What follows belongs to an exercise in optimizing a design on an open flow for small area; a production flow would make more cautious choices. At most, simulation tests tie the RTL to the original design; equivalence was not proved. Some runs may be left out. An edit can pass the tests and still lose a function that they never use. For run 9, only the layout was checked, not whether the RTL still works. The clock cells of runs 12 and 13 come from the design's own scripts or RTL, not from TritonCTS. The flow treats the clock pin as an ideal source. Dropping or thinning the clock tree relies on that and would not hold on a real chip.

--- flow/config.mk ---
export PLATFORM = sky130hd
export DESIGN_NAME = House
export DESIGN_NICKNAME = House
export VERILOG_FILES = /design/flow/design.v
export SDC_FILE = /design/flow/constraint.sdc
export NUM_CORES = 4
export LEC_CHECK = 0
export CAP_MARGIN = 20
export CORE_MARGIN = 2
export CORE_UTILIZATION = 40
export SLEW_MARGIN = 20
--- flow/constraint.sdc ---
create_clock -name core_clock -period 10.0 [get_ports {clk}]
set_input_delay 2.0000 -clock core_clock [delete_from_list [all_inputs] [get_ports {clk}]]
set_output_delay 2.0000 -clock core_clock [all_outputs]
set_load 0.01 [all_outputs]
--- flow/design.v ---
`timescale 1ns / 1ps
module BTr (
    input wire clk,               
    input wire reset,             
    input wire rx,                
    output reg [7:0] data_out,    
    output reg ready              
);
    parameter CLK_FREQ = 50000000;  
    parameter BAUD_RATE = 9600;     
    localparam BAUD_COUNT = (CLK_FREQ / (BAUD_RATE * 16)) - 1;
    reg [15:0] baud_counter;        
    reg [3:0] bit_index;            
    reg [7:0] data_reg;             
    reg [1:0] state;                
    localparam IDLE = 2'b00,        
               RECEIVE_START = 2'b01,  
               RECEIVE_DATA = 2'b10,   
               RECEIVE_STOP = 2'b11;   
    always @(posedge clk or posedge reset) begin
        if (reset) begin
            data_out <= 0;           
            ready <= 0;              
            baud_counter <= 0;       
            bit_index <= 0;          
            state <= IDLE;           
        end else begin
            case (state)
                IDLE: begin
                    if (rx == 0) begin   
                        baud_counter <= 0;  
                        state <= RECEIVE_START;  
                    end
                end
                RECEIVE_START: begin
                    if (baud_counter < BAUD_COUNT) begin
                        baud_counter <= baud_counter + 1;  
                    end else begin
                        baud_counter <= 0;  
                        state <= RECEIVE_DATA;  
                        bit_index <= 0;  
                    end
                end
                RECEIVE_DATA: begin
                    if (baud_counter < BAUD_COUNT) begin
                        baud_counter <= baud_counter + 1;  
                    end else begin
                        baud_counter <= 0;  
                        data_reg[bit_index] <= rx;  
                        if (bit_index < 7) begin
                            bit_index <= bit_index + 1;  
                        end else begin
                            state <= RECEIVE_STOP;  
                        end
                    end
                end
                RECEIVE_STOP: begin
                    if (baud_counter < BAUD_COUNT) begin
                        baud_counter <= baud_counter + 1;  
                    end else begin
                        ready <= 1;            
                        data_out <= data_reg;  
                        state <= IDLE;         
                    end
                end
            endcase
        end
    end
endmodule
`timescale 1ns / 1ps
module BTt (
    input wire clk,               
    input wire reset,             
    input wire [7:0] data_in,     
    input wire send,              
    output reg tx,                
    output reg busy               
);
    parameter CLK_FREQ = 50000000;  
    parameter BAUD_RATE = 9600;     
    localparam BAUD_COUNT = (CLK_FREQ / (BAUD_RATE * 16)) - 1;
    reg [3:0] bit_index;           
    reg [15:0] baud_counter;        
    reg [7:0] data_reg;             
    localparam IDLE = 2'b00,        
               SEND_START = 2'b01,  
               SEND_DATA = 2'b10,   
               SEND_STOP = 2'b11;   
    reg [1:0] state;                
    always @(posedge clk or posedge reset) begin
        if (reset) begin
            tx <= 1;                 
            busy <= 0;               
            state <= IDLE;           
            baud_counter <= 0;       
            bit_index <= 0;          
        end else begin
            case (state)
                IDLE: begin
                    if (send && !busy) begin
                        data_reg <= data_in;   
                        busy <= 1;             
                        baud_counter <= 0;     
                        state <= SEND_START;   
                        tx <= 0;               
                    end
                end
                SEND_START: begin
                    if (baud_counter < BAUD_COUNT) begin
                        baud_counter <= baud_counter + 1;  
                    end else begin
                        baud_counter <= 0;         
                        state <= SEND_DATA;       
                        bit_index <= 0;           
                    end
                end
                SEND_DATA: begin
                    if (baud_counter < BAUD_COUNT) begin
                        baud_counter <= baud_counter + 1;  
                    end else begin
                        baud_counter <= 0;                     
                        tx <= data_reg[bit_index];            
                        if (bit_index < 7) begin
                            bit_index <= bit_index + 1;       
                        end else begin
                            state <= SEND_STOP;               
                        end
                    end
                end
                SEND_STOP: begin
                    if (baud_counter < BAUD_COUNT) begin
                        baud_counter <= baud_counter + 1;  
                    end else begin
                        tx <= 1;                
                        busy <= 0;              
                        state <= IDLE;          
                    end
                end
            endcase
        end
    end
endmodule
`timescale 1ns / 1ps
module Leds (
    input wire clk,               
    input wire reset,             
    input wire [2:0] cmd,         
    output reg [2:0] leds         
);
    parameter CLK_FREQ = 50000000;  
    parameter LED_TOGGLE_TIME = 30;  
    localparam COUNT_MAX = CLK_FREQ * LED_TOGGLE_TIME;  
    reg [31:0] counter;            
    reg toggle;                    
    always @(posedge clk or posedge reset) begin
        if (reset) begin
            leds <= 3'b000;          
            counter <= 0;            
            toggle <= 0;             
        end else begin
            if (counter < COUNT_MAX - 1) begin
                counter <= counter + 1;  
            end else begin
                counter <= 0;            
                toggle <= ~toggle;       
            end
            if (toggle) begin
                leds <= 3'b111;          
            end else begin
                leds <= 3'b000;          
            end
            if (cmd) begin
                leds <= cmd;             
            end
        end
    end
endmodule
`timescale 1ns / 1ps
module Motor (
    input wire clk,                 
    input wire reset,               
    input wire [1:0] cmd,           
    input wire TopeA,               
    input wire TopeB,               
    output reg motor_up,            
    output reg motor_down,          
    output reg TopeA_S,             
    output reg TopeB_S              
);
    always @(posedge clk or posedge reset) begin
        if (reset) begin
            motor_up <= 0;
            motor_down <= 0;
            TopeA_S <= 0;
            TopeB_S <= 0;
        end else begin
            TopeA_S <= TopeA;  
            TopeB_S <= TopeB;  
            case (cmd)
                2'b01: begin  
                    if (!TopeA) begin  
                        motor_up <= 1;   
                        motor_down <= 0;  
                    end else begin
                        motor_up <= 0;    
                    end
                end
                2'b10: begin  
                    if (!TopeB) begin  
                        motor_down <= 1;  
                        motor_up <= 0;    
                    end else begin
                        motor_down <= 0;  
                    end
                end
                default: begin  
                    motor_up <= 0;      
                    motor_down <= 0;    
                end
            endcase
        end
    end
endmodule
`timescale 1ns / 1ps
module Move (
    input wire clk,                
    input wire reset,              
    input wire motion_detected,    
    output reg buzzer              
);
    parameter DEBOUNCE_TIME = 2500;  
    reg [11:0] debounce_counter;  
    reg motion_state;             
    always @(posedge clk or posedge reset) begin
        if (reset) begin
            buzzer <= 0;            
            debounce_counter <= 0;  
            motion_state <= 0;      
        end else begin
            if (motion_detected) begin
                if (debounce_counter < DEBOUNCE_TIME) begin
                    debounce_counter <= debounce_counter + 1;  
                end else begin
                    motion_state <= 1;  
                end
            end else begin
                debounce_counter <= 0;  
                motion_state <= 0;       
            end
            buzzer <= motion_state;
        end
    end
endmodule
`timescale 1ns / 1ps
module House (
    input wire clk,                 
    input wire reset,               
    input wire rx,                  
    output wire tx,                 
    input wire motion_detected,     
    input wire TopeA,               
    input wire TopeB,               
    output reg motor_up,            
    output reg motor_down,          
    output reg buzzer,              
    output reg led1,                
    output reg led2,                
    output reg led3                 
);
    reg [7:0] data_out;             
    wire ready;                     
    wire [7:0] data_in;             
    wire busy;                      
    wire TopeA_S;                   
    wire TopeB_S;                   
    reg [1:0] motor_cmd;            
    reg [2:0] led_cmd;              
    wire [2:0] leds;                
    BTr receiver (
        .clk(clk),
        .reset(reset),
        .rx(rx),
        .data_out(data_in),         
        .ready(ready)
    );
    BTt transmitter (
        .clk(clk),
        .reset(reset),
        .data_in(data_out),         
        .send(ready),               
        .tx(tx),
        .busy(busy)
    );
    Leds #(.CLK_FREQ(1000)) led_controller (
        .clk(clk),
        .reset(reset),
        .cmd(led_cmd),              
        .leds(leds)                 
    );
    Motor motor_controller (
        .clk(clk),
        .reset(reset),
        .cmd(motor_cmd),            
        .TopeA(TopeA),              
        .TopeB(TopeB),              
        .TopeA_S(TopeA_S),          
        .TopeB_S(TopeB_S)           
    );
    Move motion_detector (
        .clk(clk),
        .reset(reset),
        .motion_detected(motion_detected)  
    );
    always @(posedge clk or posedge reset) begin
        if (reset) begin
            motor_cmd <= 2'b00;  
            led_cmd <= 3'b000;    
            motor_up <= 1'b0;      
            motor_down <= 1'b0;    
            buzzer <= 1'b0;        
            led1 <= 1'b0;          
            led2 <= 1'b0;          
            led3 <= 1'b0;          
        end else begin
            motor_cmd <= data_in[1:0];  
            led_cmd <= data_in[7:5];  
            motor_up <= (motor_cmd == 2'b01);    
            motor_down <= (motor_cmd == 2'b10);  
            buzzer <= motion_detected;
            led1 <= leds[0];
            led2 <= leds[1];
            led3 <= leds[2];
        end
    end
    always @(posedge clk or posedge reset) begin
        if (reset) begin
            data_out <= 8'b00000000;  
        end else begin
            data_out[7:5] <= leds;     
            data_out[4]   <= TopeA_S;  
            data_out[3]   <= TopeB_S;  
            data_out[2:0] = 3'b000;    
        end
    end
endmodule
--- flow/run.sh ---
#!/bin/bash
# synth_recipe.tcl (not shown) runs the flow's synth.tcl, then flattens the netlist and writes it again
# the make line also repeats each setting of config.mk as NAME=value (left out here)
make -C /OpenROAD-flow-scripts/flow DESIGN_CONFIG=/design/flow/config.mk WORK_HOME=/design/flow/orfs CLKGATE_MAP_FILE= SYNTH_SCRIPT=/design/flow/synth_recipe.tcl finish
==> run summary, run 1 <==
# diodes - 0
async set or reset register ratio after synthesis - 91.2%
total gr overflow - 0
clock sink count - 113
Unique masters post-synth - 60
relative slew slack - 52.9%
worst slew pin tran - 0.701 ns
DIE AREA - 13600 um^2
fin nets - 509
Top reg by flops - led_controller.counter
Max Cap Viol - 0
top cell type's share of synthesized area - 50.2%
Syn-to-layout area delta - 20.0%
Vias/cell - 5.16
post-CTS setup buffer count - 0
Period minus WS final - 3.48 ns
Commonest cells post-synth - dfrtp_1 (102), nor2_1 (38), nand2_1 (33)
number of synthesized flops with an enable pin - 10
Core ar. - 12500 um^2
most common cell in the netlist - dfrtp_1
startpoint types - flop
Boundary Pins - 13
family with the most delay on the worst path - flip-flops
CP max FO - 3
Final Core Density - 48.7%
mux contribution to synthesized area - 2.44%
max-slew violations - 0
slowest stage delay, CP - 0.54 ns
global placement routability congestion - 0.812
largest registers - led_controller.counter (32), receiver.baud_counter (16), transmitter.baud_counter (16)
status - no timing/DRC/antenna violations
Routed Antenna Nets - 0
DRC - 0
root buffer cell - clkbuf_16
Sum Neg Setup Slack - 0 ns
CP Class - reg2out
Max Fclk - 287 MHz
Synth Cell Area - 5080 um^2
main combinational cell family by area after synthesis - simple AND/OR/NAND/NOR gates
initial core utilization - 40.6%
CP Cell Sequence - clkdlybuf4s50_1
largest net degree at the start of global routing - 56
PortBufs - 12
Syn Area/Cell - 11.5 um^2
CTS tree - built
Synth Area in Compound Gates - 13.5%
ys flop type - dfrtp_1
Max clock buf depth - 2
synthesized instance count - 442
CTS Hold Bufs - 0
worst hold slack - 0.345 ns
vias in the first global route - 3463
share of cells above drive strength 1 - 11.5%
crit end category - output pin
global-route wire length before repair - 16000 um
flops & latches, synth - 113
area share of and/or/nand/nor cells after synthesis - 17.6%
Reg clk slew, reported paths - 0.06 ns
initial antenna violation count - 0
placed instance area - 5440 um^2
H-tree depth - 4
worst path buffer plus inverter count - 1
final setup skew - 0.00560 ns
Max stage delay cell, worst path - dfstp_2
die extent in x - 117 um
Seq/Total Area, Yosys - 56.7%
Detailed Routing Iterations Pass 1 - 5
wire length per cell - 13.5 um
unrepaired setup endpoints after global routing - no
Final Hold Viols - 0
CTS Buf Count - 17
reg2reg setup slack - 7.74 ns
Hold Crit Class - reg2reg
xor/xnor cell area share of the yosys netlist - 2.41%
area leader, netlist - dfrtp_1
Initial DRC Count - 186
Final Setup Violations - 0
WP data arrival - 1.48 ns
Warnings, synthesis - 6
Tcrit/Tclk final - 34.8%
worst endpoint required time - 8.00 ns
Post-Synth Adder-Cell Area - 5.42%
Die Ht - 117 um
cts repair resizes - 0
clock latency on the worst-skew pair - 0.41 ns
max FFs per register - 32
Detailed Place HPWL - 6230 um
top area cells in the synthesized netlist - dfrtp_1 (50%), edfxtp_1 (5.9%), ha_1 (5.4%), nor2_1 (2.8%), nand2_1 (2.4%)
-- run 1: cell families after synthesis --
family / after synthesis
AND/OR/NAND/NOR: 169
multiplexers: 10
buffers and inverters: 22
other: 1
AO/OA/AOI/OAI: 91
XOR/XNOR: 14
flip-flops: 113
adder cells (fa/ha/maj): 22
-- run 1: final cells by class --
cell class / count / area [um^2]
Tap cell: 172 / 215
Timing Repair Buffer: 13 / 128
Inverter: 13 / 51.3
Clock buffer: 17 / 425
Sequential cell: 113 / 2880
Clock inverter: 15 / 231
Fill cell: 1165 / 6420
Multi-Input combinational cell: 323 / 2170
-- run 1: cells in the final DEF, fill, tap and decap left out, types with 3 or more instances in the layout --
master             n
xnor2_1            4
nand2b_1           6
clkinv_4           3
inv_6              4
o31ai_1            7
clkdlybuf4s50_1   12
ha_1              22
nor2b_1           13
mux2_2             9
dfrtp_1          102
and3_1            15
nand2_1           33
nor4_1            10
and4_1             3
a21oi_1           14
a211oi_1           3
a22o_1            14
nor3_1             8
o21ai_0           12
clkbuf_16         17
a31oi_1            5
edfxtp_1          10
nor2_1            38
xor2_1            10
conb_1            17
o21ai_1            7
inv_1             12
nand4_1            3
and2_1            12
nand3_1           13
a41oi_1            6
bufinv_16          5
-- run 1: path summary, 6_finish.rpt --
path,from,endpoint,cells past startpoint
min in group asynchronous,reset,transmitter.busy,2
hold reg to reg,led_controller.leds[1],data_out[6],0
setup / recovery,transmitter.tx,tx,1
hold / removal,led_controller.leds[1],data_out[6],0
max in group asynchronous,reset,buzzer,3
setup reg to reg,receiver.bit_index[0],receiver.data_reg[0],5
-- run 1: routing by layer --
metal | track usage, % | wire [um] | up-vias
li1 | - | - | 1681
met1 | 18.1 | 4100 | 1704
met2 | 25.0 | 4420 | 44
met3 | 6.33 | 337 | 9
met4 | 5.57 | 117 | 0
met5 | 0 | 0 | -
-- run 1: metrics by stage --
stage	setup slack, ns	instances
3_3_place_gp	6.24	634
4_1_cts	6.49	666
6_report	6.52	666
2_1_floorplan	5.03	458
5_1_grt	6.48	666
3_5_place_dp	6.20	634
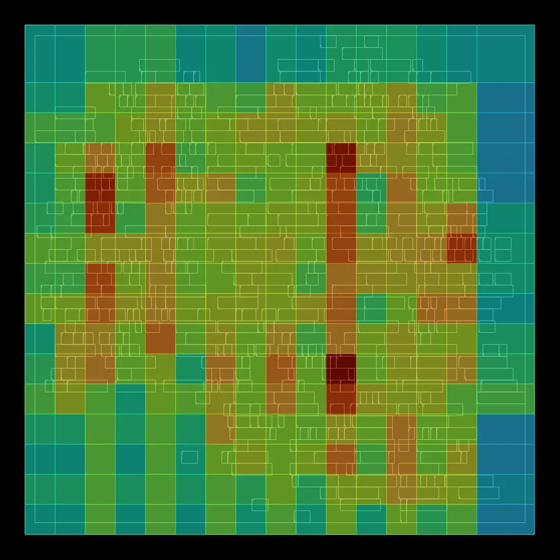
Fig. 1. Routing congestion map (run 1).
met3 Usage GRT: 6.33%
gr busiest metal: met2
Total GRT Usage: 15.3%

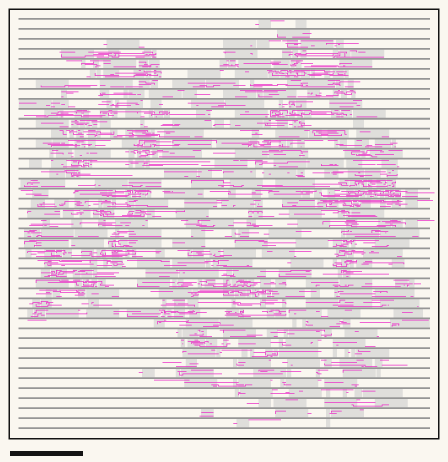
Fig. 2. Met1 routing (run 1).
Scale bar: 20 um. Supply wires on this layer in grey.
main direction: horizontal
wire length on this layer: 4100 um
Via Count: 3438
final WL: 8970 um

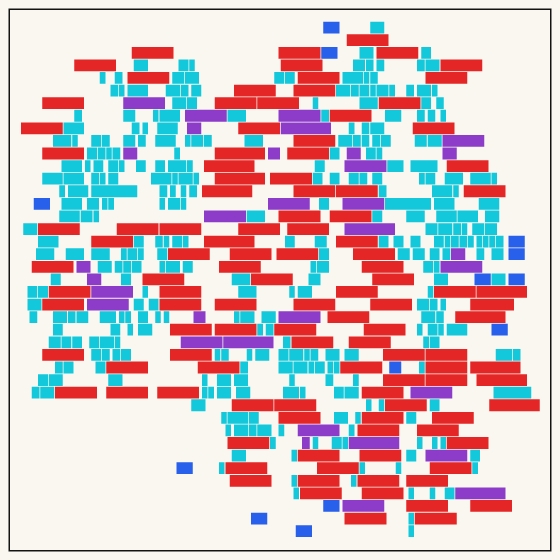
Fig. 3. Cells coloured by class (run 1).
| colour | class | cells |
|---|---|---|
| blue | other buffers and delay cells | 13 |
| red | flip-flops | 113 |
| purple | clock drivers and dummy loads | 32 |
| cyan | all other logic | 336 |
Final Cell Area: 6100 um^2
Seq/total area: 47.2%
Rows: 41

==> run 2: changes to the inputs <==
==> flow/design.v (replaced) <==
`timescale 1ns / 1ps
`timescale 1ns / 1ps
`timescale 1ns / 1ps
`timescale 1ns / 1ps
`timescale 1ns / 1ps
`timescale 1ns / 1ps
module House (
    input  wire clk,
    input  wire reset,
    input  wire rx,
    output wire tx,
    input  wire motion_detected,
    input  wire TopeA,
    input  wire TopeB,
    output reg  motor_up,
    output reg  motor_down,
    output reg  buzzer,
    output wire led1,
    output wire led2,
    output wire led3
);
    reg       rbusy;
    reg [8:0] rcnt;
    reg [3:0] rph;
    reg [4:0] rdat;             
    wire rterm = (rcnt == 9'd324);
    wire rlast = rph[3] & rph[0];                      
    wire pub   = rbusy & rterm & rlast;
    wire rsamp = (rph == 4'd1) | (rph == 4'd2) | (rph == 4'd6) |
                 (rph == 4'd7) | (rph == 4'd8);
    always @(posedge clk or posedge reset)
        if (reset)
            rbusy <= 1'b0;
        else if (!rbusy)
            rbusy <= ~rx;
        else if (rterm & rlast)
            rbusy <= 1'b0;
    always @(posedge clk) begin
        if (!rbusy) begin
            rcnt <= 9'd0;
            rph  <= 4'd0;
        end else if (rterm) begin
            rcnt <= 9'd0;
            rph  <= rph + 4'd1;
        end else
            rcnt <= rcnt + 9'd1;
        if (rbusy & rterm & rsamp)
            rdat <= {rx, rdat[4:1]};
    end
    reg p1, p2, p3;
    reg [2:0] lcmd;
    always @(posedge clk)
        p1 <= pub;
    always @(posedge clk or posedge reset)
        if (reset) begin
            p2 <= 1'b0;
            p3 <= 1'b0;
            motor_up <= 1'b0;
            motor_down <= 1'b0;
            lcmd <= 3'b000;
            buzzer <= 1'b0;
        end else begin
            p2 <= p1;
            p3 <= p2;
            if (p2) begin
                motor_up   <= rdat[0] & ~rdat[1];
                motor_down <= rdat[1] & ~rdat[0];
            end
            if (p3)
                lcmd <= rdat[4:2];
            buzzer <= motion_detected;
        end
    reg [14:0] lcnt;
    reg        ltog;
    wire lwrap = (lcnt == 15'd29999);
    always @(posedge clk or posedge reset)
        if (reset) begin
            lcnt <= 15'h7ffe;
            ltog <= 1'b0;
        end else begin
            lcnt <= lwrap ? 15'd0 : lcnt + 15'd1;
            if (lwrap)
                ltog <= ~ltog;
        end
    wire [2:0] leds = (lcmd != 3'b000) ? lcmd : {3{ltog}};
    assign led1 = leds[0];
    assign led2 = leds[1];
    assign led3 = leds[2];
    reg [3:0] tph;
    reg [8:0] tcnt;
    reg [4:0] tdat;             
    wire tterm  = (tcnt == 9'd324);
    wire tnever = (tph == 4'd15);
    wire tgap   = (tph == 4'd10);
    wire tstart = tgap | (tnever & p1);
    wire ttope  = ((tph == 4'd9) & (tcnt == 9'd323)) |
                  (tnever & rbusy & rlast & (rcnt == 9'd323));
    always @(posedge clk or posedge reset)
        if (reset)
            tph <= 4'd15;
        else if (tstart)
            tph <= 4'd0;
        else if (!tnever & tterm)
            tph <= tph + 4'd1;
    always @(posedge clk) begin
        if (tnever | tgap | tterm)
            tcnt <= 9'd0;
        else
            tcnt <= tcnt + 9'd1;
        if (ttope)
            tdat[1:0] <= {TopeA, TopeB};
        if (tstart)
            tdat[4:2] <= leds;
    end
    reg tbit;
    always @(*)
        case (tph)
            4'd5:    tbit = tdat[0];
            4'd6:    tbit = tdat[1];
            4'd7:    tbit = tdat[2];
            4'd8:    tbit = tdat[3];
            4'd9:    tbit = tdat[4];
            4'd10,
            4'd15:   tbit = 1'b1;
            default: tbit = 1'b0;
        endcase
    assign tx = tbit;
endmodule
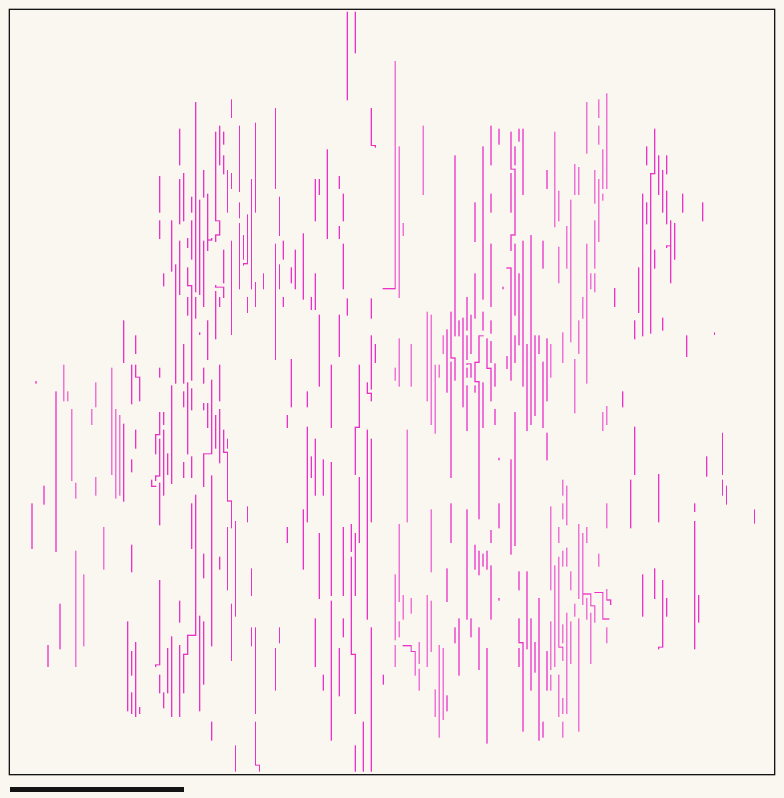
Fig. 4. Signal wires on met2 (run 2).
Scale bar: 20 um.
wire length on this layer: 2110 um
main direction: vertical
longest straight run: 26.2 um
share of all routed wire: 45%
nets with wire on the layer: 244
met2 usage: 19.8%
final WL: 4730 um
Via Count: 1862

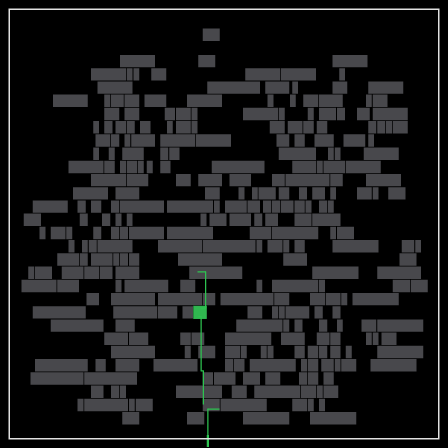
Fig. 5. Wires at chosen ports, followed through buffers (run 2).
| colour | port | bits | direction | end cells | wire |
|---|---|---|---|---|---|
| green | led2 | 1 | output | 1 | 36.9 um |
PortBufs: 12
Boundary Pins: 13

==> run summary, run 2 <==
Top reg by flops - lcnt
Warnings, synthesis - 1
crit end category - output pin
Routed Antenna Nets - 0
die extent in x - 88.0 um
Detailed Routing Iterations Pass 1 - 4
Syn Area/Cell - 10.8 um^2
Syn-to-layout area delta - 15.6%
reg2reg setup slack - 7.83 ns
Seq/Total Area, Yosys - 53.4%
CTS Hold Bufs - 0
Period minus WS final - 4.30 ns
Reg clk slew, reported paths - 0.07 ns
initial core utilization - 41.4%
top area cells in the synthesized netlist - dfstp_2 (17%), dfxtp_1 (16%), edfxtp_1 (11%), dfrtp_1 (9.7%), ha_1 (5.8%)
H-tree depth - 3
clock sink count - 62
Tcrit/Tclk final - 43.0%
CP Class - reg2out
Synth Cell Area - 2830 um^2
wire length per cell - 12.3 um
Die Ht - 88.0 um
most common cell in the netlist - nor2_1
# diodes - 0
Initial DRC Count - 79
Sum Neg Setup Slack - 0 ns
unrepaired setup endpoints after global routing - no
max-slew violations - 0
fin nets - 304
global-route wire length before repair - 8180 um
global placement routability congestion - 0.801
post-CTS setup buffer count - 0
worst endpoint required time - 8.00 ns
cts repair resizes - 0
DRC - 0
largest net degree at the start of global routing - 30
root buffer cell - clkbuf_8
commonest cells after routing, fill and taps aside - nor2_1 (37), dfxtp_1 (23), dfstp_2 (18), xor2_1 (17), inv_1 (16)
Max clock buf depth - 2
share of cells above drive strength 1 - 17.9%
largest registers - lcnt (15), rcnt (9), tcnt (9)
gr busiest metal - met2
flops & latches, synth - 62
status - no timing/DRC/antenna violations
area leader, netlist - dfstp_2
Hold Crit Class - reg2reg
async set or reset register ratio after synthesis - 46.8%
number of synthesized flops with an enable pin - 10
CTS tree - built
synthesized instance count - 262
Core ar. - 6830 um^2
Commonest cells post-synth - nor2_1 (37), dfxtp_1 (23), dfstp_2 (18)
Unique masters post-synth - 47
final setup skew - 0.00845 ns
DIE AREA - 7750 um^2
Final Hold Viols - 0
relative slew slack - 60.3%
Rows - 30
total gr overflow - 0
ys flop type - dfxtp_1
top cell type's share of synthesized area - 16.7%
vias in the first global route - 1788
commonest non-fill, non-tap cell in the layout - nor2_1
worst slew pin tran - 0.588 ns
Vias/cell - 4.82
initial antenna violation count - 0
Max Cap Viol - 0
Final Setup Violations - 0
CTS Buf Count - 9
grt met1 use - 19.3%
met3 Usage GRT - 3.11%
Max Fclk - 232 MHz
clock latency on the worst-skew pair - 0.33 ns
startpoint types - flop
Total GRT Usage - 13.8%
max FFs per register - 15
WP data arrival - 2.30 ns
pre-CTS setup slack - 6.07 ns
Detailed Place HPWL - 3320 um
CP max FO - 5
fin worst setup slack - 5.70 ns
-- run 2: cell types whose count changed after synthesis, sizes merged, moves of 10 or more --
cell,change
dfrtp,-91
dfxtp,+23
nand2,-21
dfstp,+17
o21ai,-15
a22o,-14
and2,-11
and3,-10
nor2b,-10
-- run 2: layout make-up --
class                      instances  area, um^2
fill                             654        3570
sequential                        62        1510
multi-input combinational        181        1240
clock buffer                      14         184
timing repair buffer              15         143
tap                               96         120
inverter                          16        60.1
clock inverter                     2        12.5
-- run 2: cells by family (layout without fill, tap and decap cells) --
group / Yosys count / count (layout) / share of synthesized area [%]
xor gates and xnor gates: 30 / 30 / 9.30
muxes: 6 / 6 / 2.26
and+or+nand+nor: 112 / 112 / 21.9
AOI/OAI and AO/OA: 20 / 20 / 4.56
DFF: 62 / 62 / 53.4
buffers and inverters: 19 / 47 / 2.79
adders and majority gates: 13 / 13 / 5.76
-- run 2: metrics by stage --
stage / util, % / cells / instance area (um^2) / hold slack [ns]
after global routing: 47.8 / 386 / 3270 / 0.380
final: 47.8 / 386 / 3270 / 0.371
after global placement: 44.9 / 370 / 3070 / 0.372
after floorplan: - / 262 / 2830 / 0.333
after detailed placement: 44.9 / 370 / 3070 / 0.371
after CTS: 47.8 / 386 / 3270 / 0.374
-- run 2: final timing paths --
| kind | startpoint | endpoint | depth (start not counted) |
|---|---|---|---|
| worst max-delay path | tph[1] | tx | 7 |
| worst min-delay path | p1 | p2 | 0 |
| worst max register to register | lcnt[1] | ltog | 6 |
| worst min register to register | p1 | p2 | 0 |
| max in group asynchronous | reset | tph[0] | 3 |
| min in group asynchronous | reset | buzzer | 3 |
-- run 2: critical path: stages (launching register included) --
cell             delay, ns
dfstp_2               0.57
inv_1                 0.06
ha_1                  0.20
a222oi_1              0.34
nor3b_1               0.09
a21oi_1               0.15
nand2_1               0.08
clkdlybuf4s50_1       0.49
-- run 2: per-layer routing --
metal	routed length, um	up-vias
met5	0	-
met4	70	0
met3	117	7
met2	2110	20
met1	2440	888
li1	-	947
==> run 3: changes to the inputs <==
--- a/flow/design.v
+++ b/flow/design.v
@@ -24,5 +24,5 @@
     reg [3:0] rph;
     reg [4:0] rdat;             
-    wire rterm = (rcnt == 9'd324);
+    wire rterm = (rcnt == 9'h10e);
     wire rlast = rph[3] & rph[0];                      
     wire pub   = rbusy & rterm & rlast;
@@ -37,12 +37,12 @@
             rbusy <= 1'b0;
     always @(posedge clk) begin
-        if (!rbusy) begin
+        if (!rbusy | rterm)
             rcnt <= 9'd0;
-            rph  <= 4'd0;
-        end else if (rterm) begin
-            rcnt <= 9'd0;
-            rph  <= rph + 4'd1;
-        end else
-            rcnt <= rcnt + 9'd1;
+        else
+            rcnt <= {rcnt[7:0], ~(rcnt[8] ^ rcnt[4])};
+        if (!rbusy)
+            rph <= 4'd0;
+        else if (rterm)
+            rph <= rph + 4'd1;
         if (rbusy & rterm & rsamp)
             rdat <= {rx, rdat[4:1]};
@@ -50,8 +50,7 @@
     reg p1, p2, p3;
     reg [2:0] lcmd;
-    always @(posedge clk)
-        p1 <= pub;
     always @(posedge clk or posedge reset)
         if (reset) begin
+            p1 <= 1'b0;
             p2 <= 1'b0;
             p3 <= 1'b0;
@@ -61,4 +60,5 @@
             buzzer <= 1'b0;
         end else begin
+            p1 <= pub;
             p2 <= p1;
             p3 <= p2;
@@ -71,15 +71,14 @@
             buzzer <= motion_detected;
         end
-    reg [14:0] lcnt;
+    reg [14:0] lq;
     reg        ltog;
-    wire lwrap = (lcnt == 15'd29999);
+    wire lwrap = (lq == 15'h4144);
     always @(posedge clk or posedge reset)
         if (reset) begin
-            lcnt <= 15'h7ffe;
+            lq   <= 15'h00a6;
             ltog <= 1'b0;
         end else begin
-            lcnt <= lwrap ? 15'd0 : lcnt + 15'd1;
-            if (lwrap)
-                ltog <= ~ltog;
+            lq   <= {lq[13:4], lq[3] ^ lwrap, lq[2:0], lq[14] ^ lq[3]};
+            ltog <= ltog ^ lwrap;
         end
     wire [2:0] leds = (lcmd != 3'b000) ? lcmd : {3{ltog}};
@@ -90,10 +89,10 @@
     reg [8:0] tcnt;
     reg [4:0] tdat;             
-    wire tterm  = (tcnt == 9'd324);
+    wire tterm  = (tcnt == 9'h10e);
     wire tnever = (tph == 4'd15);
     wire tgap   = (tph == 4'd10);
     wire tstart = tgap | (tnever & p1);
-    wire ttope  = ((tph == 4'd9) & (tcnt == 9'd323)) |
-                  (tnever & rbusy & rlast & (rcnt == 9'd323));
+    wire ttope  = ((tph == 4'd9) & (tcnt == 9'h187)) |
+                  (tnever & rbusy & rlast & (rcnt == 9'h187));
     always @(posedge clk or posedge reset)
         if (reset)
@@ -107,5 +106,5 @@
             tcnt <= 9'd0;
         else
-            tcnt <= tcnt + 9'd1;
+            tcnt <= {tcnt[7:0], ~(tcnt[8] ^ tcnt[4])};
         if (ttope)
             tdat[1:0] <= {TopeA, TopeB};
==> flow/flow/run.sh (new file) <==
#!/bin/bash
set -euo pipefail
export BUFFER_PORTS_ARGS="-buffer_cell sky130_fd_sc_hd__buf_1"
export CTS_ARGS="-sink_clustering_enable -repair_clock_nets -dont_use_dummy_load -buf_list sky130_fd_sc_hd__clkbuf_4 -sink_clustering_size 20 -sink_clustering_max_diameter 100"
bash standard.sh > standard.log 2>&1
==> flow/standard.sh (new file) <==
#!/bin/bash
# synth_recipe.tcl (not shown) runs the flow's synth.tcl, then flattens the netlist and writes it again
# the make line also repeats each setting of config.mk as NAME=value (left out here)
make -C /OpenROAD-flow-scripts/flow DESIGN_CONFIG=/design/flow/config.mk WORK_HOME=/design/flow/orfs CLKGATE_MAP_FILE= SYNTH_SCRIPT=/design/flow/synth_recipe.tcl "${@:-finish}"
removed: flow/run.sh
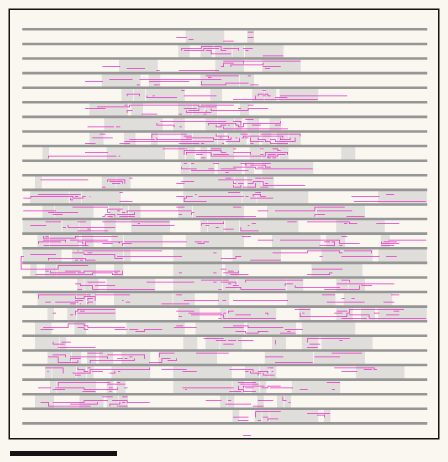
Fig. 6. Met1 routing (run 3).
Scale bar: 20 um. Supply wires on this layer in grey.
Via Count: 1328
grt met1 use: 16.6%
final WL: 3580 um

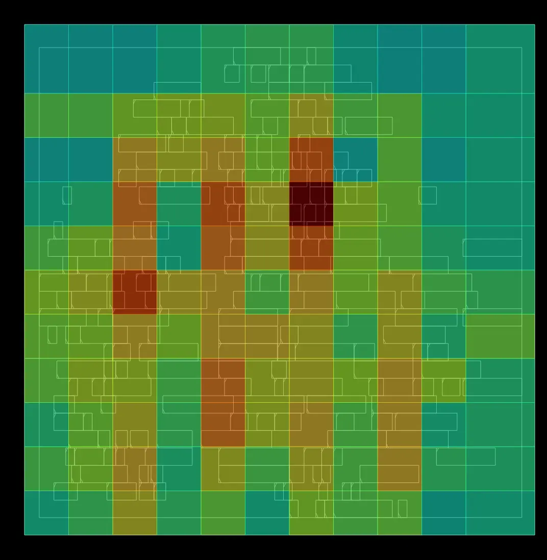
Fig. 7. Routing congestion map (run 3).
met3 Usage GRT: 6.79%
met2 usage: 19.6%

==> run summary, run 3 <==
CP max FO - 5
die extent in x - 79.8 um
CTS Hold Bufs - 0
Final Hold Viols - 0
# diodes - 0
CTS Buf Count - 9
initial core utilization - 41.4%
CP Cell Sequence - inv_1 > ha_1 > nor2b_1 > o21ai_1 > nand3_1 > buf_1
top area cells in the synthesized netlist - dfrtp_1 (24%), dfxtp_1 (19%), edfxtp_1 (13%), dfstp_2 (9.2%), ha_1 (4.4%)
vias in the first global route - 1328
area leader, netlist - dfrtp_1
Top reg by flops - lq
clock sink count - 62
Unique masters post-synth - 39
relative slew slack - 57.2%
Seq/Total Area, Yosys - 65.4%
fin nets - 215
startpoint types - flop
DIE AREA - 6360 um^2
Core ar. - 5540 um^2
flops & latches, synth - 62
Reg clk slew, reported paths - 0.08 ns
Cell Count Post-Placement - 262
crit end category - output pin
root buffer cell - clkbuf_4
PortBufs - 12
top cell type's share of synthesized area - 24.0%
slowest stage delay, CP - 0.56 ns
Max Fclk - 258 MHz
Max clock buf depth - 2
final setup skew - 0.0246 ns
cts repair resizes - 0
Detailed Routing Iterations Pass 1 - 4
wire length per cell - 13.2 um
Tcrit/Tclk final - 38.7%
Final Core Density - 45.4%
pre-CTS setup slack - 6.50 ns
CP Class - reg2out
Syn Area/Cell - 12.8 um^2
async set or reset register ratio after synthesis - 48.4%
max-slew violations - 0
worst slew pin tran - 0.641 ns
placed instance area - 2450 um^2
H-tree depth - 3
Hold Crit Class - reg2reg
Max stage delay cell, worst path - dfstp_2
Commonest cells post-synth - dfrtp_1 (22), dfxtp_1 (22), and2_1 (15)
total gr overflow - 0
Warnings, synthesis - 1
Period minus WS final - 3.87 ns
share of cells above drive strength 1 - 12.1%
ys flop type - dfxtp_1
Multi-input gate area - 752 um^2
number of fill cells - 522
worst path buffer plus inverter count - 2
Detailed Place HPWL - 2580 um
Die Ht - 79.8 um
global placement routability congestion - 0.835
Vias/cell - 4.90
post-CTS setup buffer count - 0
register area - 1500 um^2
largest registers - lq (15), rcnt (9), tcnt (9)
Syn-to-layout area delta - 9.65%
WP data arrival - 1.87 ns
largest net degree at the start of global routing - 20
Max Cap Viol - 0
unrepaired setup endpoints after global routing - no
Rows - 27
worst hold slack - 0.364 ns
number of synthesized flops with an enable pin - 10
reg2reg setup slack - 7.82 ns
CTS tree - built
synthesized instance count - 179
Synth Cell Area - 2300 um^2
commonest cells after routing, fill and taps aside - dfrtp_1 (22), dfxtp_1 (22), and2_1 (15), buf_1 (12), edfxtp_1 (10)
initial antenna violation count - 0
clock latency on the worst-skew pair - 0.40 ns
status - no timing/DRC/antenna violations
Final Setup Violations - 0
Sum Neg Setup Slack - 0 ns
Routed Antenna Nets - 0
final non-filler cell total - 271
DRC - 0
Boundary Pins - 13
max FFs per register - 15
family with the most delay on the worst path - flip-flops
Initial DRC Count - 112
fin worst setup slack - 6.13 ns
worst endpoint required time - 8.00 ns
Final Cell Area - 2520 um^2
global-route wire length before repair - 6320 um
Total GRT Usage - 13.6%
## run 3: cell count changes in the layout (fill, tap and decap cells not counted), moves of 9 or more
| cell | previous run | this run |
|---|---|---|
| nor2_1 | 37 | 7 |
| nand2_1 | 13 | 4 |
| clkdlybuf4s50_1 | 12 | 0 |
| clkbuf_8 | 11 | 0 |
| dfstp_2 | 18 | 8 |
| and2_1 | 1 | 15 |
| buf_1 | 0 | 12 |
| dfrtp_1 | 11 | 22 |
| xor2_1 | 17 | 1 |
| clkbuf_4 | 0 | 9 |
## run 3: cell type report
class,instances,area share [%]
Clock buffer,9,2.68
Inverter,9,1.34
Sequential cell,62,59.6
Tap cell,72,3.58
Multi-Input combinational cell,106,29.9
Timing Repair Buffer,13,2.88
## run 3: logic make-up (layout without fill, tap and decap cells)
family          after synthesis  after routing  synth area share (%)
buf+inv                      11             31                  1.85
flops                        62             62                  65.4
xor+xnor                      6              6                  2.29
mux                           4              4                  1.91
compound gates               23             23                  6.76
fa+ha+maj                     8              8                  4.36
simple gates                 65             65                  17.4
## run 3: path summary, 6_finish.rpt
| kind | startpoint | end | cells past startpoint |
|---|---|---|---|
| worst max-delay path | tph[0] | tx | 6 |
| worst min-delay path | lq[10] | lq[11] | 0 |
| worst max register to register | rcnt[4] | rdat[0] | 3 |
| worst min register to register | lq[10] | lq[11] | 0 |
| max in group asynchronous | reset | tph[2] | 3 |
| min in group asynchronous | reset | rbusy | 2 |
## run 3: layer usage
| metal | global-route usage, % | share of wire [%] |
|---|---|---|
| met2 | 19.6 | 45 |
| met4 | 7.29 | 2.6 |
| met3 | 6.79 | 4.4 |
| met5 | 0 | 0 |
| met1 | 16.6 | 48 |
## run 3: worst reg2reg max path, cell delays in order (launching register included)
cell and delay [ns]:
dfxtp_1 0.35, nor4b_2 0.31, nand4_1 0.48, a2111oi_2 0.68
==> run 4: changes to the inputs <==
==> flow/flow/run.sh (replaced) <==
#!/bin/bash
set -euo pipefail
export BUFFER_PORTS_ARGS="-buffer_cell sky130_fd_sc_hd__buf_1"
export CTS_ARGS="-sink_clustering_enable -repair_clock_nets -dont_use_dummy_load"
bash standard.sh > standard.log 2>&1
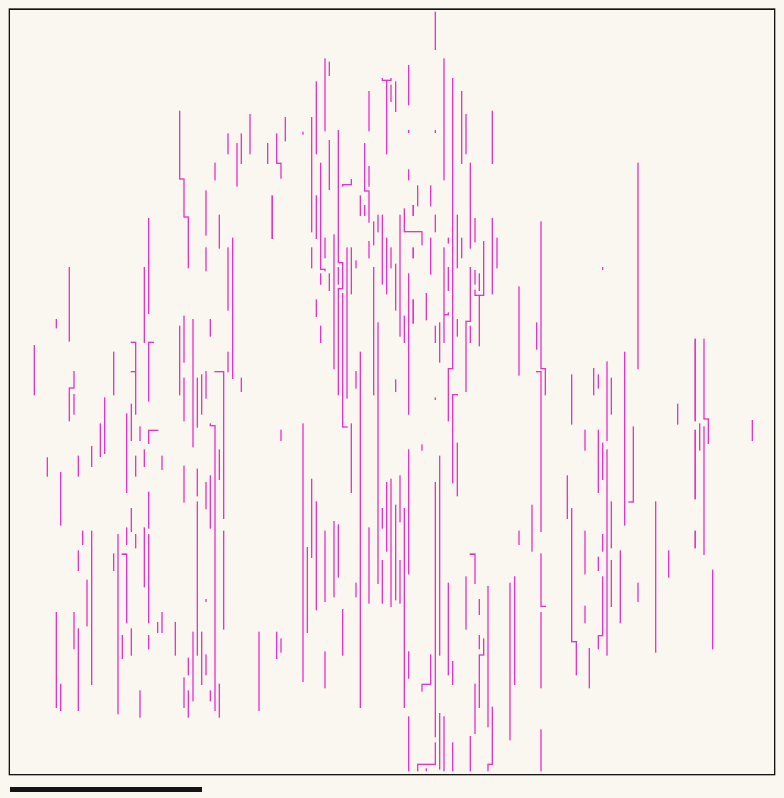
Fig. 8. Signal wires on met2 (run 4).
Scale bar: 20 um.
main direction: vertical
wire length on this layer: 1630 um
longest straight run: 37.1 um
nets with wire on the layer: 178
share of all routed wire: 45%
met2 usage: 19.7%
Via Count: 1331

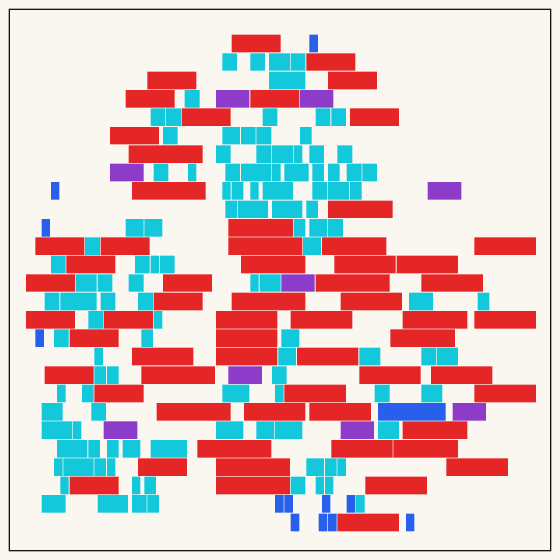
Fig. 9. Cells coloured by class (run 4).
| colour | class | cells |
|---|---|---|
| red | flip-flops | 62 |
| cyan | all other logic | 115 |
| purple | cells driving clock nets | 9 |
| blue | other buffers and delay cells | 13 |
Final Core Density: 46.5%
Seq/total area: 58.3%

==> run summary, run 4 <==
Boundary Pins - 13
largest net degree at the start of global routing - 20
area leader, netlist - dfrtp_1
worst endpoint required time - 8.00 ns
PortBufs - 12
relative slew slack - 57.1%
Tcrit/Tclk final - 38.1%
final setup skew - 0.0127 ns
final WL - 3610 um
total gr overflow - 0
top cell type's share of synthesized area - 24.0%
clock sink count - 62
async set or reset register ratio after synthesis - 48.4%
CTS Hold Bufs - 0
number of synthesized flops with an enable pin - 10
Max Cap Viol - 0
wire length per cell - 13.3 um
Commonest cells post-synth - dfrtp_1 (22), dfxtp_1 (22), and2_1 (15)
# diodes - 0
startpoint types - flop
max FFs per register - 15
CP max FO - 5
crit end category - output pin
Detailed Place HPWL - 2580 um
share of cells above drive strength 1 - 12.1%
Final Hold Viols - 0
synthesized instance count - 179
Syn-to-layout area delta - 12.1%
Total GRT Usage - 13.6%
ys flop type - dfxtp_1
Max Fclk - 262 MHz
Vias/cell - 4.91
DIE AREA - 6360 um^2
vias in the first global route - 1333
die extent in x - 79.8 um
largest registers - lq (15), rcnt (9), tcnt (9)
initial antenna violation count - 0
Warnings, synthesis - 1
clock latency on the worst-skew pair - 0.33 ns
max-slew violations - 0
Period minus WS final - 3.81 ns
Max clock buf depth - 2
Rows - 27
Initial DRC Count - 99
post-CTS setup buffer count - 0
Top reg by flops - lq
Synth Cell Area - 2300 um^2
Routed Antenna Nets - 0
Final Setup Violations - 0
status - no timing/DRC/antenna violations
CTS tree - built
Core ar. - 5540 um^2
Syn Area/Cell - 12.8 um^2
cts repair resizes - 0
DRC - 0
Detailed Routing Iterations Pass 1 - 4
CTS Buf Count - 9
worst hold slack - 0.362 ns
flops & latches, synth - 62
root buffer cell - clkbuf_8
top area cells in the synthesized netlist - dfrtp_1 (24%), dfxtp_1 (19%), edfxtp_1 (13%), dfstp_2 (9.2%), ha_1 (4.4%)
unrepaired setup endpoints after global routing - no
Hold Crit Class - reg2reg
global placement routability congestion - 0.835
commonest cells after routing, fill and taps aside - dfrtp_1 (22), dfxtp_1 (22), and2_1 (15), buf_1 (12), edfxtp_1 (10)
global-route wire length before repair - 6330 um
fin worst setup slack - 6.19 ns
WP data arrival - 1.81 ns
pre-CTS setup slack - 6.50 ns
H-tree depth - 3
initial core utilization - 41.4%
reg2reg setup slack - 7.83 ns
Die Ht - 79.8 um
worst slew pin tran - 0.642 ns
Reg clk slew, reported paths - 0.06 ns
Unique masters post-synth - 39
Seq/Total Area, Yosys - 65.4%
Sum Neg Setup Slack - 0 ns
CP Class - reg2out
fin nets - 215
## run 4: cell counts after synthesis
Identical to the previous run, type by type.
## run 4: routing by layer
metal,vias up,track usage (%),part of all wire (%)
li1,669,-,-
met1,636,16.8,48
met2,18,19.7,45
met3,8,6.11,4.1
met4,0,7.29,2.6
met5,-,0,0
## run 4: path summary, 6_finish.rpt
kind	start	end	cells past startpoint
min in group asynchronous	reset	rbusy	2
hold / removal	lq[6]	lq[7]	0
hold reg to reg	lq[6]	lq[7]	0
max in group asynchronous	reset	tph[2]	3
setup / recovery	tph[0]	tx	6
setup reg to reg	rcnt[4]	rdat[0]	3
## run 4: critical path, cell delays in order, from the launching register on
cell and delay (ns):
dfstp_2 0.56, inv_1 0.09, ha_1 0.21, nor2b_1 0.14, o21ai_1 0.24, nand3_1 0.12
buf_1 0.14
## run 4: cell type report
| cell class | instances | area (um^2) |
|---|---|---|
| clock buffers | 9 | 124 |
| well taps | 72 | 90.1 |
| flip-flops and latches | 62 | 1500 |
| fillers | 514 | 2970 |
| repair buffers | 13 | 72.6 |
| multi-input cells | 106 | 752 |
| inverters | 9 | 33.8 |
## run 4: logic make-up (layout without fill, tap and decap cells)
group	Yosys count	count (layout)	share of synthesized area [%]
AOI/OAI and AO/OA	23	23	6.76
adders and majority gates	8	8	4.36
xor gates and xnor gates	6	6	2.29
buffers and inverters	11	31	1.85
and+or+nand+nor	65	65	17.4
DFF	62	62	65.4
muxes	4	4	1.91
## run 4: per-stage QoR
stage          cell area [um^2]  cells  utilization (%)
2_1_floorplan              2300    179                -
3_3_place_gp               2420    261             43.7
3_5_place_dp               2450    262             44.2
4_1_cts                    2570    271             46.5
5_1_grt                    2570    271             46.5
6_report                   2570    271             46.5
==> run 5: changes to the inputs <==
==> flow/run.sh (new file) <==
#!/bin/bash
# synth_recipe.tcl (not shown) runs the flow's synth.tcl, then flattens the netlist and writes it again
# the make line also repeats each setting of config.mk as NAME=value (left out here)
make -C /OpenROAD-flow-scripts/flow DESIGN_CONFIG=/design/flow/config.mk WORK_HOME=/design/flow/orfs CLKGATE_MAP_FILE= SYNTH_SCRIPT=/design/flow/synth_recipe.tcl finish
removed: flow/flow/run.sh
removed: flow/standard.sh
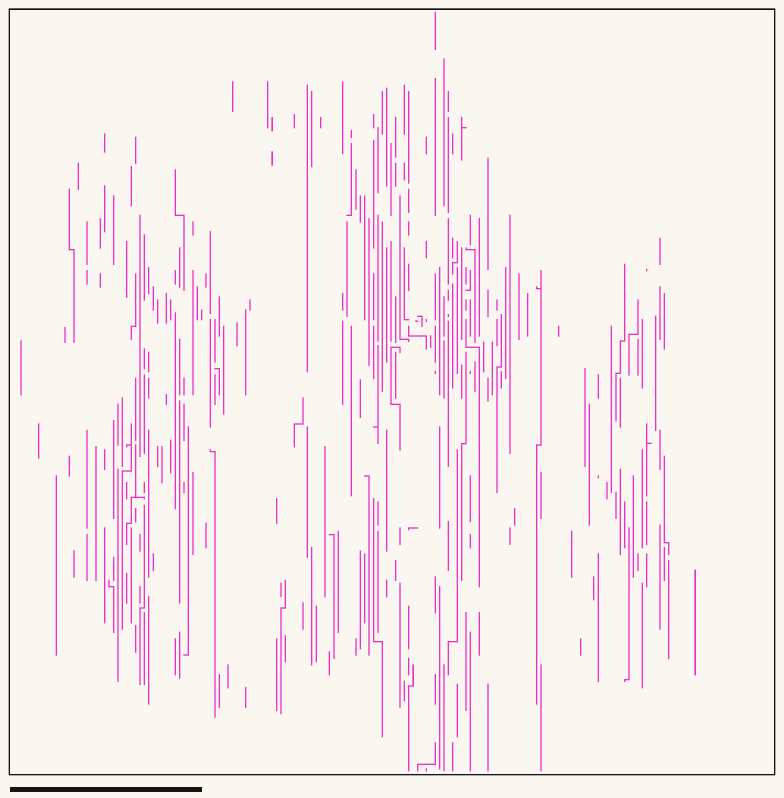
Fig. 10. Signal wires on met2 (run 5).
Scale bar: 20 um.
main direction: vertical
nets with wire on the layer: 191
share of all routed wire: 51%
final WL: 3920 um
met2 usage: 24.7%

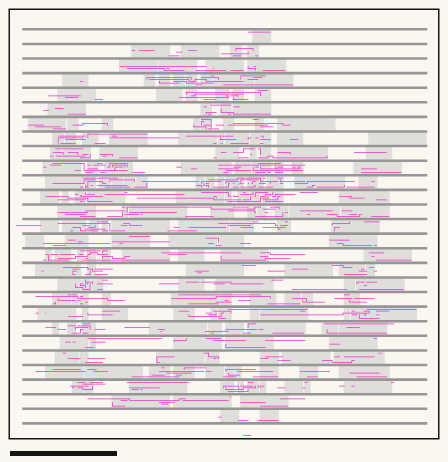
Fig. 11. Met1 routing (run 5).
Scale bar: 20 um. Supply wires on this layer in grey.
wire length on this layer: 1700 um
main direction: horizontal
grt met1 use: 17.1%
Via Count: 1389

==> run summary, run 5 <==
Max clock buf depth - 2
clock latency on the worst-skew pair - 0.33 ns
top area cells in the synthesized netlist - dfrtp_1 (24%), dfxtp_1 (19%), edfxtp_1 (13%), dfstp_2 (9.2%), ha_1 (4.4%)
Post-Synth Adder-Cell Area - 4.36%
worst endpoint required time - 8.00 ns
Hold Crit Class - reg2reg
WP data arrival - 2.22 ns
synthesized instance count - 179
Synth Cell Area - 2300 um^2
die extent in x - 79.8 um
largest registers - lq (15), rcnt (9), tcnt (9)
DRC - 0
CP Capture Point - tx
Core ar. - 5540 um^2
Commonest cells post-synth - dfrtp_1 (22), dfxtp_1 (22), and2_1 (15)
Final Core Density - 49.0%
Sum Neg Setup Slack - 0 ns
CTS Buf Count - 9
async set or reset register ratio after synthesis - 48.4%
Total GRT Usage - 15.0%
Boundary Pins - 13
worst slew pin tran - 0.721 ns
DIE AREA - 6360 um^2
reg2reg setup slack - 7.77 ns
initial antenna violation count - 0
final setup skew - 0.00584 ns
share of cells above drive strength 1 - 14.1%
ys flop type - dfxtp_1
root buffer cell - clkbuf_8
Die Ht - 79.8 um
post-CTS setup buffer count - 0
reg2reg start - rcnt[4]
Rows - 27
Top reg by flops - lq
Reg clk slew, reported paths - 0.06 ns
startpoint types - flop
CTS Hold Bufs - 0
CTS tree - built
Syn Area/Cell - 12.8 um^2
Routed Antenna Nets - 0
Detailed Routing Iterations Pass 1 - 4
relative slew slack - 51.8%
status - no timing/DRC/antenna violations
Tcrit/Tclk final - 42.2%
xor/xnor cell area share of the yosys netlist - 2.29%
top cell type's share of synthesized area - 24.0%
Syn-to-layout area delta - 18.1%
max FFs per register - 15
Synth Area in Compound Gates - 6.76%
H-tree depth - 3
Unique masters post-synth - 39
Final Hold Viols - 0
cts repair resizes - 0
wire length per cell - 14.2 um
Detailed Place HPWL - 2740 um
==> run 5: worst min path at each step <==
stage | from | endpoint | slack, ns | depth (start not counted)
after floorplan | lq[6] | lq[7] | 0.35 | 0
after CTS | lq[1] | lq[2] | 0.37 | 0
after detailed placement | lq[6] | lq[7] | 0.36 | 0
after global placement | lq[6] | lq[7] | 0.36 | 0
after global routing | lq[1] | lq[2] | 0.38 | 0
final | lq[1] | lq[2] | 0.37 | 0
==> run 5: cell type report <==
| type | count | area, um^2 |
|---|---|---|
| Clock buffer | 12 | 145 |
| Clock inverter | 4 | 70.1 |
| Fill cell | 520 | 2830 |
| Inverter | 9 | 33.8 |
| Multi-Input combinational cell | 106 | 752 |
| Sequential cell | 62 | 1500 |
| Tap cell | 72 | 90.1 |
| Timing Repair Buffer | 12 | 120 |
==> run 5: critical path, stage by stage, from the launching register on <==
cell,delay [ns]
dfstp_2,0.56
inv_1,0.08
ha_1,0.21
a222oi_1,0.29
nand2b_1,0.16
nand3_1,0.09
clkdlybuf4s50_1,0.50
==> run 5: logic make-up after synthesis <==
family          Yosys count
mux                       4
simple gates             65
buf+inv                  11
fa+ha+maj                 8
flops                    62
compound gates           23
xor+xnor                  6
==> run 5: per-layer routing <==
metal	routed length (um)	track usage, %	up-vias
li1	-	-	673
met1	1700	17.1	680
met2	2000	24.7	32
met3	178	7.47	4
met4	46	5.08	0
met5	0	0	-
==> run 5: stage by stage <==
| stage | instances | area (um^2) | hold slack [ns] |
|---|---|---|---|
| after global placement | 261 | 2500 | 0.358 |
| final | 277 | 2710 | 0.371 |
| after global routing | 277 | 2710 | 0.379 |
| after detailed placement | 261 | 2500 | 0.359 |
| after floorplan | 179 | 2300 | 0.347 |
| after CTS | 277 | 2710 | 0.372 |
==> run 6: changes to the inputs <==
==> flow/flow/run.sh (new file) <==
#!/bin/bash
set -euo pipefail
export BUFFER_PORTS_ARGS="-buffer_cell sky130_fd_sc_hd__buf_2"
export CTS_ARGS="-sink_clustering_enable -repair_clock_nets -dont_use_dummy_load -buf_list sky130_fd_sc_hd__clkbuf_4 -sink_clustering_size 30 -sink_clustering_max_diameter 200"
bash standard.sh > standard.log 2>&1
==> flow/standard.sh (new file) <==
#!/bin/bash
# synth_recipe.tcl (not shown) runs the flow's synth.tcl, then flattens the netlist and writes it again
# the make line also repeats each setting of config.mk as NAME=value (left out here)
make -C /OpenROAD-flow-scripts/flow DESIGN_CONFIG=/design/flow/config.mk WORK_HOME=/design/flow/orfs CLKGATE_MAP_FILE= SYNTH_SCRIPT=/design/flow/synth_recipe.tcl "${@:-finish}"
removed: flow/run.sh
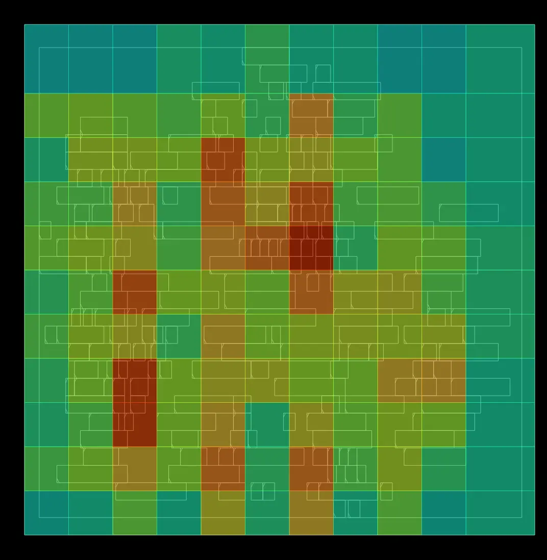
Fig. 12. Routing congestion map (run 6).
met2 usage: 22.2%
met3 Usage GRT: 6.45%

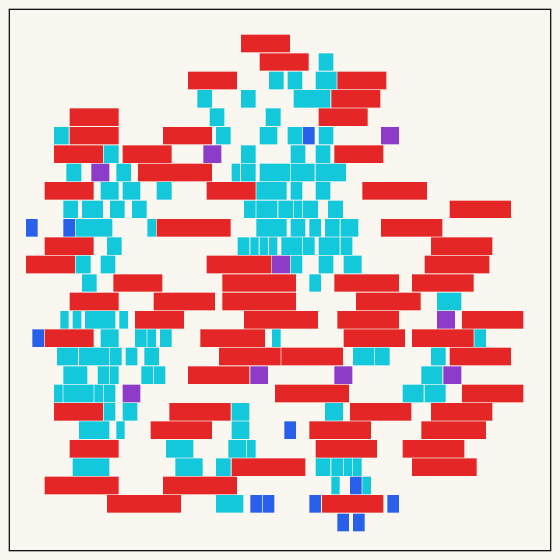
Fig. 13. Cells coloured by class (run 6).
| colour | class | cells |
|---|---|---|
| blue | other buffers and delay cells | 12 |
| red | flip-flops | 62 |
| cyan | all other logic | 115 |
| purple | cells driving clock nets | 9 |
Seq/total area: 59.9%
Final Core Density: 45.2%
Rows: 27
Core ar.: 5540 um^2

==> run summary, run 6 <==
status - no timing/DRC/antenna violations
Reg clk slew, reported paths - 0.08 ns
area share of and/or/nand/nor cells after synthesis - 17.4%
Seq/Total Area, Yosys - 65.4%
CTS Hold Bufs - 0
Worst Reg2Reg Path Length in Cells - 3
max FFs per register - 15
initial antenna violation count - 0
number of synthesized flops with an enable pin - 10
Total GRT Usage - 14.0%
CTS tree - built
Initial DRC Count - 58
CP Cell Sequence - inv_1 > ha_1 > nor2b_1 > o21ai_1 > nand3_1 > buf_2
Warnings, synthesis - 1
Syn Area/Cell - 12.8 um^2
Detailed Routing Iterations Pass 1 - 4
global-route wire length before repair - 6670 um
cts repair resizes - 0
async set or reset register ratio after synthesis - 48.4%
ys flop type - dfxtp_1
clock sink count - 62
max-slew violations - 0
flops & latches, synth - 62
share of cells above drive strength 1 - 18.2%
Top reg by flops - lq
Unique masters post-synth - 39
Period minus WS final - 3.92 ns
Tcrit/Tclk final - 39.2%
Hold Crit Class - reg2reg
commonest cells after routing, fill and taps aside - dfrtp_1 (22), dfxtp_1 (22), and2_1 (15), buf_2 (12), edfxtp_1 (10)
root buffer cell - clkbuf_4
Boundary Pins - 13
top area cells in the synthesized netlist - dfrtp_1 (24%), dfxtp_1 (19%), edfxtp_1 (13%), dfstp_2 (9.2%), ha_1 (4.4%)
main combinational cell family by area after synthesis - simple AND/OR/NAND/NOR gates
final setup skew - 0.0286 ns
DIE AREA - 6360 um^2
top cell type's share of synthesized area - 24.0%
CTS Buf Count - 9
Sum Neg Setup Slack - 0 ns
final WL - 3790 um
crit end category - output pin
post-CTS setup buffer count - 0
PortBufs - 12
initial core utilization - 41.4%
reg2reg setup slack - 7.78 ns
worst hold slack - 0.372 ns
relative slew slack - 51.2%
CP max FO - 5
area leader, netlist - dfrtp_1
wire length per cell - 14.0 um
Final Cell Area - 2500 um^2
# diodes - 0
largest net degree at the start of global routing - 31
fin nets - 214
global placement routability congestion - 0.838
xor/xnor cell area share of the yosys netlist - 2.29%
reg2reg start - rcnt[4]
Final Hold Viols - 0
number of fill cells - 536
total gr overflow - 0
mux contribution to synthesized area - 1.91%
slowest stage delay, CP - 0.58 ns
CP Class - reg2out
Via Count - 1371
worst endpoint required time - 8.00 ns
Max stage delay cell, worst path - dfstp_2
startpoint types - flop
Commonest cells post-synth - dfrtp_1 (22), dfxtp_1 (22), and2_1 (15)
## run 6: cell counts after synthesis
No cell type changed its count.
## run 6: critical path, delay by kind of cell, from the launching register on
kind / cells / cell delay, ns
AOI/OAI and AO/OA: 1 / 0.26
adders and majority gates: 1 / 0.21
DFF: 1 / 0.58
buffers and inverters: 2 / 0.25
and+or+nand+nor: 2 / 0.25
## run 6: cells by family (layout without fill, tap and decap cells)
group	after synthesis	count (layout)
buffers and inverters	11	30
adder cells (fa/ha/maj)	8	8
AO/OA/AOI/OAI	23	23
flip-flops	62	62
AND/OR/NAND/NOR	65	65
XOR/XNOR	6	6
multiplexers	4	4
## run 6: how the worst max path moves through the flow
| stage | slack, ns | end | from |
|---|---|---|---|
| floorplan | 6.70 | tx | tph[0] |
| global placement | 6.53 | tx | tph[0] |
| detailed placement | 6.48 | tx | tph[0] |
| CTS | 6.05 | tx | tph[0] |
| global route | 5.94 | tx | tph[0] |
| finish | 6.08 | tx | tph[0] |
## run 6: cell type report
type | count | area [um^2] | share of cell area, %
Sequential cell | 62 | 1500 | 59.9
Multi-Input combinational cell | 106 | 752 | 30.0
Tap cell | 72 | 90.1 | 3.60
Clock buffer | 9 | 67.6 | 2.70
Timing Repair Buffer | 12 | 60.1 | 2.40
Inverter | 9 | 33.8 | 1.35
## run 6: per-stage QoR
step | std cells | setup WS, ns
CTS | 270 | 6.05
global placement | 261 | 6.53
floorplan | 179 | 6.70
detailed placement | 261 | 6.48
global route | 270 | 5.94
finish | 270 | 6.08
## run 6: metal layers
metal / GRT usage (%) / vias up / share of wire, %
met1: 16.8 / 680 / 45
li1: - / 664 / -
met2: 22.2 / 19 / 49
met4: 5.25 / 0 / 2.0
met5: 0 / - / 0
met3: 6.45 / 8 / 3.5
==> run 7: changes to the inputs <==
==> flow/flow/run.sh (replaced) <==
#!/bin/bash
set -euo pipefail
export BUFFER_PORTS_ARGS="-buffer_cell sky130_fd_sc_hd__buf_1"
export CTS_ARGS="-sink_clustering_enable -repair_clock_nets -dont_use_dummy_load -buf_list sky130_fd_sc_hd__clkbuf_8 -sink_clustering_size 64 -sink_clustering_max_diameter 500"
bash standard.sh > standard.log 2>&1
--- a/flow/config.mk
+++ b/flow/config.mk
@@ -6,6 +6,6 @@
 export NUM_CORES = 4
 export LEC_CHECK = 0
-export CAP_MARGIN = 20
+export CAP_MARGIN = 0
 export CORE_MARGIN = 2
 export CORE_UTILIZATION = 40
-export SLEW_MARGIN = 20
+export SLEW_MARGIN = 0
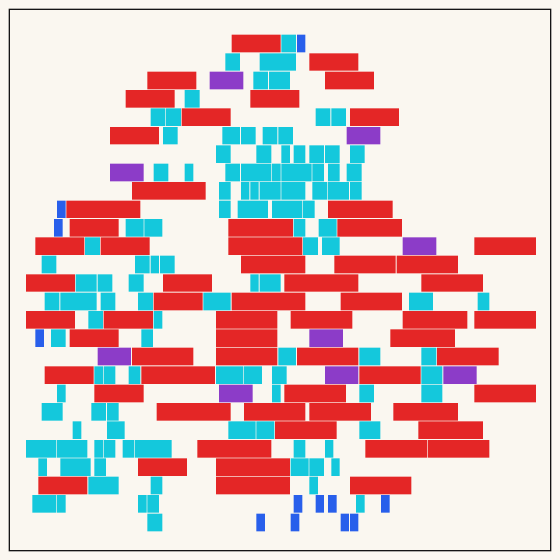
Fig. 14. Cells coloured by class (run 7).
Final Cell Area: 2550 um^2
Seq/total area: 59.0%
Final Core Density: 46.0%

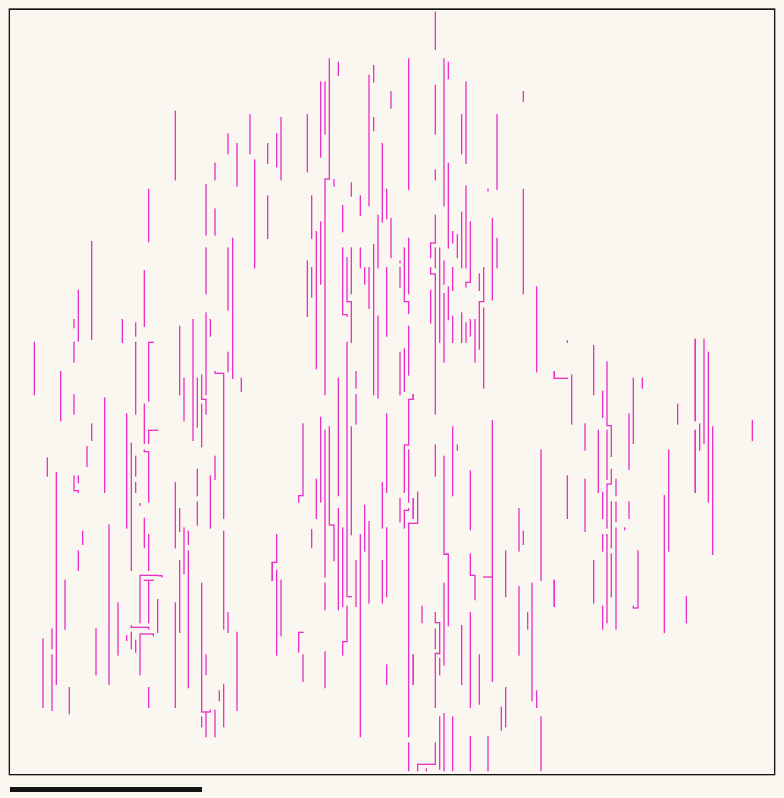
Fig. 15. Signal wires on met2 (run 7).
Scale bar: 20 um.
Via Count: 1341
met2 usage: 18.2%
final WL: 3630 um

==> run summary, run 7 <==
status - no timing/DRC/antenna violations
Rows - 27
reg2reg setup slack - 7.85 ns
area leader, netlist - dfrtp_1
Syn Area/Cell - 12.8 um^2
Max clock buf depth - 2
Worst Reg2Reg Path Length in Cells - 3
Top reg by flops - lq
initial core utilization - 41.4%
Core ar. - 5540 um^2
global-route wire length before repair - 6170 um
xor/xnor cell area share of the yosys netlist - 2.29%
slowest stage delay, CP - 0.56 ns
flops & latches, synth - 62
total gr overflow - 0
Seq/Total Area, Yosys - 65.4%
relative slew slack - 28.9%
R2R Path End - rdat[4]
initial antenna violation count - 0
Warnings, synthesis - 1
wire length per cell - 13.5 um
ys flop type - dfxtp_1
H-tree depth - 3
worst endpoint required time - 8.00 ns
fin worst setup slack - 6.14 ns
Sum Neg Setup Slack - 0 ns
Final Hold Viols - 0
share of cells above drive strength 1 - 11.6%
cts repair resizes - 0
die extent in x - 79.8 um
reg2reg start - rcnt[4]
Reg clk slew, reported paths - 0.06 ns
top cell type's share of synthesized area - 24.0%
synthesized instance count - 179
max-slew violations - 0
commonest cells after routing, fill and taps aside - dfrtp_1 (22), dfxtp_1 (22), and2_1 (15), buf_1 (12), edfxtp_1 (10)
# diodes - 0
worst slew pin tran - 1.07 ns
number of synthesized flops with an enable pin - 10
Initial DRC Count - 89
CTS tree - built
Synth Cell Area - 2300 um^2
Vias/cell - 4.97
global placement routability congestion - 0.835
unrepaired setup endpoints after global routing - no
PortBufs - 12
WP data arrival - 1.86 ns
Max Fclk - 259 MHz
largest registers - lq (15), rcnt (9), tcnt (9)
mux contribution to synthesized area - 1.91%
max FFs per register - 15
post-CTS setup buffer count - 0
fin nets - 214
Hold Crit Class - reg2reg
Hold Path Sink - lq[7]
Tcrit/Tclk final - 38.6%
pre-CTS setup slack - 6.49 ns
vias in the first global route - 1294
CP max FO - 4
Total GRT Usage - 13.5%
DRC - 0
Max Cap Viol - 0
CP Cell Sequence - inv_1 > ha_1 > a222oi_1 > nand2b_1 > nand3_1 > buf_1
Boundary Pins - 13
Worst Min Path Start - lq[6]
area share of and/or/nand/nor cells after synthesis - 17.4%
clock latency on the worst-skew pair - 0.33 ns
Synth Area in Compound Gates - 6.76%
CTS Buf Count - 9
Post-Synth Adder-Cell Area - 4.36%
root buffer cell - clkbuf_8
Detailed Routing Iterations Pass 1 - 5
top area cells in the synthesized netlist - dfrtp_1 (24%), dfxtp_1 (19%), edfxtp_1 (13%), dfstp_2 (9.2%), ha_1 (4.4%)
==> run 7: cell counts after synthesis <==
No cell type changed its count.
==> run 7: final cells by class <==
cell class / count / area [um^2]
clock buffers: 9 / 124
inverters: 9 / 33.8
multi-input cells: 106 / 752
repair buffers: 12 / 45.0
well taps: 72 / 90.1
flip-flops and latches: 62 / 1500
fillers: 517 / 2990
==> run 7: worst max-delay path by stage <==
stage | to | startpoint | slack (ns) | cells after the start
floorplan | tx | tph[0] | 6.70 | 5
global placement | tx | tph[0] | 6.54 | 6
detailed placement | tx | tph[0] | 6.49 | 6
CTS | tx | tph[0] | 6.13 | 6
global route | tx | tph[0] | 5.99 | 6
finish | tx | tph[0] | 6.14 | 6
==> run 7: logic make-up (layout without fill, tap and decap cells) <==
group | Yosys count | count (layout)
AOI/OAI and AO/OA | 23 | 23
xor gates and xnor gates | 6 | 6
adders and majority gates | 8 | 8
buffers and inverters | 11 | 30
DFF | 62 | 62
muxes | 4 | 4
and+or+nand+nor | 65 | 65
==> run 7: metal layers <==
metal / up-vias / share of wire [%] / global-route usage [%]
met3: 7 / 5.3 / 7.92
met1: 646 / 48 / 17.3
met2: 23 / 45 / 18.2
met5: - / 0 / 0
li1: 665 / - / -
met4: 0 / 2.3 / 6.27
==> run 7: per-stage QoR <==
step                      utilization, %  hold WS [ns]  instances  cell area [um^2]
after floorplan                        -         0.347        179              2300
after global placement              43.7         0.355        261              2420
after detailed placement            43.7         0.353        261              2420
after CTS                           46.0         0.359        270              2550
after global routing                46.0         0.372        270              2550
final                               46.0         0.359        270              2550
==> run 7: worst max-delay path, delay by kind of cell (launching register included) <==
| family | cells | cell delay (ns) |
|---|---|---|
| AOI/OAI and AO/OA | 1 | 0.30 |
| adders and majority gates | 1 | 0.21 |
| DFF | 1 | 0.56 |
| buffers and inverters | 2 | 0.24 |
| and+or+nand+nor | 2 | 0.23 |
==> run 8: changes to the inputs <==
==> flow/flow/run.sh (replaced) <==
#!/bin/bash
set -euo pipefail
export BUFFER_PORTS_ARGS="-buffer_cell sky130_fd_sc_hd__buf_1"
export CTS_ARGS="-sink_clustering_enable -repair_clock_nets -dont_use_dummy_load -buf_list sky130_fd_sc_hd__clkbuf_4"
bash standard.sh > standard.log 2>&1
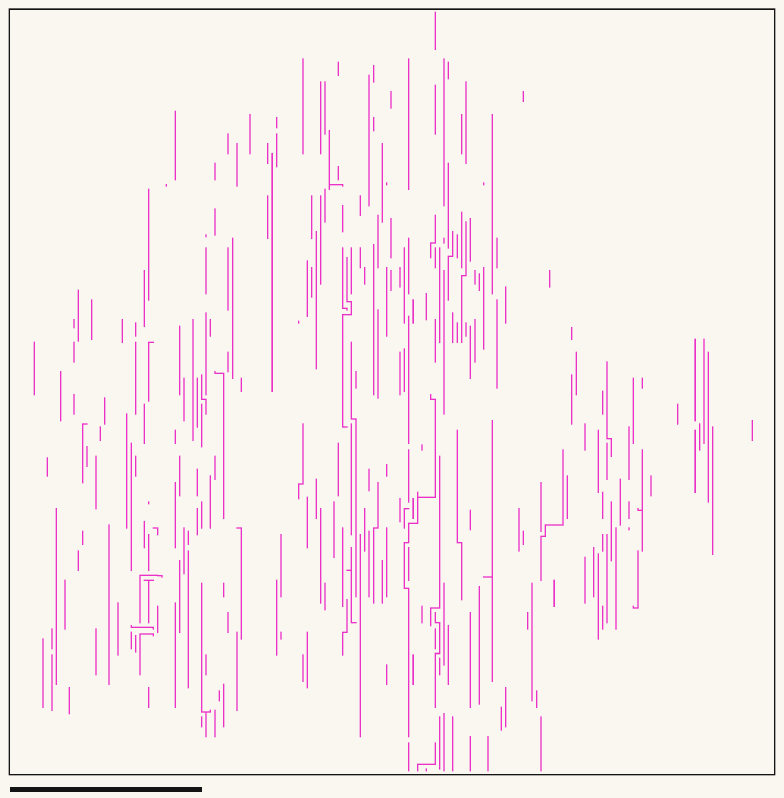
Fig. 16. Signal wires on met2 (run 8).
Scale bar: 20 um.
nets with wire on the layer: 181
longest straight run: 27.2 um
Via Count: 1328
met2 usage: 17.6%

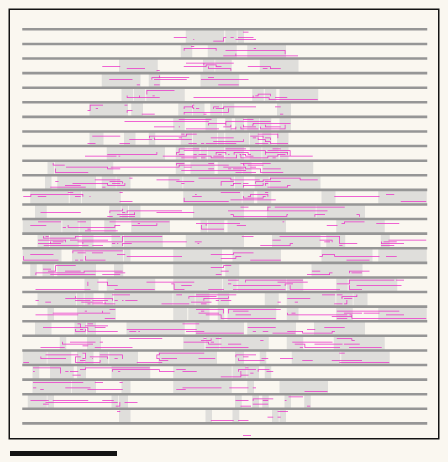
Fig. 17. Met1 routing (run 8).
Scale bar: 20 um. Supply wires on this layer in grey.
wire length on this layer: 1770 um
longest straight run: 18.4 um
main direction: horizontal
grt met1 use: 17.3%
final WL: 3600 um

==> run summary, run 8 <==
status - no timing/DRC/antenna violations
Top reg by flops - lq
Hold Crit Class - reg2reg
Synth Cell Area - 2300 um^2
relative slew slack - 26.8%
final setup skew - 0.0377 ns
worst endpoint required time - 8.00 ns
area leader, netlist - dfrtp_1
max-slew violations - 0
number of synthesized flops with an enable pin - 10
Max Fclk - 256 MHz
root buffer cell - clkbuf_4
CTS tree - built
top area cells in the synthesized netlist - dfrtp_1 (24%), dfxtp_1 (19%), edfxtp_1 (13%), dfstp_2 (9.2%), ha_1 (4.4%)
global-route wire length before repair - 6090 um
Syn-to-layout area delta - 8.45%
Max Cap Viol - 0
flops & latches, synth - 62
Reg clk slew, reported paths - 0.09 ns
CP Class - reg2out
Final Setup Violations - 0
Period minus WS final - 3.91 ns
Routed Antenna Nets - 0
Syn Area/Cell - 12.8 um^2
gr busiest metal - met2
commonest cells after routing, fill and taps aside - dfrtp_1 (22), dfxtp_1 (22), and2_1 (15), buf_1 (12), edfxtp_1 (10)
wire length per cell - 13.3 um
Detailed Routing Iterations Pass 1 - 6
fin nets - 214
DRC - 0
Final Hold Viols - 0
largest registers - lq (15), rcnt (9), tcnt (9)
Sum Neg Setup Slack - 0 ns
Vias/cell - 4.92
Max clock buf depth - 2
worst path buffer plus inverter count - 2
Boundary Pins - 13
initial antenna violation count - 0
CTS Buf Count - 9
Max stage delay cell, worst path - dfstp_2
Seq/Total Area, Yosys - 65.4%
CTS Hold Bufs - 0
total gr overflow - 0
Unique masters post-synth - 39
cts repair resizes - 0
initial core utilization - 41.4%
share of cells above drive strength 1 - 11.6%
unrepaired setup endpoints after global routing - no
Commonest cells post-synth - dfrtp_1 (22), dfxtp_1 (22), and2_1 (15)
DIE AREA - 6360 um^2
Tcrit/Tclk final - 39.1%
family with the most delay on the worst path - flip-flops
startpoint types - flop
PortBufs - 12
vias in the first global route - 1290
# diodes - 0
slowest stage delay, CP - 0.56 ns
synthesized instance count - 179
met3 Usage GRT - 6.56%
largest net degree at the start of global routing - 31
worst slew pin tran - 1.10 ns
clock latency on the worst-skew pair - 0.40 ns
top cell type's share of synthesized area - 24.0%
global placement routability congestion - 0.835
Rows - 27
CP max FO - 4
clock sink count - 62
Core ar. - 5540 um^2
crit end category - output pin
Die Ht - 79.8 um
async set or reset register ratio after synthesis - 48.4%
Total GRT Usage - 13.1%
ys flop type - dfxtp_1
Initial DRC Count - 90
CP Cell Sequence - inv_1 > ha_1 > a222oi_1 > nand2b_1 > nand3_1 > buf_1
WP data arrival - 1.91 ns
Detailed Place HPWL - 2510 um
die extent in x - 79.8 um
Warnings, synthesis - 1
H-tree depth - 3
max FFs per register - 15
post-CTS setup buffer count - 0
## run 8: cell count changes in the layout (fill, tap and decap cells not counted)
| cell | previous run | this run |
|---|---|---|
| clkbuf_4 | 0 | 9 |
| clkbuf_8 | 9 | 0 |
## run 8: cell families (layout without fill, tap and decap cells)
group                    count (synthesis)  in the layout  share of synthesized area [%]
AND/OR/NAND/NOR                         65             65                           17.4
flip-flops                              62             62                           65.4
AO/OA/AOI/OAI                           23             23                           6.76
buffers and inverters                   11             30                           1.85
adder cells (fa/ha/maj)                  8              8                           4.36
XOR/XNOR                                 6              6                           2.29
multiplexers                             4              4                           1.91
## run 8: path summary, 6_finish.rpt
| path | from | end | slack (ns) | cells past startpoint |
|---|---|---|---|---|
| max | tph[0] | tx | 6.09 | 6 |
| min | lq[6] | lq[7] | 0.36 | 0 |
| max reg2reg | rcnt[4] | rdat[4] | 7.84 | 3 |
| min reg2reg | lq[6] | lq[7] | 0.36 | 0 |
| max in group asynchronous | reset | lq[12] | 7.48 | 2 |
| min in group asynchronous | reset | motor_down | 1.84 | 2 |
## run 8: final cells by class
| type | instances | area [um^2] |
|---|---|---|
| Tap cell | 72 | 90.1 |
| Fill cell | 523 | 3050 |
| Clock buffer | 9 | 67.6 |
| Sequential cell | 62 | 1500 |
| Inverter | 9 | 33.8 |
| Multi-Input combinational cell | 106 | 752 |
| Timing Repair Buffer | 12 | 45.0 |
## run 8: metrics by stage
| step | setup WS [ns] | hold slack (ns) | util, % | instance area (um^2) | std cells |
|---|---|---|---|---|---|
| finish | 6.09 | 0.360 | 44.9 | 2490 | 270 |
| global route | 5.93 | 0.376 | 44.9 | 2490 | 270 |
| CTS | 6.06 | 0.361 | 44.9 | 2490 | 270 |
| detailed placement | 6.49 | 0.353 | 43.7 | 2420 | 261 |
| global placement | 6.54 | 0.355 | 43.7 | 2420 | 261 |
| floorplan | 6.70 | 0.347 | - | 2300 | 179 |
## run 8: per-layer routing
layer | wire [um] | up-vias | part of all wire (%)
li1 | - | 666 | -
met1 | 1770 | 635 | 49
met2 | 1570 | 18 | 43
met3 | 180 | 9 | 5.0
met4 | 93 | 0 | 2.6
met5 | 0 | - | 0
==> run 9: changes to the inputs <==
--- a/flow/design.v
+++ b/flow/design.v
@@ -25,8 +25,7 @@
     reg [4:0] rdat;             
     wire rterm = (rcnt == 9'h10e);
-    wire rlast = rph[3] & rph[0];                      
+    wire rlast = ~rph[3] & rph[2] & ~rph[1];           
     wire pub   = rbusy & rterm & rlast;
-    wire rsamp = (rph == 4'd1) | (rph == 4'd2) | (rph == 4'd6) |
-                 (rph == 4'd7) | (rph == 4'd8);
+    wire rsamp = rph[3];
     always @(posedge clk or posedge reset)
         if (reset)
@@ -42,7 +41,7 @@
             rcnt <= {rcnt[7:0], ~(rcnt[8] ^ rcnt[4])};
         if (!rbusy)
-            rph <= 4'd0;
+            rph <= 4'b0110;
         else if (rterm)
-            rph <= rph + 4'd1;
+            rph <= {rph[2:0], ~(rph[2] & (rph[1] ^ rph[3]))};
         if (rbusy & rterm & rsamp)
             rdat <= {rx, rdat[4:1]};
@@ -90,16 +89,16 @@
     reg [4:0] tdat;             
     wire tterm  = (tcnt == 9'h10e);
-    wire tnever = (tph == 4'd15);
-    wire tgap   = (tph == 4'd10);
+    wire tnever = (~tph[0] & tph[1] & tph[2] & ~tph[3]);
+    wire tgap   = (tph[1] & tph[2] & tph[3]);
+    wire tp9    = (tph[0] & tph[1] & tph[2]);
+    wire tfb    = (~tph[2] & ~tph[3]) | (~tph[0] & ~tph[1] & tph[3]);
     wire tstart = tgap | (tnever & p1);
-    wire ttope  = ((tph == 4'd9) & (tcnt == 9'h187)) |
+    wire ttope  = (tp9 & (tcnt == 9'h187)) |
                   (tnever & rbusy & rlast & (rcnt == 9'h187));
     always @(posedge clk or posedge reset)
         if (reset)
-            tph <= 4'd15;
-        else if (tstart)
-            tph <= 4'd0;
-        else if (!tnever & tterm)
-            tph <= tph + 4'd1;
+            tph <= 4'b0110;
+        else if (tstart | (~tnever & tterm))
+            tph <= {tph[2:0], tfb};
     always @(posedge clk) begin
         if (tnever | tgap | tterm)
@@ -112,16 +111,4 @@
             tdat[4:2] <= leds;
     end
-    reg tbit;
-    always @(*)
-        case (tph)
-            4'd5:    tbit = tdat[0];
-            4'd6:    tbit = tdat[1];
-            4'd7:    tbit = tdat[2];
-            4'd8:    tbit = tdat[3];
-            4'd9:    tbit = tdat[4];
-            4'd10,
-            4'd15:   tbit = 1'b1;
-            default: tbit = 1'b0;
-        endcase
-    assign tx = tbit;
+    assign tx = ((~tph[0] & tph[1] & tph[2])) | (((~tph[0] & ~tph[1] & ~tph[3])) & tdat[0]) | (((~tph[0] & ~tph[1] & ~tph[2])) & tdat[1]) | (((~tph[1] & ~tph[2] & ~tph[3])) & tdat[2]) | (((tph[0] & tph[1] & ~tph[2])) & tdat[3]) | (((tph[0] & tph[1] & tph[2])) & tdat[4]);
 endmodule
==> flow/flow/run.sh (replaced) <==
#!/bin/bash
# The standard layout (standard.sh) with these changes:
#  - synthesis: the standard flow's own script, but Yosys's ABC step maps the logic with
#    an area-oriented script (flow/abc_area.script); registers are untouched
#  - port buffers are sky130_fd_sc_hd__buf_1
#  - clock tree: clkbuf_4 buffers only, no dummy loads
# Every tool's output goes to logs under orfs/logs and to standard.log.
set -euo pipefail
W=$PWD
{
  echo "proc abc {args} {"
  echo "  set i [lsearch \$args -script]"
  echo "  if {\$i >= 0} { lset args [expr {\$i + 1}] $W/flow/abc_area.script }"
  echo "  yosys abc {*}\$args"
  echo "}"
  cat synth_recipe.tcl
} > my_synth.tcl
sed "s#SYNTH_SCRIPT=[^ ]*#SYNTH_SCRIPT=$W/my_synth.tcl#" standard.sh > my_standard.sh
grep -q "SYNTH_SCRIPT=$W/my_synth.tcl" my_standard.sh
export BUFFER_PORTS_ARGS="-buffer_cell sky130_fd_sc_hd__buf_1"
export CTS_ARGS="-sink_clustering_enable -repair_clock_nets -dont_use_dummy_load -buf_list sky130_fd_sc_hd__clkbuf_4"
bash my_standard.sh > standard.log 2>&1
==> flow/flow/abc_area.script (new file) <==
strash
ifraig
scorr
dc2
strash
&get -n
&st
&syn2
&dch -f
&nf -R 1000
&put
topo
dnsize -c
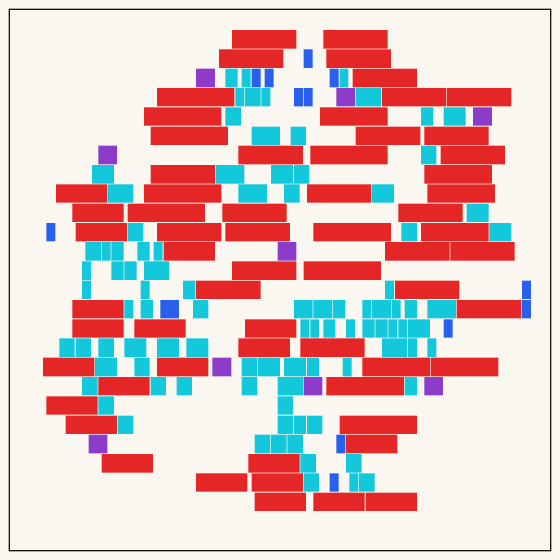
Fig. 18. Cells coloured by class (run 9).
Rows: 26
Core ar.: 5070 um^2
Seq/total area: 65.3%
Final Cell Area: 2290 um^2
Final Core Density: 45.2%

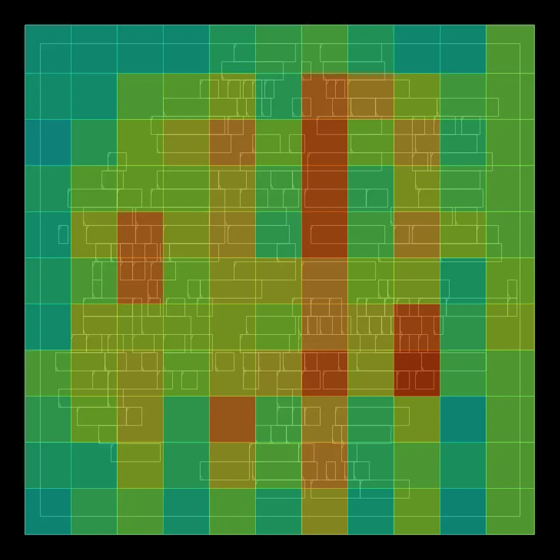
Fig. 19. Routing congestion map (run 9).
met2 usage: 19.1%
wire length per cell: 13.3 um
grt met1 use: 14.9%

==> run summary, run 9 <==
number of fill cells - 493
die extent in x - 76.2 um
status - no timing/DRC/antenna violations
Total GRT Usage - 13.0%
share of cells above drive strength 1 - 8.99%
max FFs per register - 15
number of synthesized flops with an enable pin - 10
WP data arrival - 1.66 ns
worst slew pin tran - 1.03 ns
Unique masters post-synth - 33
PortBufs - 12
gr busiest metal - met2
post-CTS setup buffer count - 0
max-slew violations - 0
Final Hold Viols - 0
CP Class - reg2out
final setup skew - 0.0211 ns
Hold Crit Class - reg2reg
global-route wire length before repair - 5620 um
Syn-to-layout area delta - 9.95%
total gr overflow - 0
flops & latches, synth - 62
Routed Antenna Nets - 0
crit end category - output pin
CTS Hold Bufs - 0
top area cells in the synthesized netlist - dfrtp_1 (29%), dfxtp_1 (21%), edfxtp_1 (14%), dfstp_2 (7.6%), and2_0 (4.2%)
most common cell in the netlist - dfrtp_1
initial core utilization - 41.1%
worst endpoint required time - 8.00 ns
Cell Count Post-Placement - 239
Multi-input gate area - 569 um^2
Max Fclk - 273 MHz
root buffer cell - clkbuf_4
final WL - 3290 um
area leader, netlist - dfrtp_1
Sum Neg Setup Slack - 0 ns
Top reg by flops - lq
Commonest cells post-synth - dfrtp_1 (24), dfxtp_1 (22), and2_0 (14)
CTS tree - built
largest registers - lq (15), rcnt (9), tcnt (9)
met3 Usage GRT - 7.23%
initial antenna violation count - 0
Reg clk slew, reported paths - 0.10 ns
Warnings, synthesis - 1
# diodes - 0
clock sink count - 62
largest net degree at the start of global routing - 31
Detailed Place HPWL - 2280 um
Seq/Total Area, Yosys - 71.8%
Detailed Routing Iterations Pass 1 - 4
Max clock buf depth - 2
DIE AREA - 5810 um^2
placed instance area - 2230 um^2
Boundary Pins - 13
CP max FO - 6
Final Setup Violations - 0
unrepaired setup endpoints after global routing - no
relative slew slack - 31.2%
commonest cells after routing, fill and taps aside - dfrtp_1 (24), dfxtp_1 (22), and2_0 (14), buf_1 (12)
clock latency on the worst-skew pair - 0.39 ns
cts repair resizes - 0
vias in the first global route - 1214
register area - 1500 um^2
synthesized instance count - 156
async set or reset register ratio after synthesis - 48.4%
Syn Area/Cell - 13.4 um^2
top cell type's share of synthesized area - 28.8%
global placement routability congestion - 0.751
Initial DRC Count - 47
Die Ht - 76.2 um
Period minus WS final - 3.66 ns
Tcrit/Tclk final - 36.6%
H-tree depth - 3
ys flop type - dfrtp_1
Max Cap Viol - 0
Vias/cell - 4.89
Synth Cell Area - 2090 um^2
Via Count - 1213
commonest non-fill, non-tap cell in the layout - dfrtp_1
CTS Buf Count - 9
final non-filler cell total - 248
DRC - 0
startpoint types - flop
fin nets - 186
worst hold slack - 0.376 ns
run 9: cell count changes in the layout (fill, tap and decap cells not counted), moves of 5 or more:
cell      delta
clkinv_1     +5
and3_1       -5
and2_0      +14
nand3_1      -5
nand2_1      +6
and2_1      -15
inv_1        -9
ha_1         -8
run 9: through the flow:
step           worst slack (ns)
6_report                   6.34
5_1_grt                    6.25
4_1_cts                    6.31
3_5_place_dp               6.77
3_3_place_gp               6.83
2_1_floorplan              6.94
run 9: worst max-delay path, stage by stage (launching register included):
cell and delay [ns]:
dfstp_2 0.59, nor2_1 0.08, a32o_1 0.21, a21oi_1 0.13
o221ai_1 0.12, buf_1 0.15
run 9: per-layer routing:
| metal | part of all wire [%] | vias up |
|---|---|---|
| li1 | - | 595 |
| met1 | 45 | 589 |
| met2 | 48 | 25 |
| met3 | 5.3 | 4 |
| met4 | 1.4 | 0 |
| met5 | 0 | - |
run 9: area by class of cell:
| cell class | instances | area share (%) |
|---|---|---|
| sequential | 62 | 65.3 |
| inverter | 5 | 0.818 |
| multi-input combinational | 89 | 24.8 |
| tap | 70 | 3.82 |
| clock buffer | 9 | 2.94 |
| timing repair buffer | 13 | 2.29 |
run 9: logic make-up after synthesis:
kind of cell,synth area share [%]
and+or+nand+nor,17.3
xor gates and xnor gates,1.68
AOI/OAI and AO/OA,5.16
buffers and inverters,0.899
DFF,71.8
muxes,3.12
run 9: final timing paths:
kind | from | to | slack (ns) | cells past startpoint
setup / recovery | tph[1] | tx | 6.34 | 5
hold / removal | lq[1] | lq[2] | 0.38 | 0
setup reg to reg | tph[1] | tph[2] | 7.96 | 5
hold reg to reg | lq[1] | lq[2] | 0.38 | 0
max in group asynchronous | reset | buzzer | 7.81 | 2
min in group asynchronous | reset | lq[6] | 1.69 | 2
==> run 10: changes to the inputs <==
--- a/flow/design.v
+++ b/flow/design.v
@@ -89,8 +89,8 @@
     reg [4:0] tdat;             
     wire tterm  = (tcnt == 9'h10e);
-    wire tnever = (~tph[0] & tph[1] & tph[2] & ~tph[3]);
-    wire tgap   = (tph[1] & tph[2] & tph[3]);
-    wire tp9    = (tph[0] & tph[1] & tph[2]);
-    wire tfb    = (~tph[2] & ~tph[3]) | (~tph[0] & ~tph[1] & tph[3]);
+    wire tnever = (~tph[1] & ~tph[2] & ~tph[3]);
+    wire tgap   = (~tph[1] & ~tph[2] & tph[3]);
+    wire tp9    = (~tph[0] & ~tph[1]);
+    wire tfb    = (tph[0] & ~tph[3]) | (~tph[1] & ~tph[2]) | (~tph[0] & tph[3]);
     wire tstart = tgap | (tnever & p1);
     wire ttope  = (tp9 & (tcnt == 9'h187)) |
@@ -98,5 +98,5 @@
     always @(posedge clk or posedge reset)
         if (reset)
-            tph <= 4'b0110;
+            tph <= 4'b0001;
         else if (tstart | (~tnever & tterm))
             tph <= {tph[2:0], tfb};
@@ -111,4 +111,4 @@
             tdat[4:2] <= leds;
     end
-    assign tx = ((~tph[0] & tph[1] & tph[2])) | (((~tph[0] & ~tph[1] & ~tph[3])) & tdat[0]) | (((~tph[0] & ~tph[1] & ~tph[2])) & tdat[1]) | (((~tph[1] & ~tph[2] & ~tph[3])) & tdat[2]) | (((tph[0] & tph[1] & ~tph[2])) & tdat[3]) | (((tph[0] & tph[1] & tph[2])) & tdat[4]);
+    assign tx = ((~tph[1] & ~tph[2])) | (((~tph[0] & ~tph[2])) & tdat[0]) | (((~tph[1] & tph[2] & ~tph[3])) & tdat[1]) | (((tph[0] & tph[1] & ~tph[2] & tph[3])) & tdat[2]) | (((~tph[0] & ~tph[3])) & tdat[3]) | (((~tph[0] & ~tph[1])) & tdat[4]);
 endmodule
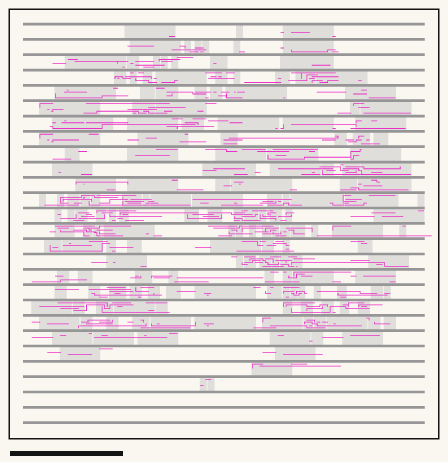
Fig. 20. Met1 routing (run 10).
Scale bar: 20 um. Supply wires on this layer in grey.
Via Count: 1224
grt met1 use: 15.8%
final WL: 3220 um

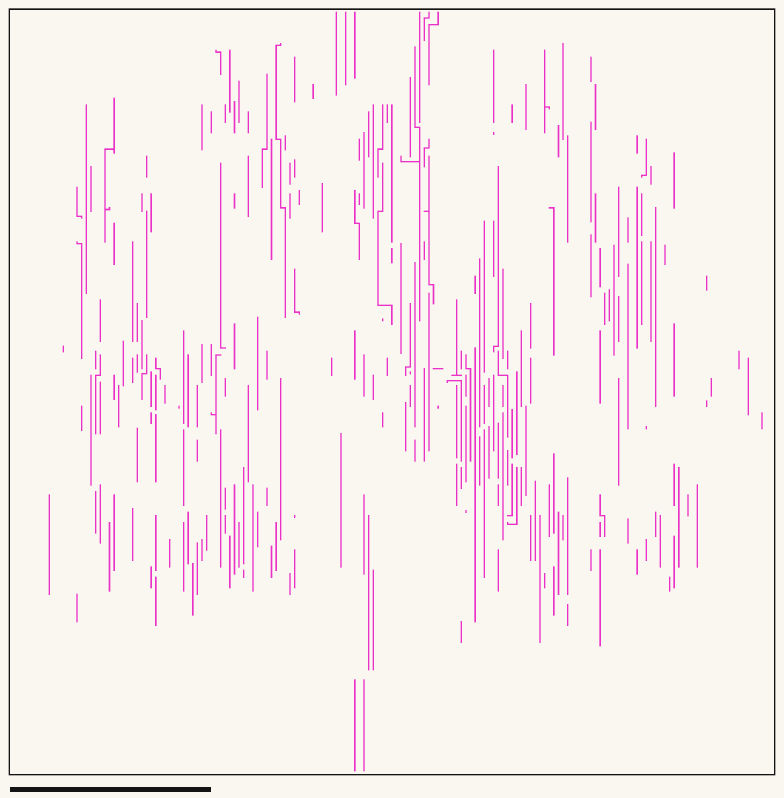
Fig. 21. Signal wires on met2 (run 10).
Scale bar: 20 um.
main direction: vertical
longest straight run: 27.2 um
wire length on this layer: 1540 um
nets with wire on the layer: 169
share of all routed wire: 48%
met2 usage: 19.6%

==> run summary, run 10 <==
status - no timing/DRC/antenna violations
Synth Cell Area - 2070 um^2
Hold Crit Class - reg2reg
unrepaired setup endpoints after global routing - no
WP data arrival - 1.56 ns
initial core utilization - 41.0%
CP max FO - 3
Top reg by flops - lq
total gr overflow - 0
max FFs per register - 15
Cell Count Post-Placement - 241
global placement routability congestion - 0.852
number of synthesized flops with an enable pin - 10
fin worst setup slack - 6.44 ns
largest net degree at the start of global routing - 31
cts repair resizes - 0
Max Fclk - 281 MHz
Unique masters post-synth - 31
CP Class - reg2out
Syn Area/Cell - 13.1 um^2
clock sink count - 62
R2R Path End - rdat[0]
startpoint types - flop
Max clock buf depth - 2
Syn-to-layout area delta - 10.0%
CP Capture Point - led3
CTS Buf Count - 9
wire length per cell - 12.9 um
largest registers - lq (15), rcnt (9), tcnt (9)
flops & latches, synth - 62
final setup skew - 0.0165 ns
Multi-input gate area - 557 um^2
DIE AREA - 5770 um^2
reg2reg setup slack - 8.10 ns
synthesized instance count - 158
top cell type's share of synthesized area - 30.2%
Final Hold Viols - 0
CTS tree - built
Vias/cell - 4.90
relative slew slack - 33.5%
Warnings, synthesis - 1
final non-filler cell total - 250
worst endpoint required time - 8.00 ns
Total GRT Usage - 13.2%
most common cell in the netlist - dfrtp_1
post-CTS setup buffer count - 0
CTS Hold Bufs - 0
Rows - 26
area leader, netlist - dfrtp_1
Detailed Routing Iterations Pass 1 - 4
Initial DRC Count - 70
Final Setup Violations - 0
# diodes - 0
fin nets - 188
die extent in x - 75.9 um
CP Launch Point - lcmd[0]
crit end category - output pin
Reg clk slew, reported paths - 0.09 ns
DRC - 0
Boundary Pins - 13
root buffer cell - clkbuf_4
Worst Reg2Reg Path Length in Cells - 5
Core ar. - 5040 um^2
Seq/Total Area, Yosys - 72.4%
commonest cells after routing, fill and taps aside - dfrtp_1 (25), dfxtp_1 (22), and2_0 (13), buf_1 (12), nand2_1 (11)
Routed Antenna Nets - 0
PortBufs - 12
global-route wire length before repair - 5680 um
## run 10: cell count changes after synthesis, moves of 2 or more
cell / previous run / this run
nand3_1: 1 / 3
a31oi_1: 1 / 3
nor2_1: 7 / 10
nor2b_1: 5 / 3
o21bai_1: 2 / 0
a211oi_1: 0 / 2
## run 10: layout make-up
cell class	instances	share of cell area, %
repair buffers	13	2.31
multi-input cells	92	24.5
flip-flops and latches	62	65.8
inverters	4	0.659
well taps	70	3.85
clock buffers	9	2.97
## run 10: worst max-delay path, stage by stage, from the launching register on
cell	delay, ns
dfrtp_1	0.40
nor4b_1	0.39
or2_0	0.22
buf_1	0.17
## run 10: kinds of logic after synthesis
family | synth area share, %
compound gates | 4.72
xor+xnor | 1.69
buf+inv | 0.725
flops | 72.4
mux | 2.60
simple gates | 17.9
## run 10: worst min path at each step
| stage | startpoint | endpoint | slack, ns | cells past startpoint |
|---|---|---|---|---|
| 6_report | lq[1] | lq[2] | 0.38 | 0 |
| 5_1_grt | lq[0] | lq[1] | 0.38 | 0 |
| 3_3_place_gp | lq[8] | lq[9] | 0.36 | 0 |
| 4_1_cts | lq[1] | lq[2] | 0.37 | 0 |
| 3_5_place_dp | lq[1] | lq[2] | 0.36 | 0 |
| 2_1_floorplan | lq[6] | lq[7] | 0.35 | 0 |
## run 10: per-stage QoR
step / utilization [%] / hold slack (ns) / area (um^2)
global route: 45.2 / 0.375 / 2280
detailed placement: 43.8 / 0.357 / 2210
CTS: 45.2 / 0.375 / 2280
finish: 45.2 / 0.377 / 2280
floorplan: - / 0.347 / 2070
global placement: 43.8 / 0.359 / 2210
## run 10: per-layer routing
| layer | vias up | track usage (%) | part of all wire [%] |
|---|---|---|---|
| met5 | - | 0 | 0 |
| met4 | 0 | 8.73 | 2.0 |
| met3 | 9 | 5.36 | 4.9 |
| met2 | 24 | 19.6 | 48 |
| met1 | 593 | 15.8 | 45 |
| li1 | 598 | - | - |
==> run 11: changes to the inputs <==
==> flow/flow/abc_area.script (replaced) <==
strash
&get -n
&st
&deepsyn -T 20
&dch -f
&nf -R 1000
&put
topo
dnsize -c
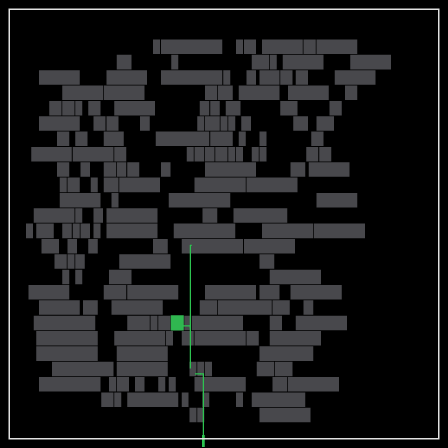
Fig. 22. Wires at chosen ports, followed through buffers (run 11).

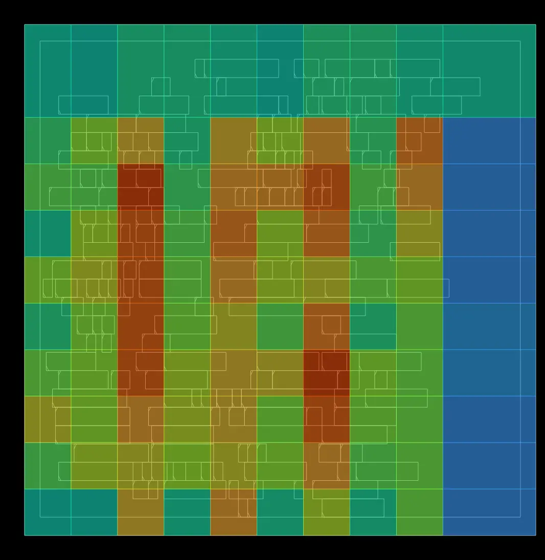
Fig. 23. Routing congestion map (run 11).
Total GRT Usage: 14.0%
met2 usage: 21.6%

==> run summary, run 11 <==
Detailed Routing Iterations Pass 1 - 4
area leader, netlist - dfrtp_1
reg2reg start - rcnt[8]
wire length per cell - 12.5 um
final setup skew - 0.0272 ns
clock latency on the worst-skew pair - 0.38 ns
status - no timing/DRC/antenna violations
relative slew slack - 33.8%
DRC - 0
post-CTS setup buffer count - 0
startpoint types - flop
Reg clk slew, reported paths - 0.08 ns
Initial DRC Count - 68
Final Hold Viols - 0
die extent in x - 75.9 um
CP max FO - 5
Top reg by flops - lq
H-tree depth - 3
Warnings, synthesis - 1
Hold Path Sink - lq[13]
number of synthesized flops with an enable pin - 10
DIE AREA - 5760 um^2
number of fill cells - 471
global-route wire length before repair - 5640 um
clock sink count - 62
Synth Cell Area - 2070 um^2
async set or reset register ratio after synthesis - 48.4%
# diodes - 0
global placement routability congestion - 0.782
Hold Crit Class - reg2reg
max-slew violations - 0
Cell Count Post-Placement - 241
xor/xnor cell area share of the yosys netlist - 1.27%
flops & latches, synth - 62
Max clock buf depth - 2
largest net degree at the start of global routing - 31
total gr overflow - 0
main combinational cell family by area after synthesis - simple AND/OR/NAND/NOR gates
Die Ht - 75.9 um
Worst Reg2Reg Path Length in Cells - 6
Syn Area/Cell - 13.0 um^2
Syn-to-layout area delta - 9.69%
Routed Antenna Nets - 0
PortBufs - 12
Sum Neg Setup Slack - 0 ns
CTS Hold Bufs - 0
Core ar. - 5040 um^2
Max Cap Viol - 0
ys flop type - dfrtp_1
WP data arrival - 1.44 ns
CP Launch Point - tph[0]
vias in the first global route - 1230
top cell type's share of synthesized area - 30.3%
Period minus WS final - 3.44 ns
Tcrit/Tclk final - 34.4%
worst hold slack - 0.369 ns
crit end category - output pin
commonest cells after routing, fill and taps aside - dfrtp_1 (25), dfxtp_1 (22), buf_1 (12)
reg2reg setup slack - 7.91 ns
final non-filler cell total - 250
initial core utilization - 41.0%
CP Class - reg2out
grt met1 use - 16.2%
mux contribution to synthesized area - 2.18%
Boundary Pins - 13
worst slew pin tran - 0.987 ns
Commonest cells post-synth - dfrtp_1 (25), dfxtp_1 (22)
max FFs per register - 15
Unique masters post-synth - 31
initial antenna violation count - 0
cts repair resizes - 0
Cells on Worst Hold Path - 0
unrepaired setup endpoints after global routing - no
Vias/cell - 4.71
final WL - 3130 um
root buffer cell - clkbuf_4
Synth Area in Compound Gates - 5.57%
CTS tree - built
Max Fclk - 291 MHz
share of cells above drive strength 1 - 7.78%
Seq/Total Area, Yosys - 72.5%
Worst Min Path Start - lq[12]
synthesized instance count - 159
CTS Buf Count - 9
Detailed Place HPWL - 2290 um
Via Count - 1177
Post-Synth Adder-Cell Area - 0%
largest registers - lq (15), rcnt (9), tcnt (9)
fin nets - 188
worst endpoint required time - 8.00 ns
Final Setup Violations - 0
top area cells in the synthesized netlist - dfrtp_1 (30%), dfxtp_1 (21%), edfxtp_1 (15%), dfstp_2 (6.4%), and2_0 (3.0%)
Rows - 26
commonest non-fill, non-tap cell in the layout - dfrtp_1
most common cell in the netlist - dfrtp_1
area share of and/or/nand/nor cells after synthesis - 16.9%
gr busiest metal - met2
R2R Path End - rdat[1]
met3 Usage GRT - 5.16%
-- run 11: cell count changes after synthesis, moves of 2 or more --
| cell | delta |
|---|---|
| and3_1 | +2 |
| a31oi_1 | -2 |
| o22a_1 | +2 |
| clkinv_1 | +5 |
| and2_0 | -3 |
| mux2i_1 | -2 |
| a211oi_1 | -2 |
| o22ai_1 | +2 |
| nand4b_1 | -2 |
-- run 11: metrics by stage --
| stage | worst slack [ns] | util (%) | instance area (um^2) |
|---|---|---|---|
| floorplan | 7.10 | - | 2070 |
| global placement | 6.99 | 43.6 | 2200 |
| detailed placement | 6.96 | 43.6 | 2200 |
| CTS | 6.52 | 45.0 | 2270 |
| global route | 6.40 | 45.0 | 2270 |
| finish | 6.56 | 45.0 | 2270 |
-- run 11: area by class of cell --
class	count	area [um^2]	share of cell area, %
Sequential cell	62	1500	66.1
Multi-Input combinational cell	88	536	23.6
Tap cell	70	87.6	3.86
Clock buffer	9	67.6	2.98
Timing Repair Buffer	12	45.0	1.99
Inverter	9	33.8	1.49
-- run 11: logic make-up (layout without fill, tap and decap cells) --
family,Yosys count,count (layout)
muxes,4,4
xor gates and xnor gates,3,3
buffers and inverters,9,30
AOI/OAI and AO/OA,19,19
and+or+nand+nor,62,62
DFF,62,62
-- run 11: worst max path at each step --
stage / cells after the start / to
after floorplan: 3 / tx
after global placement: 4 / tx
after detailed placement: 4 / tx
after CTS: 4 / tx
after global routing: 4 / tx
final: 4 / tx
-- run 11: layer usage --
| layer | wire length [um] | up-vias |
|---|---|---|
| met2 | 1550 | 15 |
| met4 | 93 | 0 |
| met5 | 0 | - |
| li1 | - | 590 |
| met3 | 85 | 10 |
| met1 | 1400 | 562 |
-- run 11: critical path, cell delays in order (launching register included) --
cell and delay (ns):
dfstp_2 0.57, clkinv_1 0.10, a22oi_1 0.16, o22ai_1 0.10
buf_1 0.13
==> run 12: changes to the inputs <==
--- a/flow/flow/run.sh
+++ b/flow/flow/run.sh
@@ -4,5 +4,5 @@
 #    an area-oriented script (flow/abc_area.script); registers are untouched
 #  - port buffers are sky130_fd_sc_hd__buf_1
-#  - clock tree: clkbuf_4 buffers only, no dummy loads
+#  - clock tree: flow/small_cts.tcl replaces TritonCTS
 # Every tool's output goes to logs under orfs/logs and to standard.log.
 set -euo pipefail
@@ -19,4 +19,4 @@
 grep -q "SYNTH_SCRIPT=$W/my_synth.tcl" my_standard.sh
 export BUFFER_PORTS_ARGS="-buffer_cell sky130_fd_sc_hd__buf_1"
-export CTS_ARGS="-sink_clustering_enable -repair_clock_nets -dont_use_dummy_load -buf_list sky130_fd_sc_hd__clkbuf_4"
+export PRE_CTS_TCL=$W/flow/small_cts.tcl
 bash my_standard.sh > standard.log 2>&1
==> flow/flow/small_cts.tcl (new file) <==
# Clock tree for a small design: split the clock sinks into K groups by
# k-means on their placed locations and drive each group with one clock
# buffer fed straight from the clock port.
proc my_small_cts {K cell} {
  set block [ord::get_db_block]
  set dbu [$block getDbUnitsPerMicron]
  set pins {}; set xy {}
  foreach p [get_pins -of_objects [get_nets clk]] {
    if {[get_property $p direction] != "input"} continue
    set b [[[sta::sta_to_db_pin $p] getInst] getBBox]
    lappend pins $p
    lappend xy [list [expr ([$b xMin]+[$b xMax])/2.0/$dbu] [expr ([$b yMin]+[$b yMax])/2.0/$dbu]]
  }
  set n [llength $pins]
  # initial centres: spread along sorted x+y
  set order [lsort -real -indices [lmap q $xy {expr [lindex $q 0]+[lindex $q 1]}]]
  set cs {}
  for {set k 0} {$k < $K} {incr k} {
    lappend cs [lindex $xy [lindex $order [expr int(($k+0.5)*$n/$K)]]]
  }
  for {set it 0} {$it < 50} {incr it} {
    set asg {}
    foreach q $xy {
      set best 0; set bd 1e30
      for {set k 0} {$k < $K} {incr k} {
        set c [lindex $cs $k]
        set d [expr abs([lindex $q 0]-[lindex $c 0])+abs([lindex $q 1]-[lindex $c 1])]
        if {$d < $bd} {set bd $d; set best $k}
      }
      lappend asg $best
    }
    set ncs {}
    for {set k 0} {$k < $K} {incr k} {
      set sx 0; set sy 0; set m 0
      foreach q $xy a $asg { if {$a == $k} { set sx [expr $sx+[lindex $q 0]]; set sy [expr $sy+[lindex $q 1]]; incr m } }
      if {$m == 0} { lappend ncs [lindex $cs $k] } else { lappend ncs [list [expr $sx/$m] [expr $sy/$m]] }
    }
    set cs $ncs
  }
  for {set k 0} {$k < $K} {incr k} {
    set lp {}
    foreach p $pins a $asg { if {$a == $k} { lappend lp $p } }
    if {[llength $lp] == 0} continue
    puts "clock group $k: [llength $lp] sinks at [lindex $cs $k]"
    insert_buffer -buffer_cell $cell -net clk -load_pins $lp -location [lindex $cs $k] \
      -buffer_name clkbuf_leaf_$k -net_name clknet_leaf_$k
  }
  set_propagated_clock [all_clocks]
}

# Used in place of TritonCTS (this file is sourced as the PRE_CTS_TCL hook):
# the clock port drives three clkbuf_8 buffers, one per group of nearby
# registers.
proc clock_tree_synthesis {args} {
  my_small_cts 3 sky130_fd_sc_hd__clkbuf_8
}
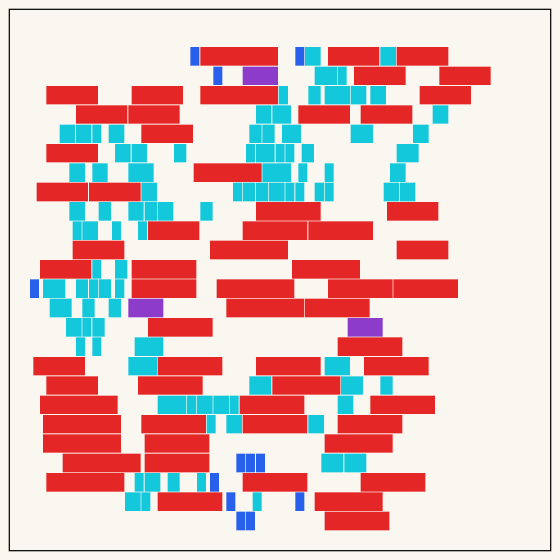
Fig. 24. Cells coloured by class (run 12).
Final Cell Area: 2240 um^2
Core ar.: 5040 um^2

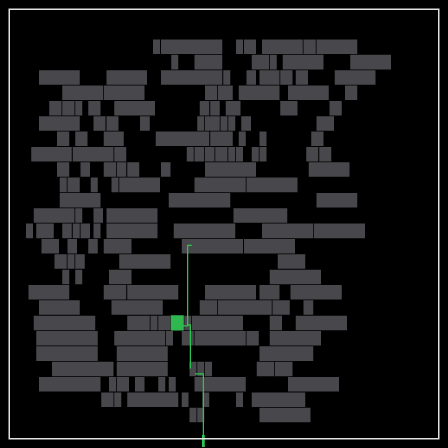
Fig. 25. Wires at chosen ports, followed through buffers (run 12).
| colour | port | bits | direction | end cells | wire |
|---|---|---|---|---|---|
| green | led2 | 1 | output | 1 | 36.5 um |

==> run summary, run 12 <==
Routed Antenna Nets - 0
relative slew slack - 34.0%
initial antenna violation count - 0
Unique masters post-synth - 31
DIE AREA - 5760 um^2
Final Hold Viols - 0
Cell Count Post-Placement - 241
Total GRT Usage - 11.9%
Final Setup Violations - 0
final non-filler cell total - 244
Sum Neg Setup Slack - 0 ns
worst slew pin tran - 0.984 ns
clock latency on the worst-skew pair - 0.18 ns
Boundary Pins - 13
startpoint types - flop
pre-CTS setup slack - 6.96 ns
Top reg by flops - lq
final WL - 3070 um
Rows - 26
vias in the first global route - 1178
async set or reset register ratio after synthesis - 48.4%
number of fill cells - 470
met2 usage - 20.9%
placed instance area - 2200 um^2
CP Class - reg2out
Die Ht - 75.9 um
Commonest cells post-synth - dfrtp_1 (25), dfxtp_1 (22)
status - no timing/DRC/antenna violations
area leader, netlist - dfrtp_1
gr busiest metal - met2
Tcrit/Tclk final - 32.6%
global-route wire length before repair - 5450 um
Detailed Routing Iterations Pass 1 - 4
CTS Hold Bufs - 0
Cells on Worst Hold Path - 0
post-CTS setup buffer count - 0
Vias/cell - 4.78
PortBufs - 12
commonest cells after routing, fill and taps aside - dfrtp_1 (25), dfxtp_1 (22), buf_1 (12)
largest registers - lq (15), rcnt (9), tcnt (9)
cts repair resizes - 0
crit end category - output pin
register area - 1500 um^2
max-slew violations - 0
Reg clk slew, reported paths - 0.13 ns
Syn-to-layout area delta - 8.41%
fin nets - 182
Initial DRC Count - 79
share of cells above drive strength 1 - 4.60%
ys flop type - dfrtp_1
total gr overflow - 0
met3 Usage GRT - 1.19%
Max Cap Viol - 0
Seq/Total Area, Yosys - 72.5%
Synth Cell Area - 2070 um^2
Hold Crit Class - reg2reg
number of synthesized flops with an enable pin - 10
top cell type's share of synthesized area - 30.3%
Period minus WS final - 3.26 ns
final setup skew - 0.0269 ns
grt met1 use - 16.2%
die extent in x - 75.9 um
## run 12: cell counts after synthesis
Identical to the previous run, type by type.
## run 12: final timing paths
path                            startpoint       to  slack (ns)
max in group asynchronous            reset       p1        7.64
min in group asynchronous            reset   tph[1]        1.89
worst max register to register     rcnt[8]  rdat[1]        7.86
worst max-delay path                tph[0]       tx        6.74
worst min register to register       lq[1]    lq[2]        0.38
worst min-delay path                 lq[1]    lq[2]        0.38
## run 12: worst max-delay path: stages, from the launching register on
cell      delay, ns
dfstp_2        0.59
clkinv_1       0.10
a22oi_1        0.16
o22ai_1        0.10
buf_1          0.14
## run 12: per-stage QoR
| step | hold slack [ns] | utilization (%) |
|---|---|---|
| 3_3_place_gp | 0.357 | 43.6 |
| 3_5_place_dp | 0.360 | 43.6 |
| 5_1_grt | 0.388 | 44.4 |
| 6_report | 0.378 | 44.4 |
| 4_1_cts | 0.379 | 44.4 |
| 2_1_floorplan | 0.347 | - |
## run 12: cell families after synthesis
logic type,synth area share [%]
flops,72.5
simple gates,16.9
compound gates,5.57
buf+inv,1.63
mux,2.18
xor+xnor,1.27
## run 12: cell type report, clock buffers not listed
cell class	count	share of cell area [%]
inverter	9	1.51
multi-input combinational	88	23.9
sequential	62	66.8
tap	70	3.91
timing repair buffer	12	2.01
## run 12: per-layer routing
| layer | up-vias | routed length, um |
|---|---|---|
| met1 | 572 | 1390 |
| met3 | 4 | 77 |
| met2 | 14 | 1550 |
| met5 | - | 0 |
| met4 | 0 | 51 |
| li1 | 577 | - |
==> run 13: changes to the inputs <==
--- a/flow/flow/small_cts.tcl
+++ b/flow/flow/small_cts.tcl
@@ -50,7 +50,7 @@
 
 # Used in place of TritonCTS (this file is sourced as the PRE_CTS_TCL hook):
-# the clock port drives three clkbuf_8 buffers, one per group of nearby
+# the clock port drives four clkbuf_8 buffers, one per group of nearby
 # registers.
 proc clock_tree_synthesis {args} {
-  my_small_cts 3 sky130_fd_sc_hd__clkbuf_8
+  my_small_cts 4 sky130_fd_sc_hd__clkbuf_8
 }
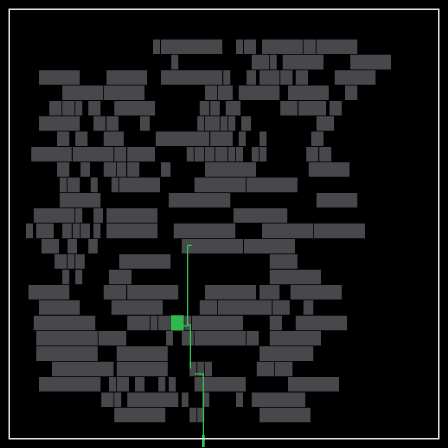
Fig. 26. Wires at chosen ports, followed through buffers (run 13).
| colour | port | bits | direction | end cells | wire |
|---|---|---|---|---|---|
| green | led2 | 1 | output | 1 | 36.5 um |

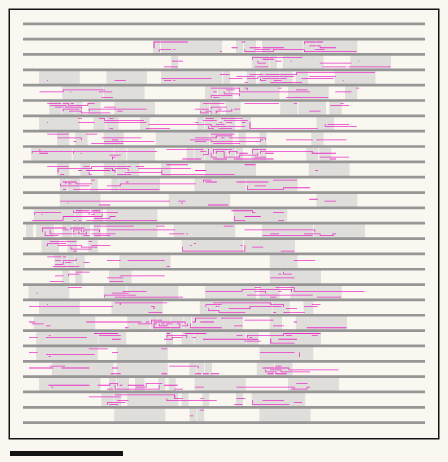
Fig. 27. Met1 routing (run 13).
Scale bar: 20 um. Supply wires on this layer in grey.
Via Count: 1167
grt met1 use: 16.3%
final WL: 3120 um

==> run summary, run 13 <==
status - no timing/DRC/antenna violations
worst endpoint required time - 8.00 ns
Final Core Density - 44.7%
area leader, netlist - dfrtp_1
final non-filler cell total - 245
relative slew slack - 33.7%
Initial DRC Count - 101
Period minus WS final - 3.23 ns
async set or reset register ratio after synthesis - 48.4%
CP Cell Sequence - clkinv_1 > a22oi_1 > o22ai_1 > buf_1
Commonest cells post-synth - dfrtp_1 (25), dfxtp_1 (22)
number of fill cells - 468
Detailed Place HPWL - 2290 um
crit end category - output pin
largest net degree at the start of global routing - 31
Max Fclk - 310 MHz
Reg clk slew, reported paths - 0.10 ns
global-route wire length before repair - 5540 um
share of cells above drive strength 1 - 5.14%
DIE AREA - 5760 um^2
vias in the first global route - 1177
Multi-input gate area - 536 um^2
commonest cells after routing, fill and taps aside - dfrtp_1 (25), dfxtp_1 (22), buf_1 (12)
unrepaired setup endpoints after global routing - no
Synth Cell Area - 2070 um^2
initial core utilization - 41.0%
synthesized instance count - 159
Total GRT Usage - 12.2%
ys flop type - dfrtp_1
post-CTS setup buffer count - 0
Unique masters post-synth - 31
Routed Antenna Nets - 0
most common cell in the netlist - dfrtp_1
CP Class - reg2out
Final Hold Viols - 0
max-slew violations - 0
Hold Crit Class - reg2reg
largest registers - lq (15), rcnt (9), tcnt (9)
fin nets - 183
number of synthesized flops with an enable pin - 10
final setup skew - 0.0233 ns
cts repair resizes - 0
Final Setup Violations - 0
clock latency on the worst-skew pair - 0.16 ns
worst slew pin tran - 0.988 ns
startpoint types - flop
Syn Area/Cell - 13.0 um^2
Sum Neg Setup Slack - 0 ns
Seq/Total Area, Yosys - 72.5%
Vias/cell - 4.76
# diodes - 0
Die Ht - 75.9 um
top cell type's share of synthesized area - 30.3%
initial antenna violation count - 0
Top reg by flops - lq
placed instance area - 2200 um^2
Core ar. - 5040 um^2
Max Cap Viol - 0
CP max FO - 5
PortBufs - 12
CTS Hold Bufs - 0
wire length per cell - 12.8 um
max FFs per register - 15
Syn-to-layout area delta - 9.08%
commonest non-fill, non-tap cell in the layout - dfrtp_1
Rows - 26
register area - 1500 um^2
die extent in x - 75.9 um
flops & latches, synth - 62
global placement routability congestion - 0.782
WP data arrival - 1.23 ns
Cell Count Post-Placement - 241
DRC - 0
slowest stage delay, CP - 0.58 ns
Max stage delay cell, worst path - dfstp_2
Boundary Pins - 13
top area cells in the synthesized netlist - dfrtp_1 (30%), dfxtp_1 (21%), edfxtp_1 (15%), dfstp_2 (6.4%), and2_0 (3.0%)
Warnings, synthesis - 1
total gr overflow - 0
Detailed Routing Iterations Pass 1 - 4
Tcrit/Tclk final - 32.3%
Final Cell Area - 2250 um^2
run 13: cell counts after synthesis:
Identical to the previous run, type by type.
run 13: cell type report, clock buffers not listed:
cell class                 instances  area share, %
tap                               70           3.88
sequential                        62           66.4
inverter                           9           1.50
timing repair buffer              12           2.00
multi-input combinational         88           23.8
run 13: logic make-up (layout without fill, tap and decap cells):
| logic type | count (synthesis) | in the layout | share of synthesized area (%) |
|---|---|---|---|
| XOR/XNOR | 3 | 3 | 1.27 |
| multiplexers | 4 | 4 | 2.18 |
| buffers and inverters | 9 | 25 | 1.63 |
| AO/OA/AOI/OAI | 19 | 19 | 5.57 |
| AND/OR/NAND/NOR | 62 | 62 | 16.9 |
| flip-flops | 62 | 62 | 72.5 |
run 13: path summary, 6_finish.rpt:
| path | from | end | slack, ns | cells after the start |
|---|---|---|---|---|
| max | tph[0] | tx | 6.77 | 4 |
| min | lq[1] | lq[2] | 0.38 | 0 |
| max reg2reg | rcnt[8] | rdat[2] | 7.87 | 6 |
| min reg2reg | lq[1] | lq[2] | 0.38 | 0 |
| max in group asynchronous | reset | lcmd[1] | 7.61 | 2 |
| min in group asynchronous | reset | p2 | 1.91 | 2 |
run 13: critical path, delay by kind of cell (launching register included):
family,cells,cell delay (ns)
buf+inv,2,0.24
compound gates,2,0.26
flops,1,0.58
run 13: through the flow:
stage / hold slack [ns] / setup slack (ns)
floorplan: 0.347 / 7.10
global placement: 0.357 / 6.99
detailed placement: 0.360 / 6.96
CTS: 0.377 / 6.76
global route: 0.387 / 6.64
finish: 0.375 / 6.77
run 13: routing by layer:
metal | share of wire [%] | track usage [%] | vias up
met2 | 49 | 21.6 | 17
li1 | - | - | 577
met3 | 3.1 | 1.46 | 7
met5 | 0 | 0 | -
met4 | 2.1 | 2.14 | 0
met1 | 45 | 16.3 | 566

==> notes/layouts.md <==
Pictures saved along the way, in no particular order.

Routing congestion map.
(a)
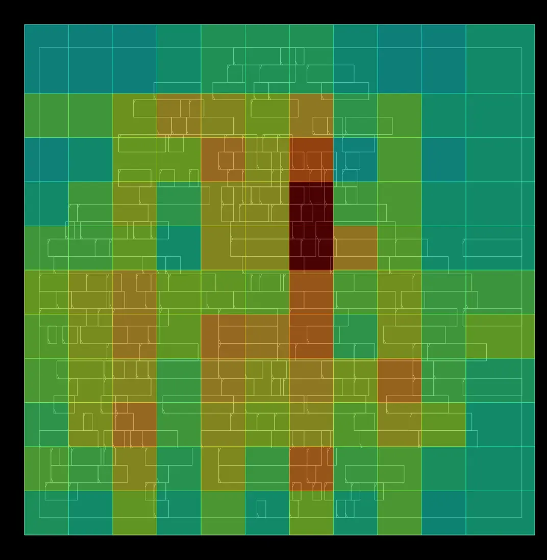
(b)
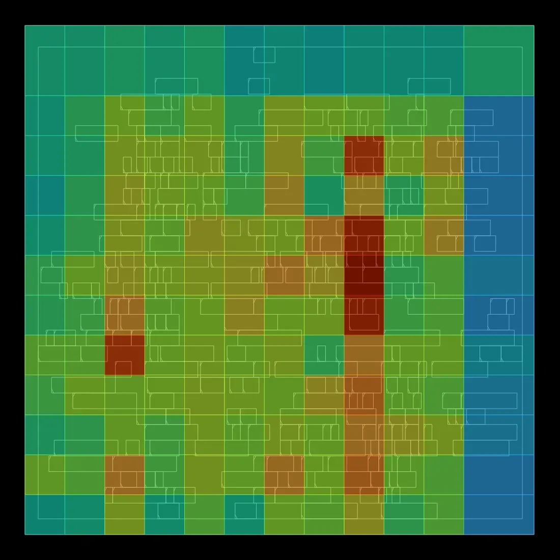
(c)
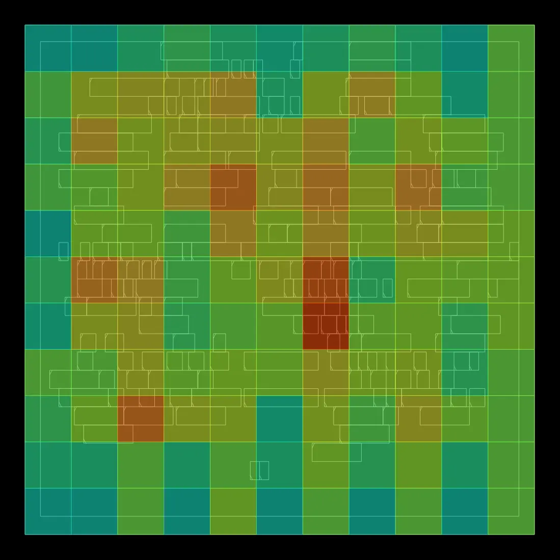
(d)
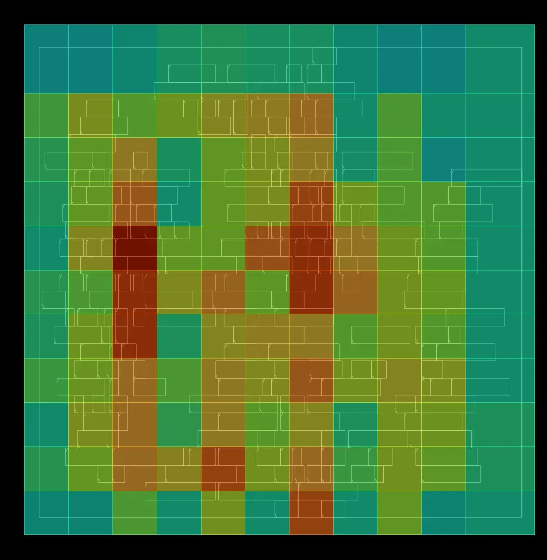
(e)
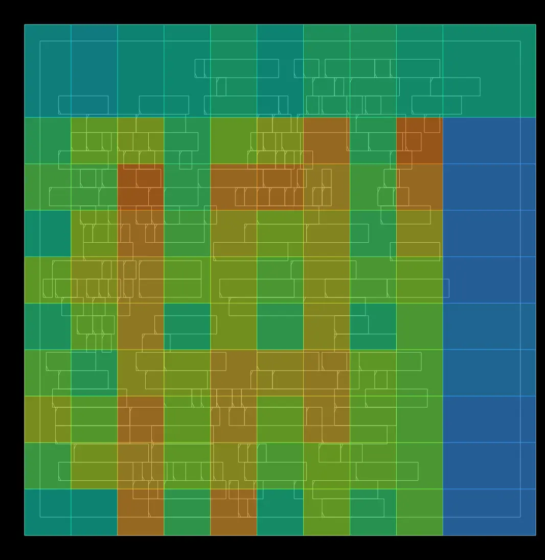
(c): run 10
(b): run 2
(e): run 13
(a): run 7
(d): run 5


## Gallery

Signal wires on met2.
Scale bar: 20 um.
Plate I
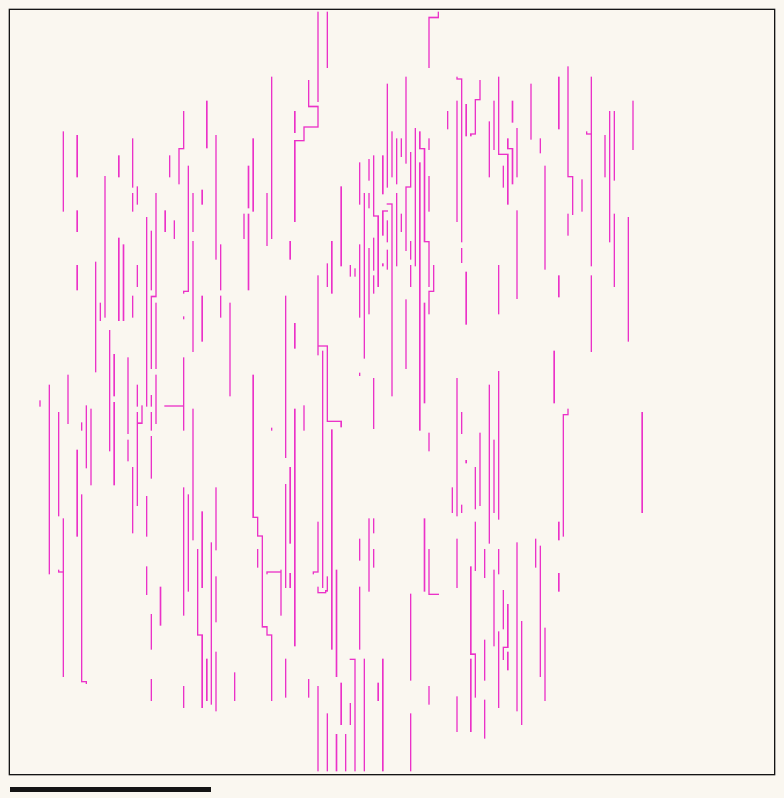
Plate II
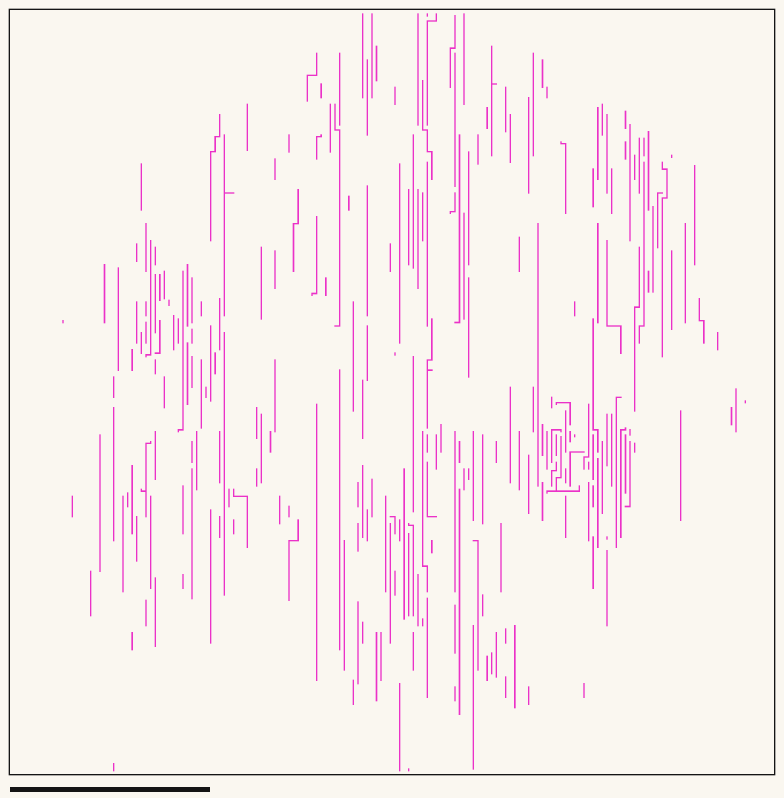
Plate III
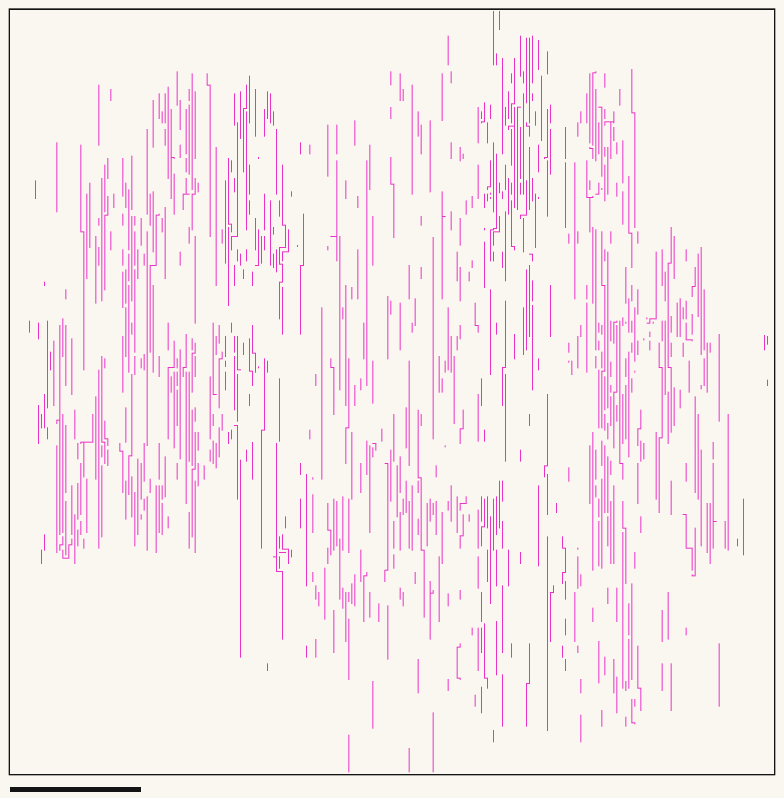
- largest die: Plate III
Plate II comes from run 9.
Plate I comes from run 11.
Plate III comes from run 1.

==> separate check: timing with driven ports <==
No port has a modelled driver above. Below, the same layouts with a new extraction and two added sets of constraints.
Step 1 sets driving cells, clkbuf_16 on the clock port and buf_2 on the other inputs (assumed; they add their load-dependent delay and slew).
Step 2, shift: input delay + t, output delay - t, t = (earliest + latest rising clock arrival at the registers) / 2. This alone moves slack from input paths to output paths.
Slacks: ideal / step 1 / step 2; pairs: ideal / step 1.
| run | t (ns) | slack for setup (ns) | pins driven straight from the clock port |
|---|---|---|---|
| run 1 | 0.449 | 6.520 / 6.481 / 6.216 | 1 |
| run 2 | 0.355 | 5.696 / 5.670 / 6.025 | 1 |
| run 3 | 0.411 | 6.129 / 6.104 / 6.515 | 1 |
| run 4 | 0.353 | 6.186 / 6.158 / 6.511 | 1 |
| run 5 | 0.355 | 5.778 / 5.750 / 6.105 | 1 |
| run 6 | 0.395 | 6.078 / 6.054 / 6.449 | 1 |
| run 7 | 0.354 | 6.143 / 6.112 / 6.466 | 1 |
| run 8 | 0.406 | 6.089 / 6.062 / 6.468 | 1 |
| run 9 | 0.404 | 6.338 / 6.312 / 6.717 | 1 |
| run 10 | 0.406 | 6.443 / 6.420 / 6.826 | 1 |
| run 11 | 0.391 | 6.560 / 6.537 / 6.927 | 1 |
| run 12 | 0.208 | 6.738 / 6.694 / 6.901 | 3 |
| run 13 | 0.199 | 6.770 / 6.717 / 6.915 | 4 |
After both steps setup and hold are still met in every run listed. For run 1, which loses most, drivers alone change the setup slack by -0.039 ns; drivers and shift together by -0.304 ns.
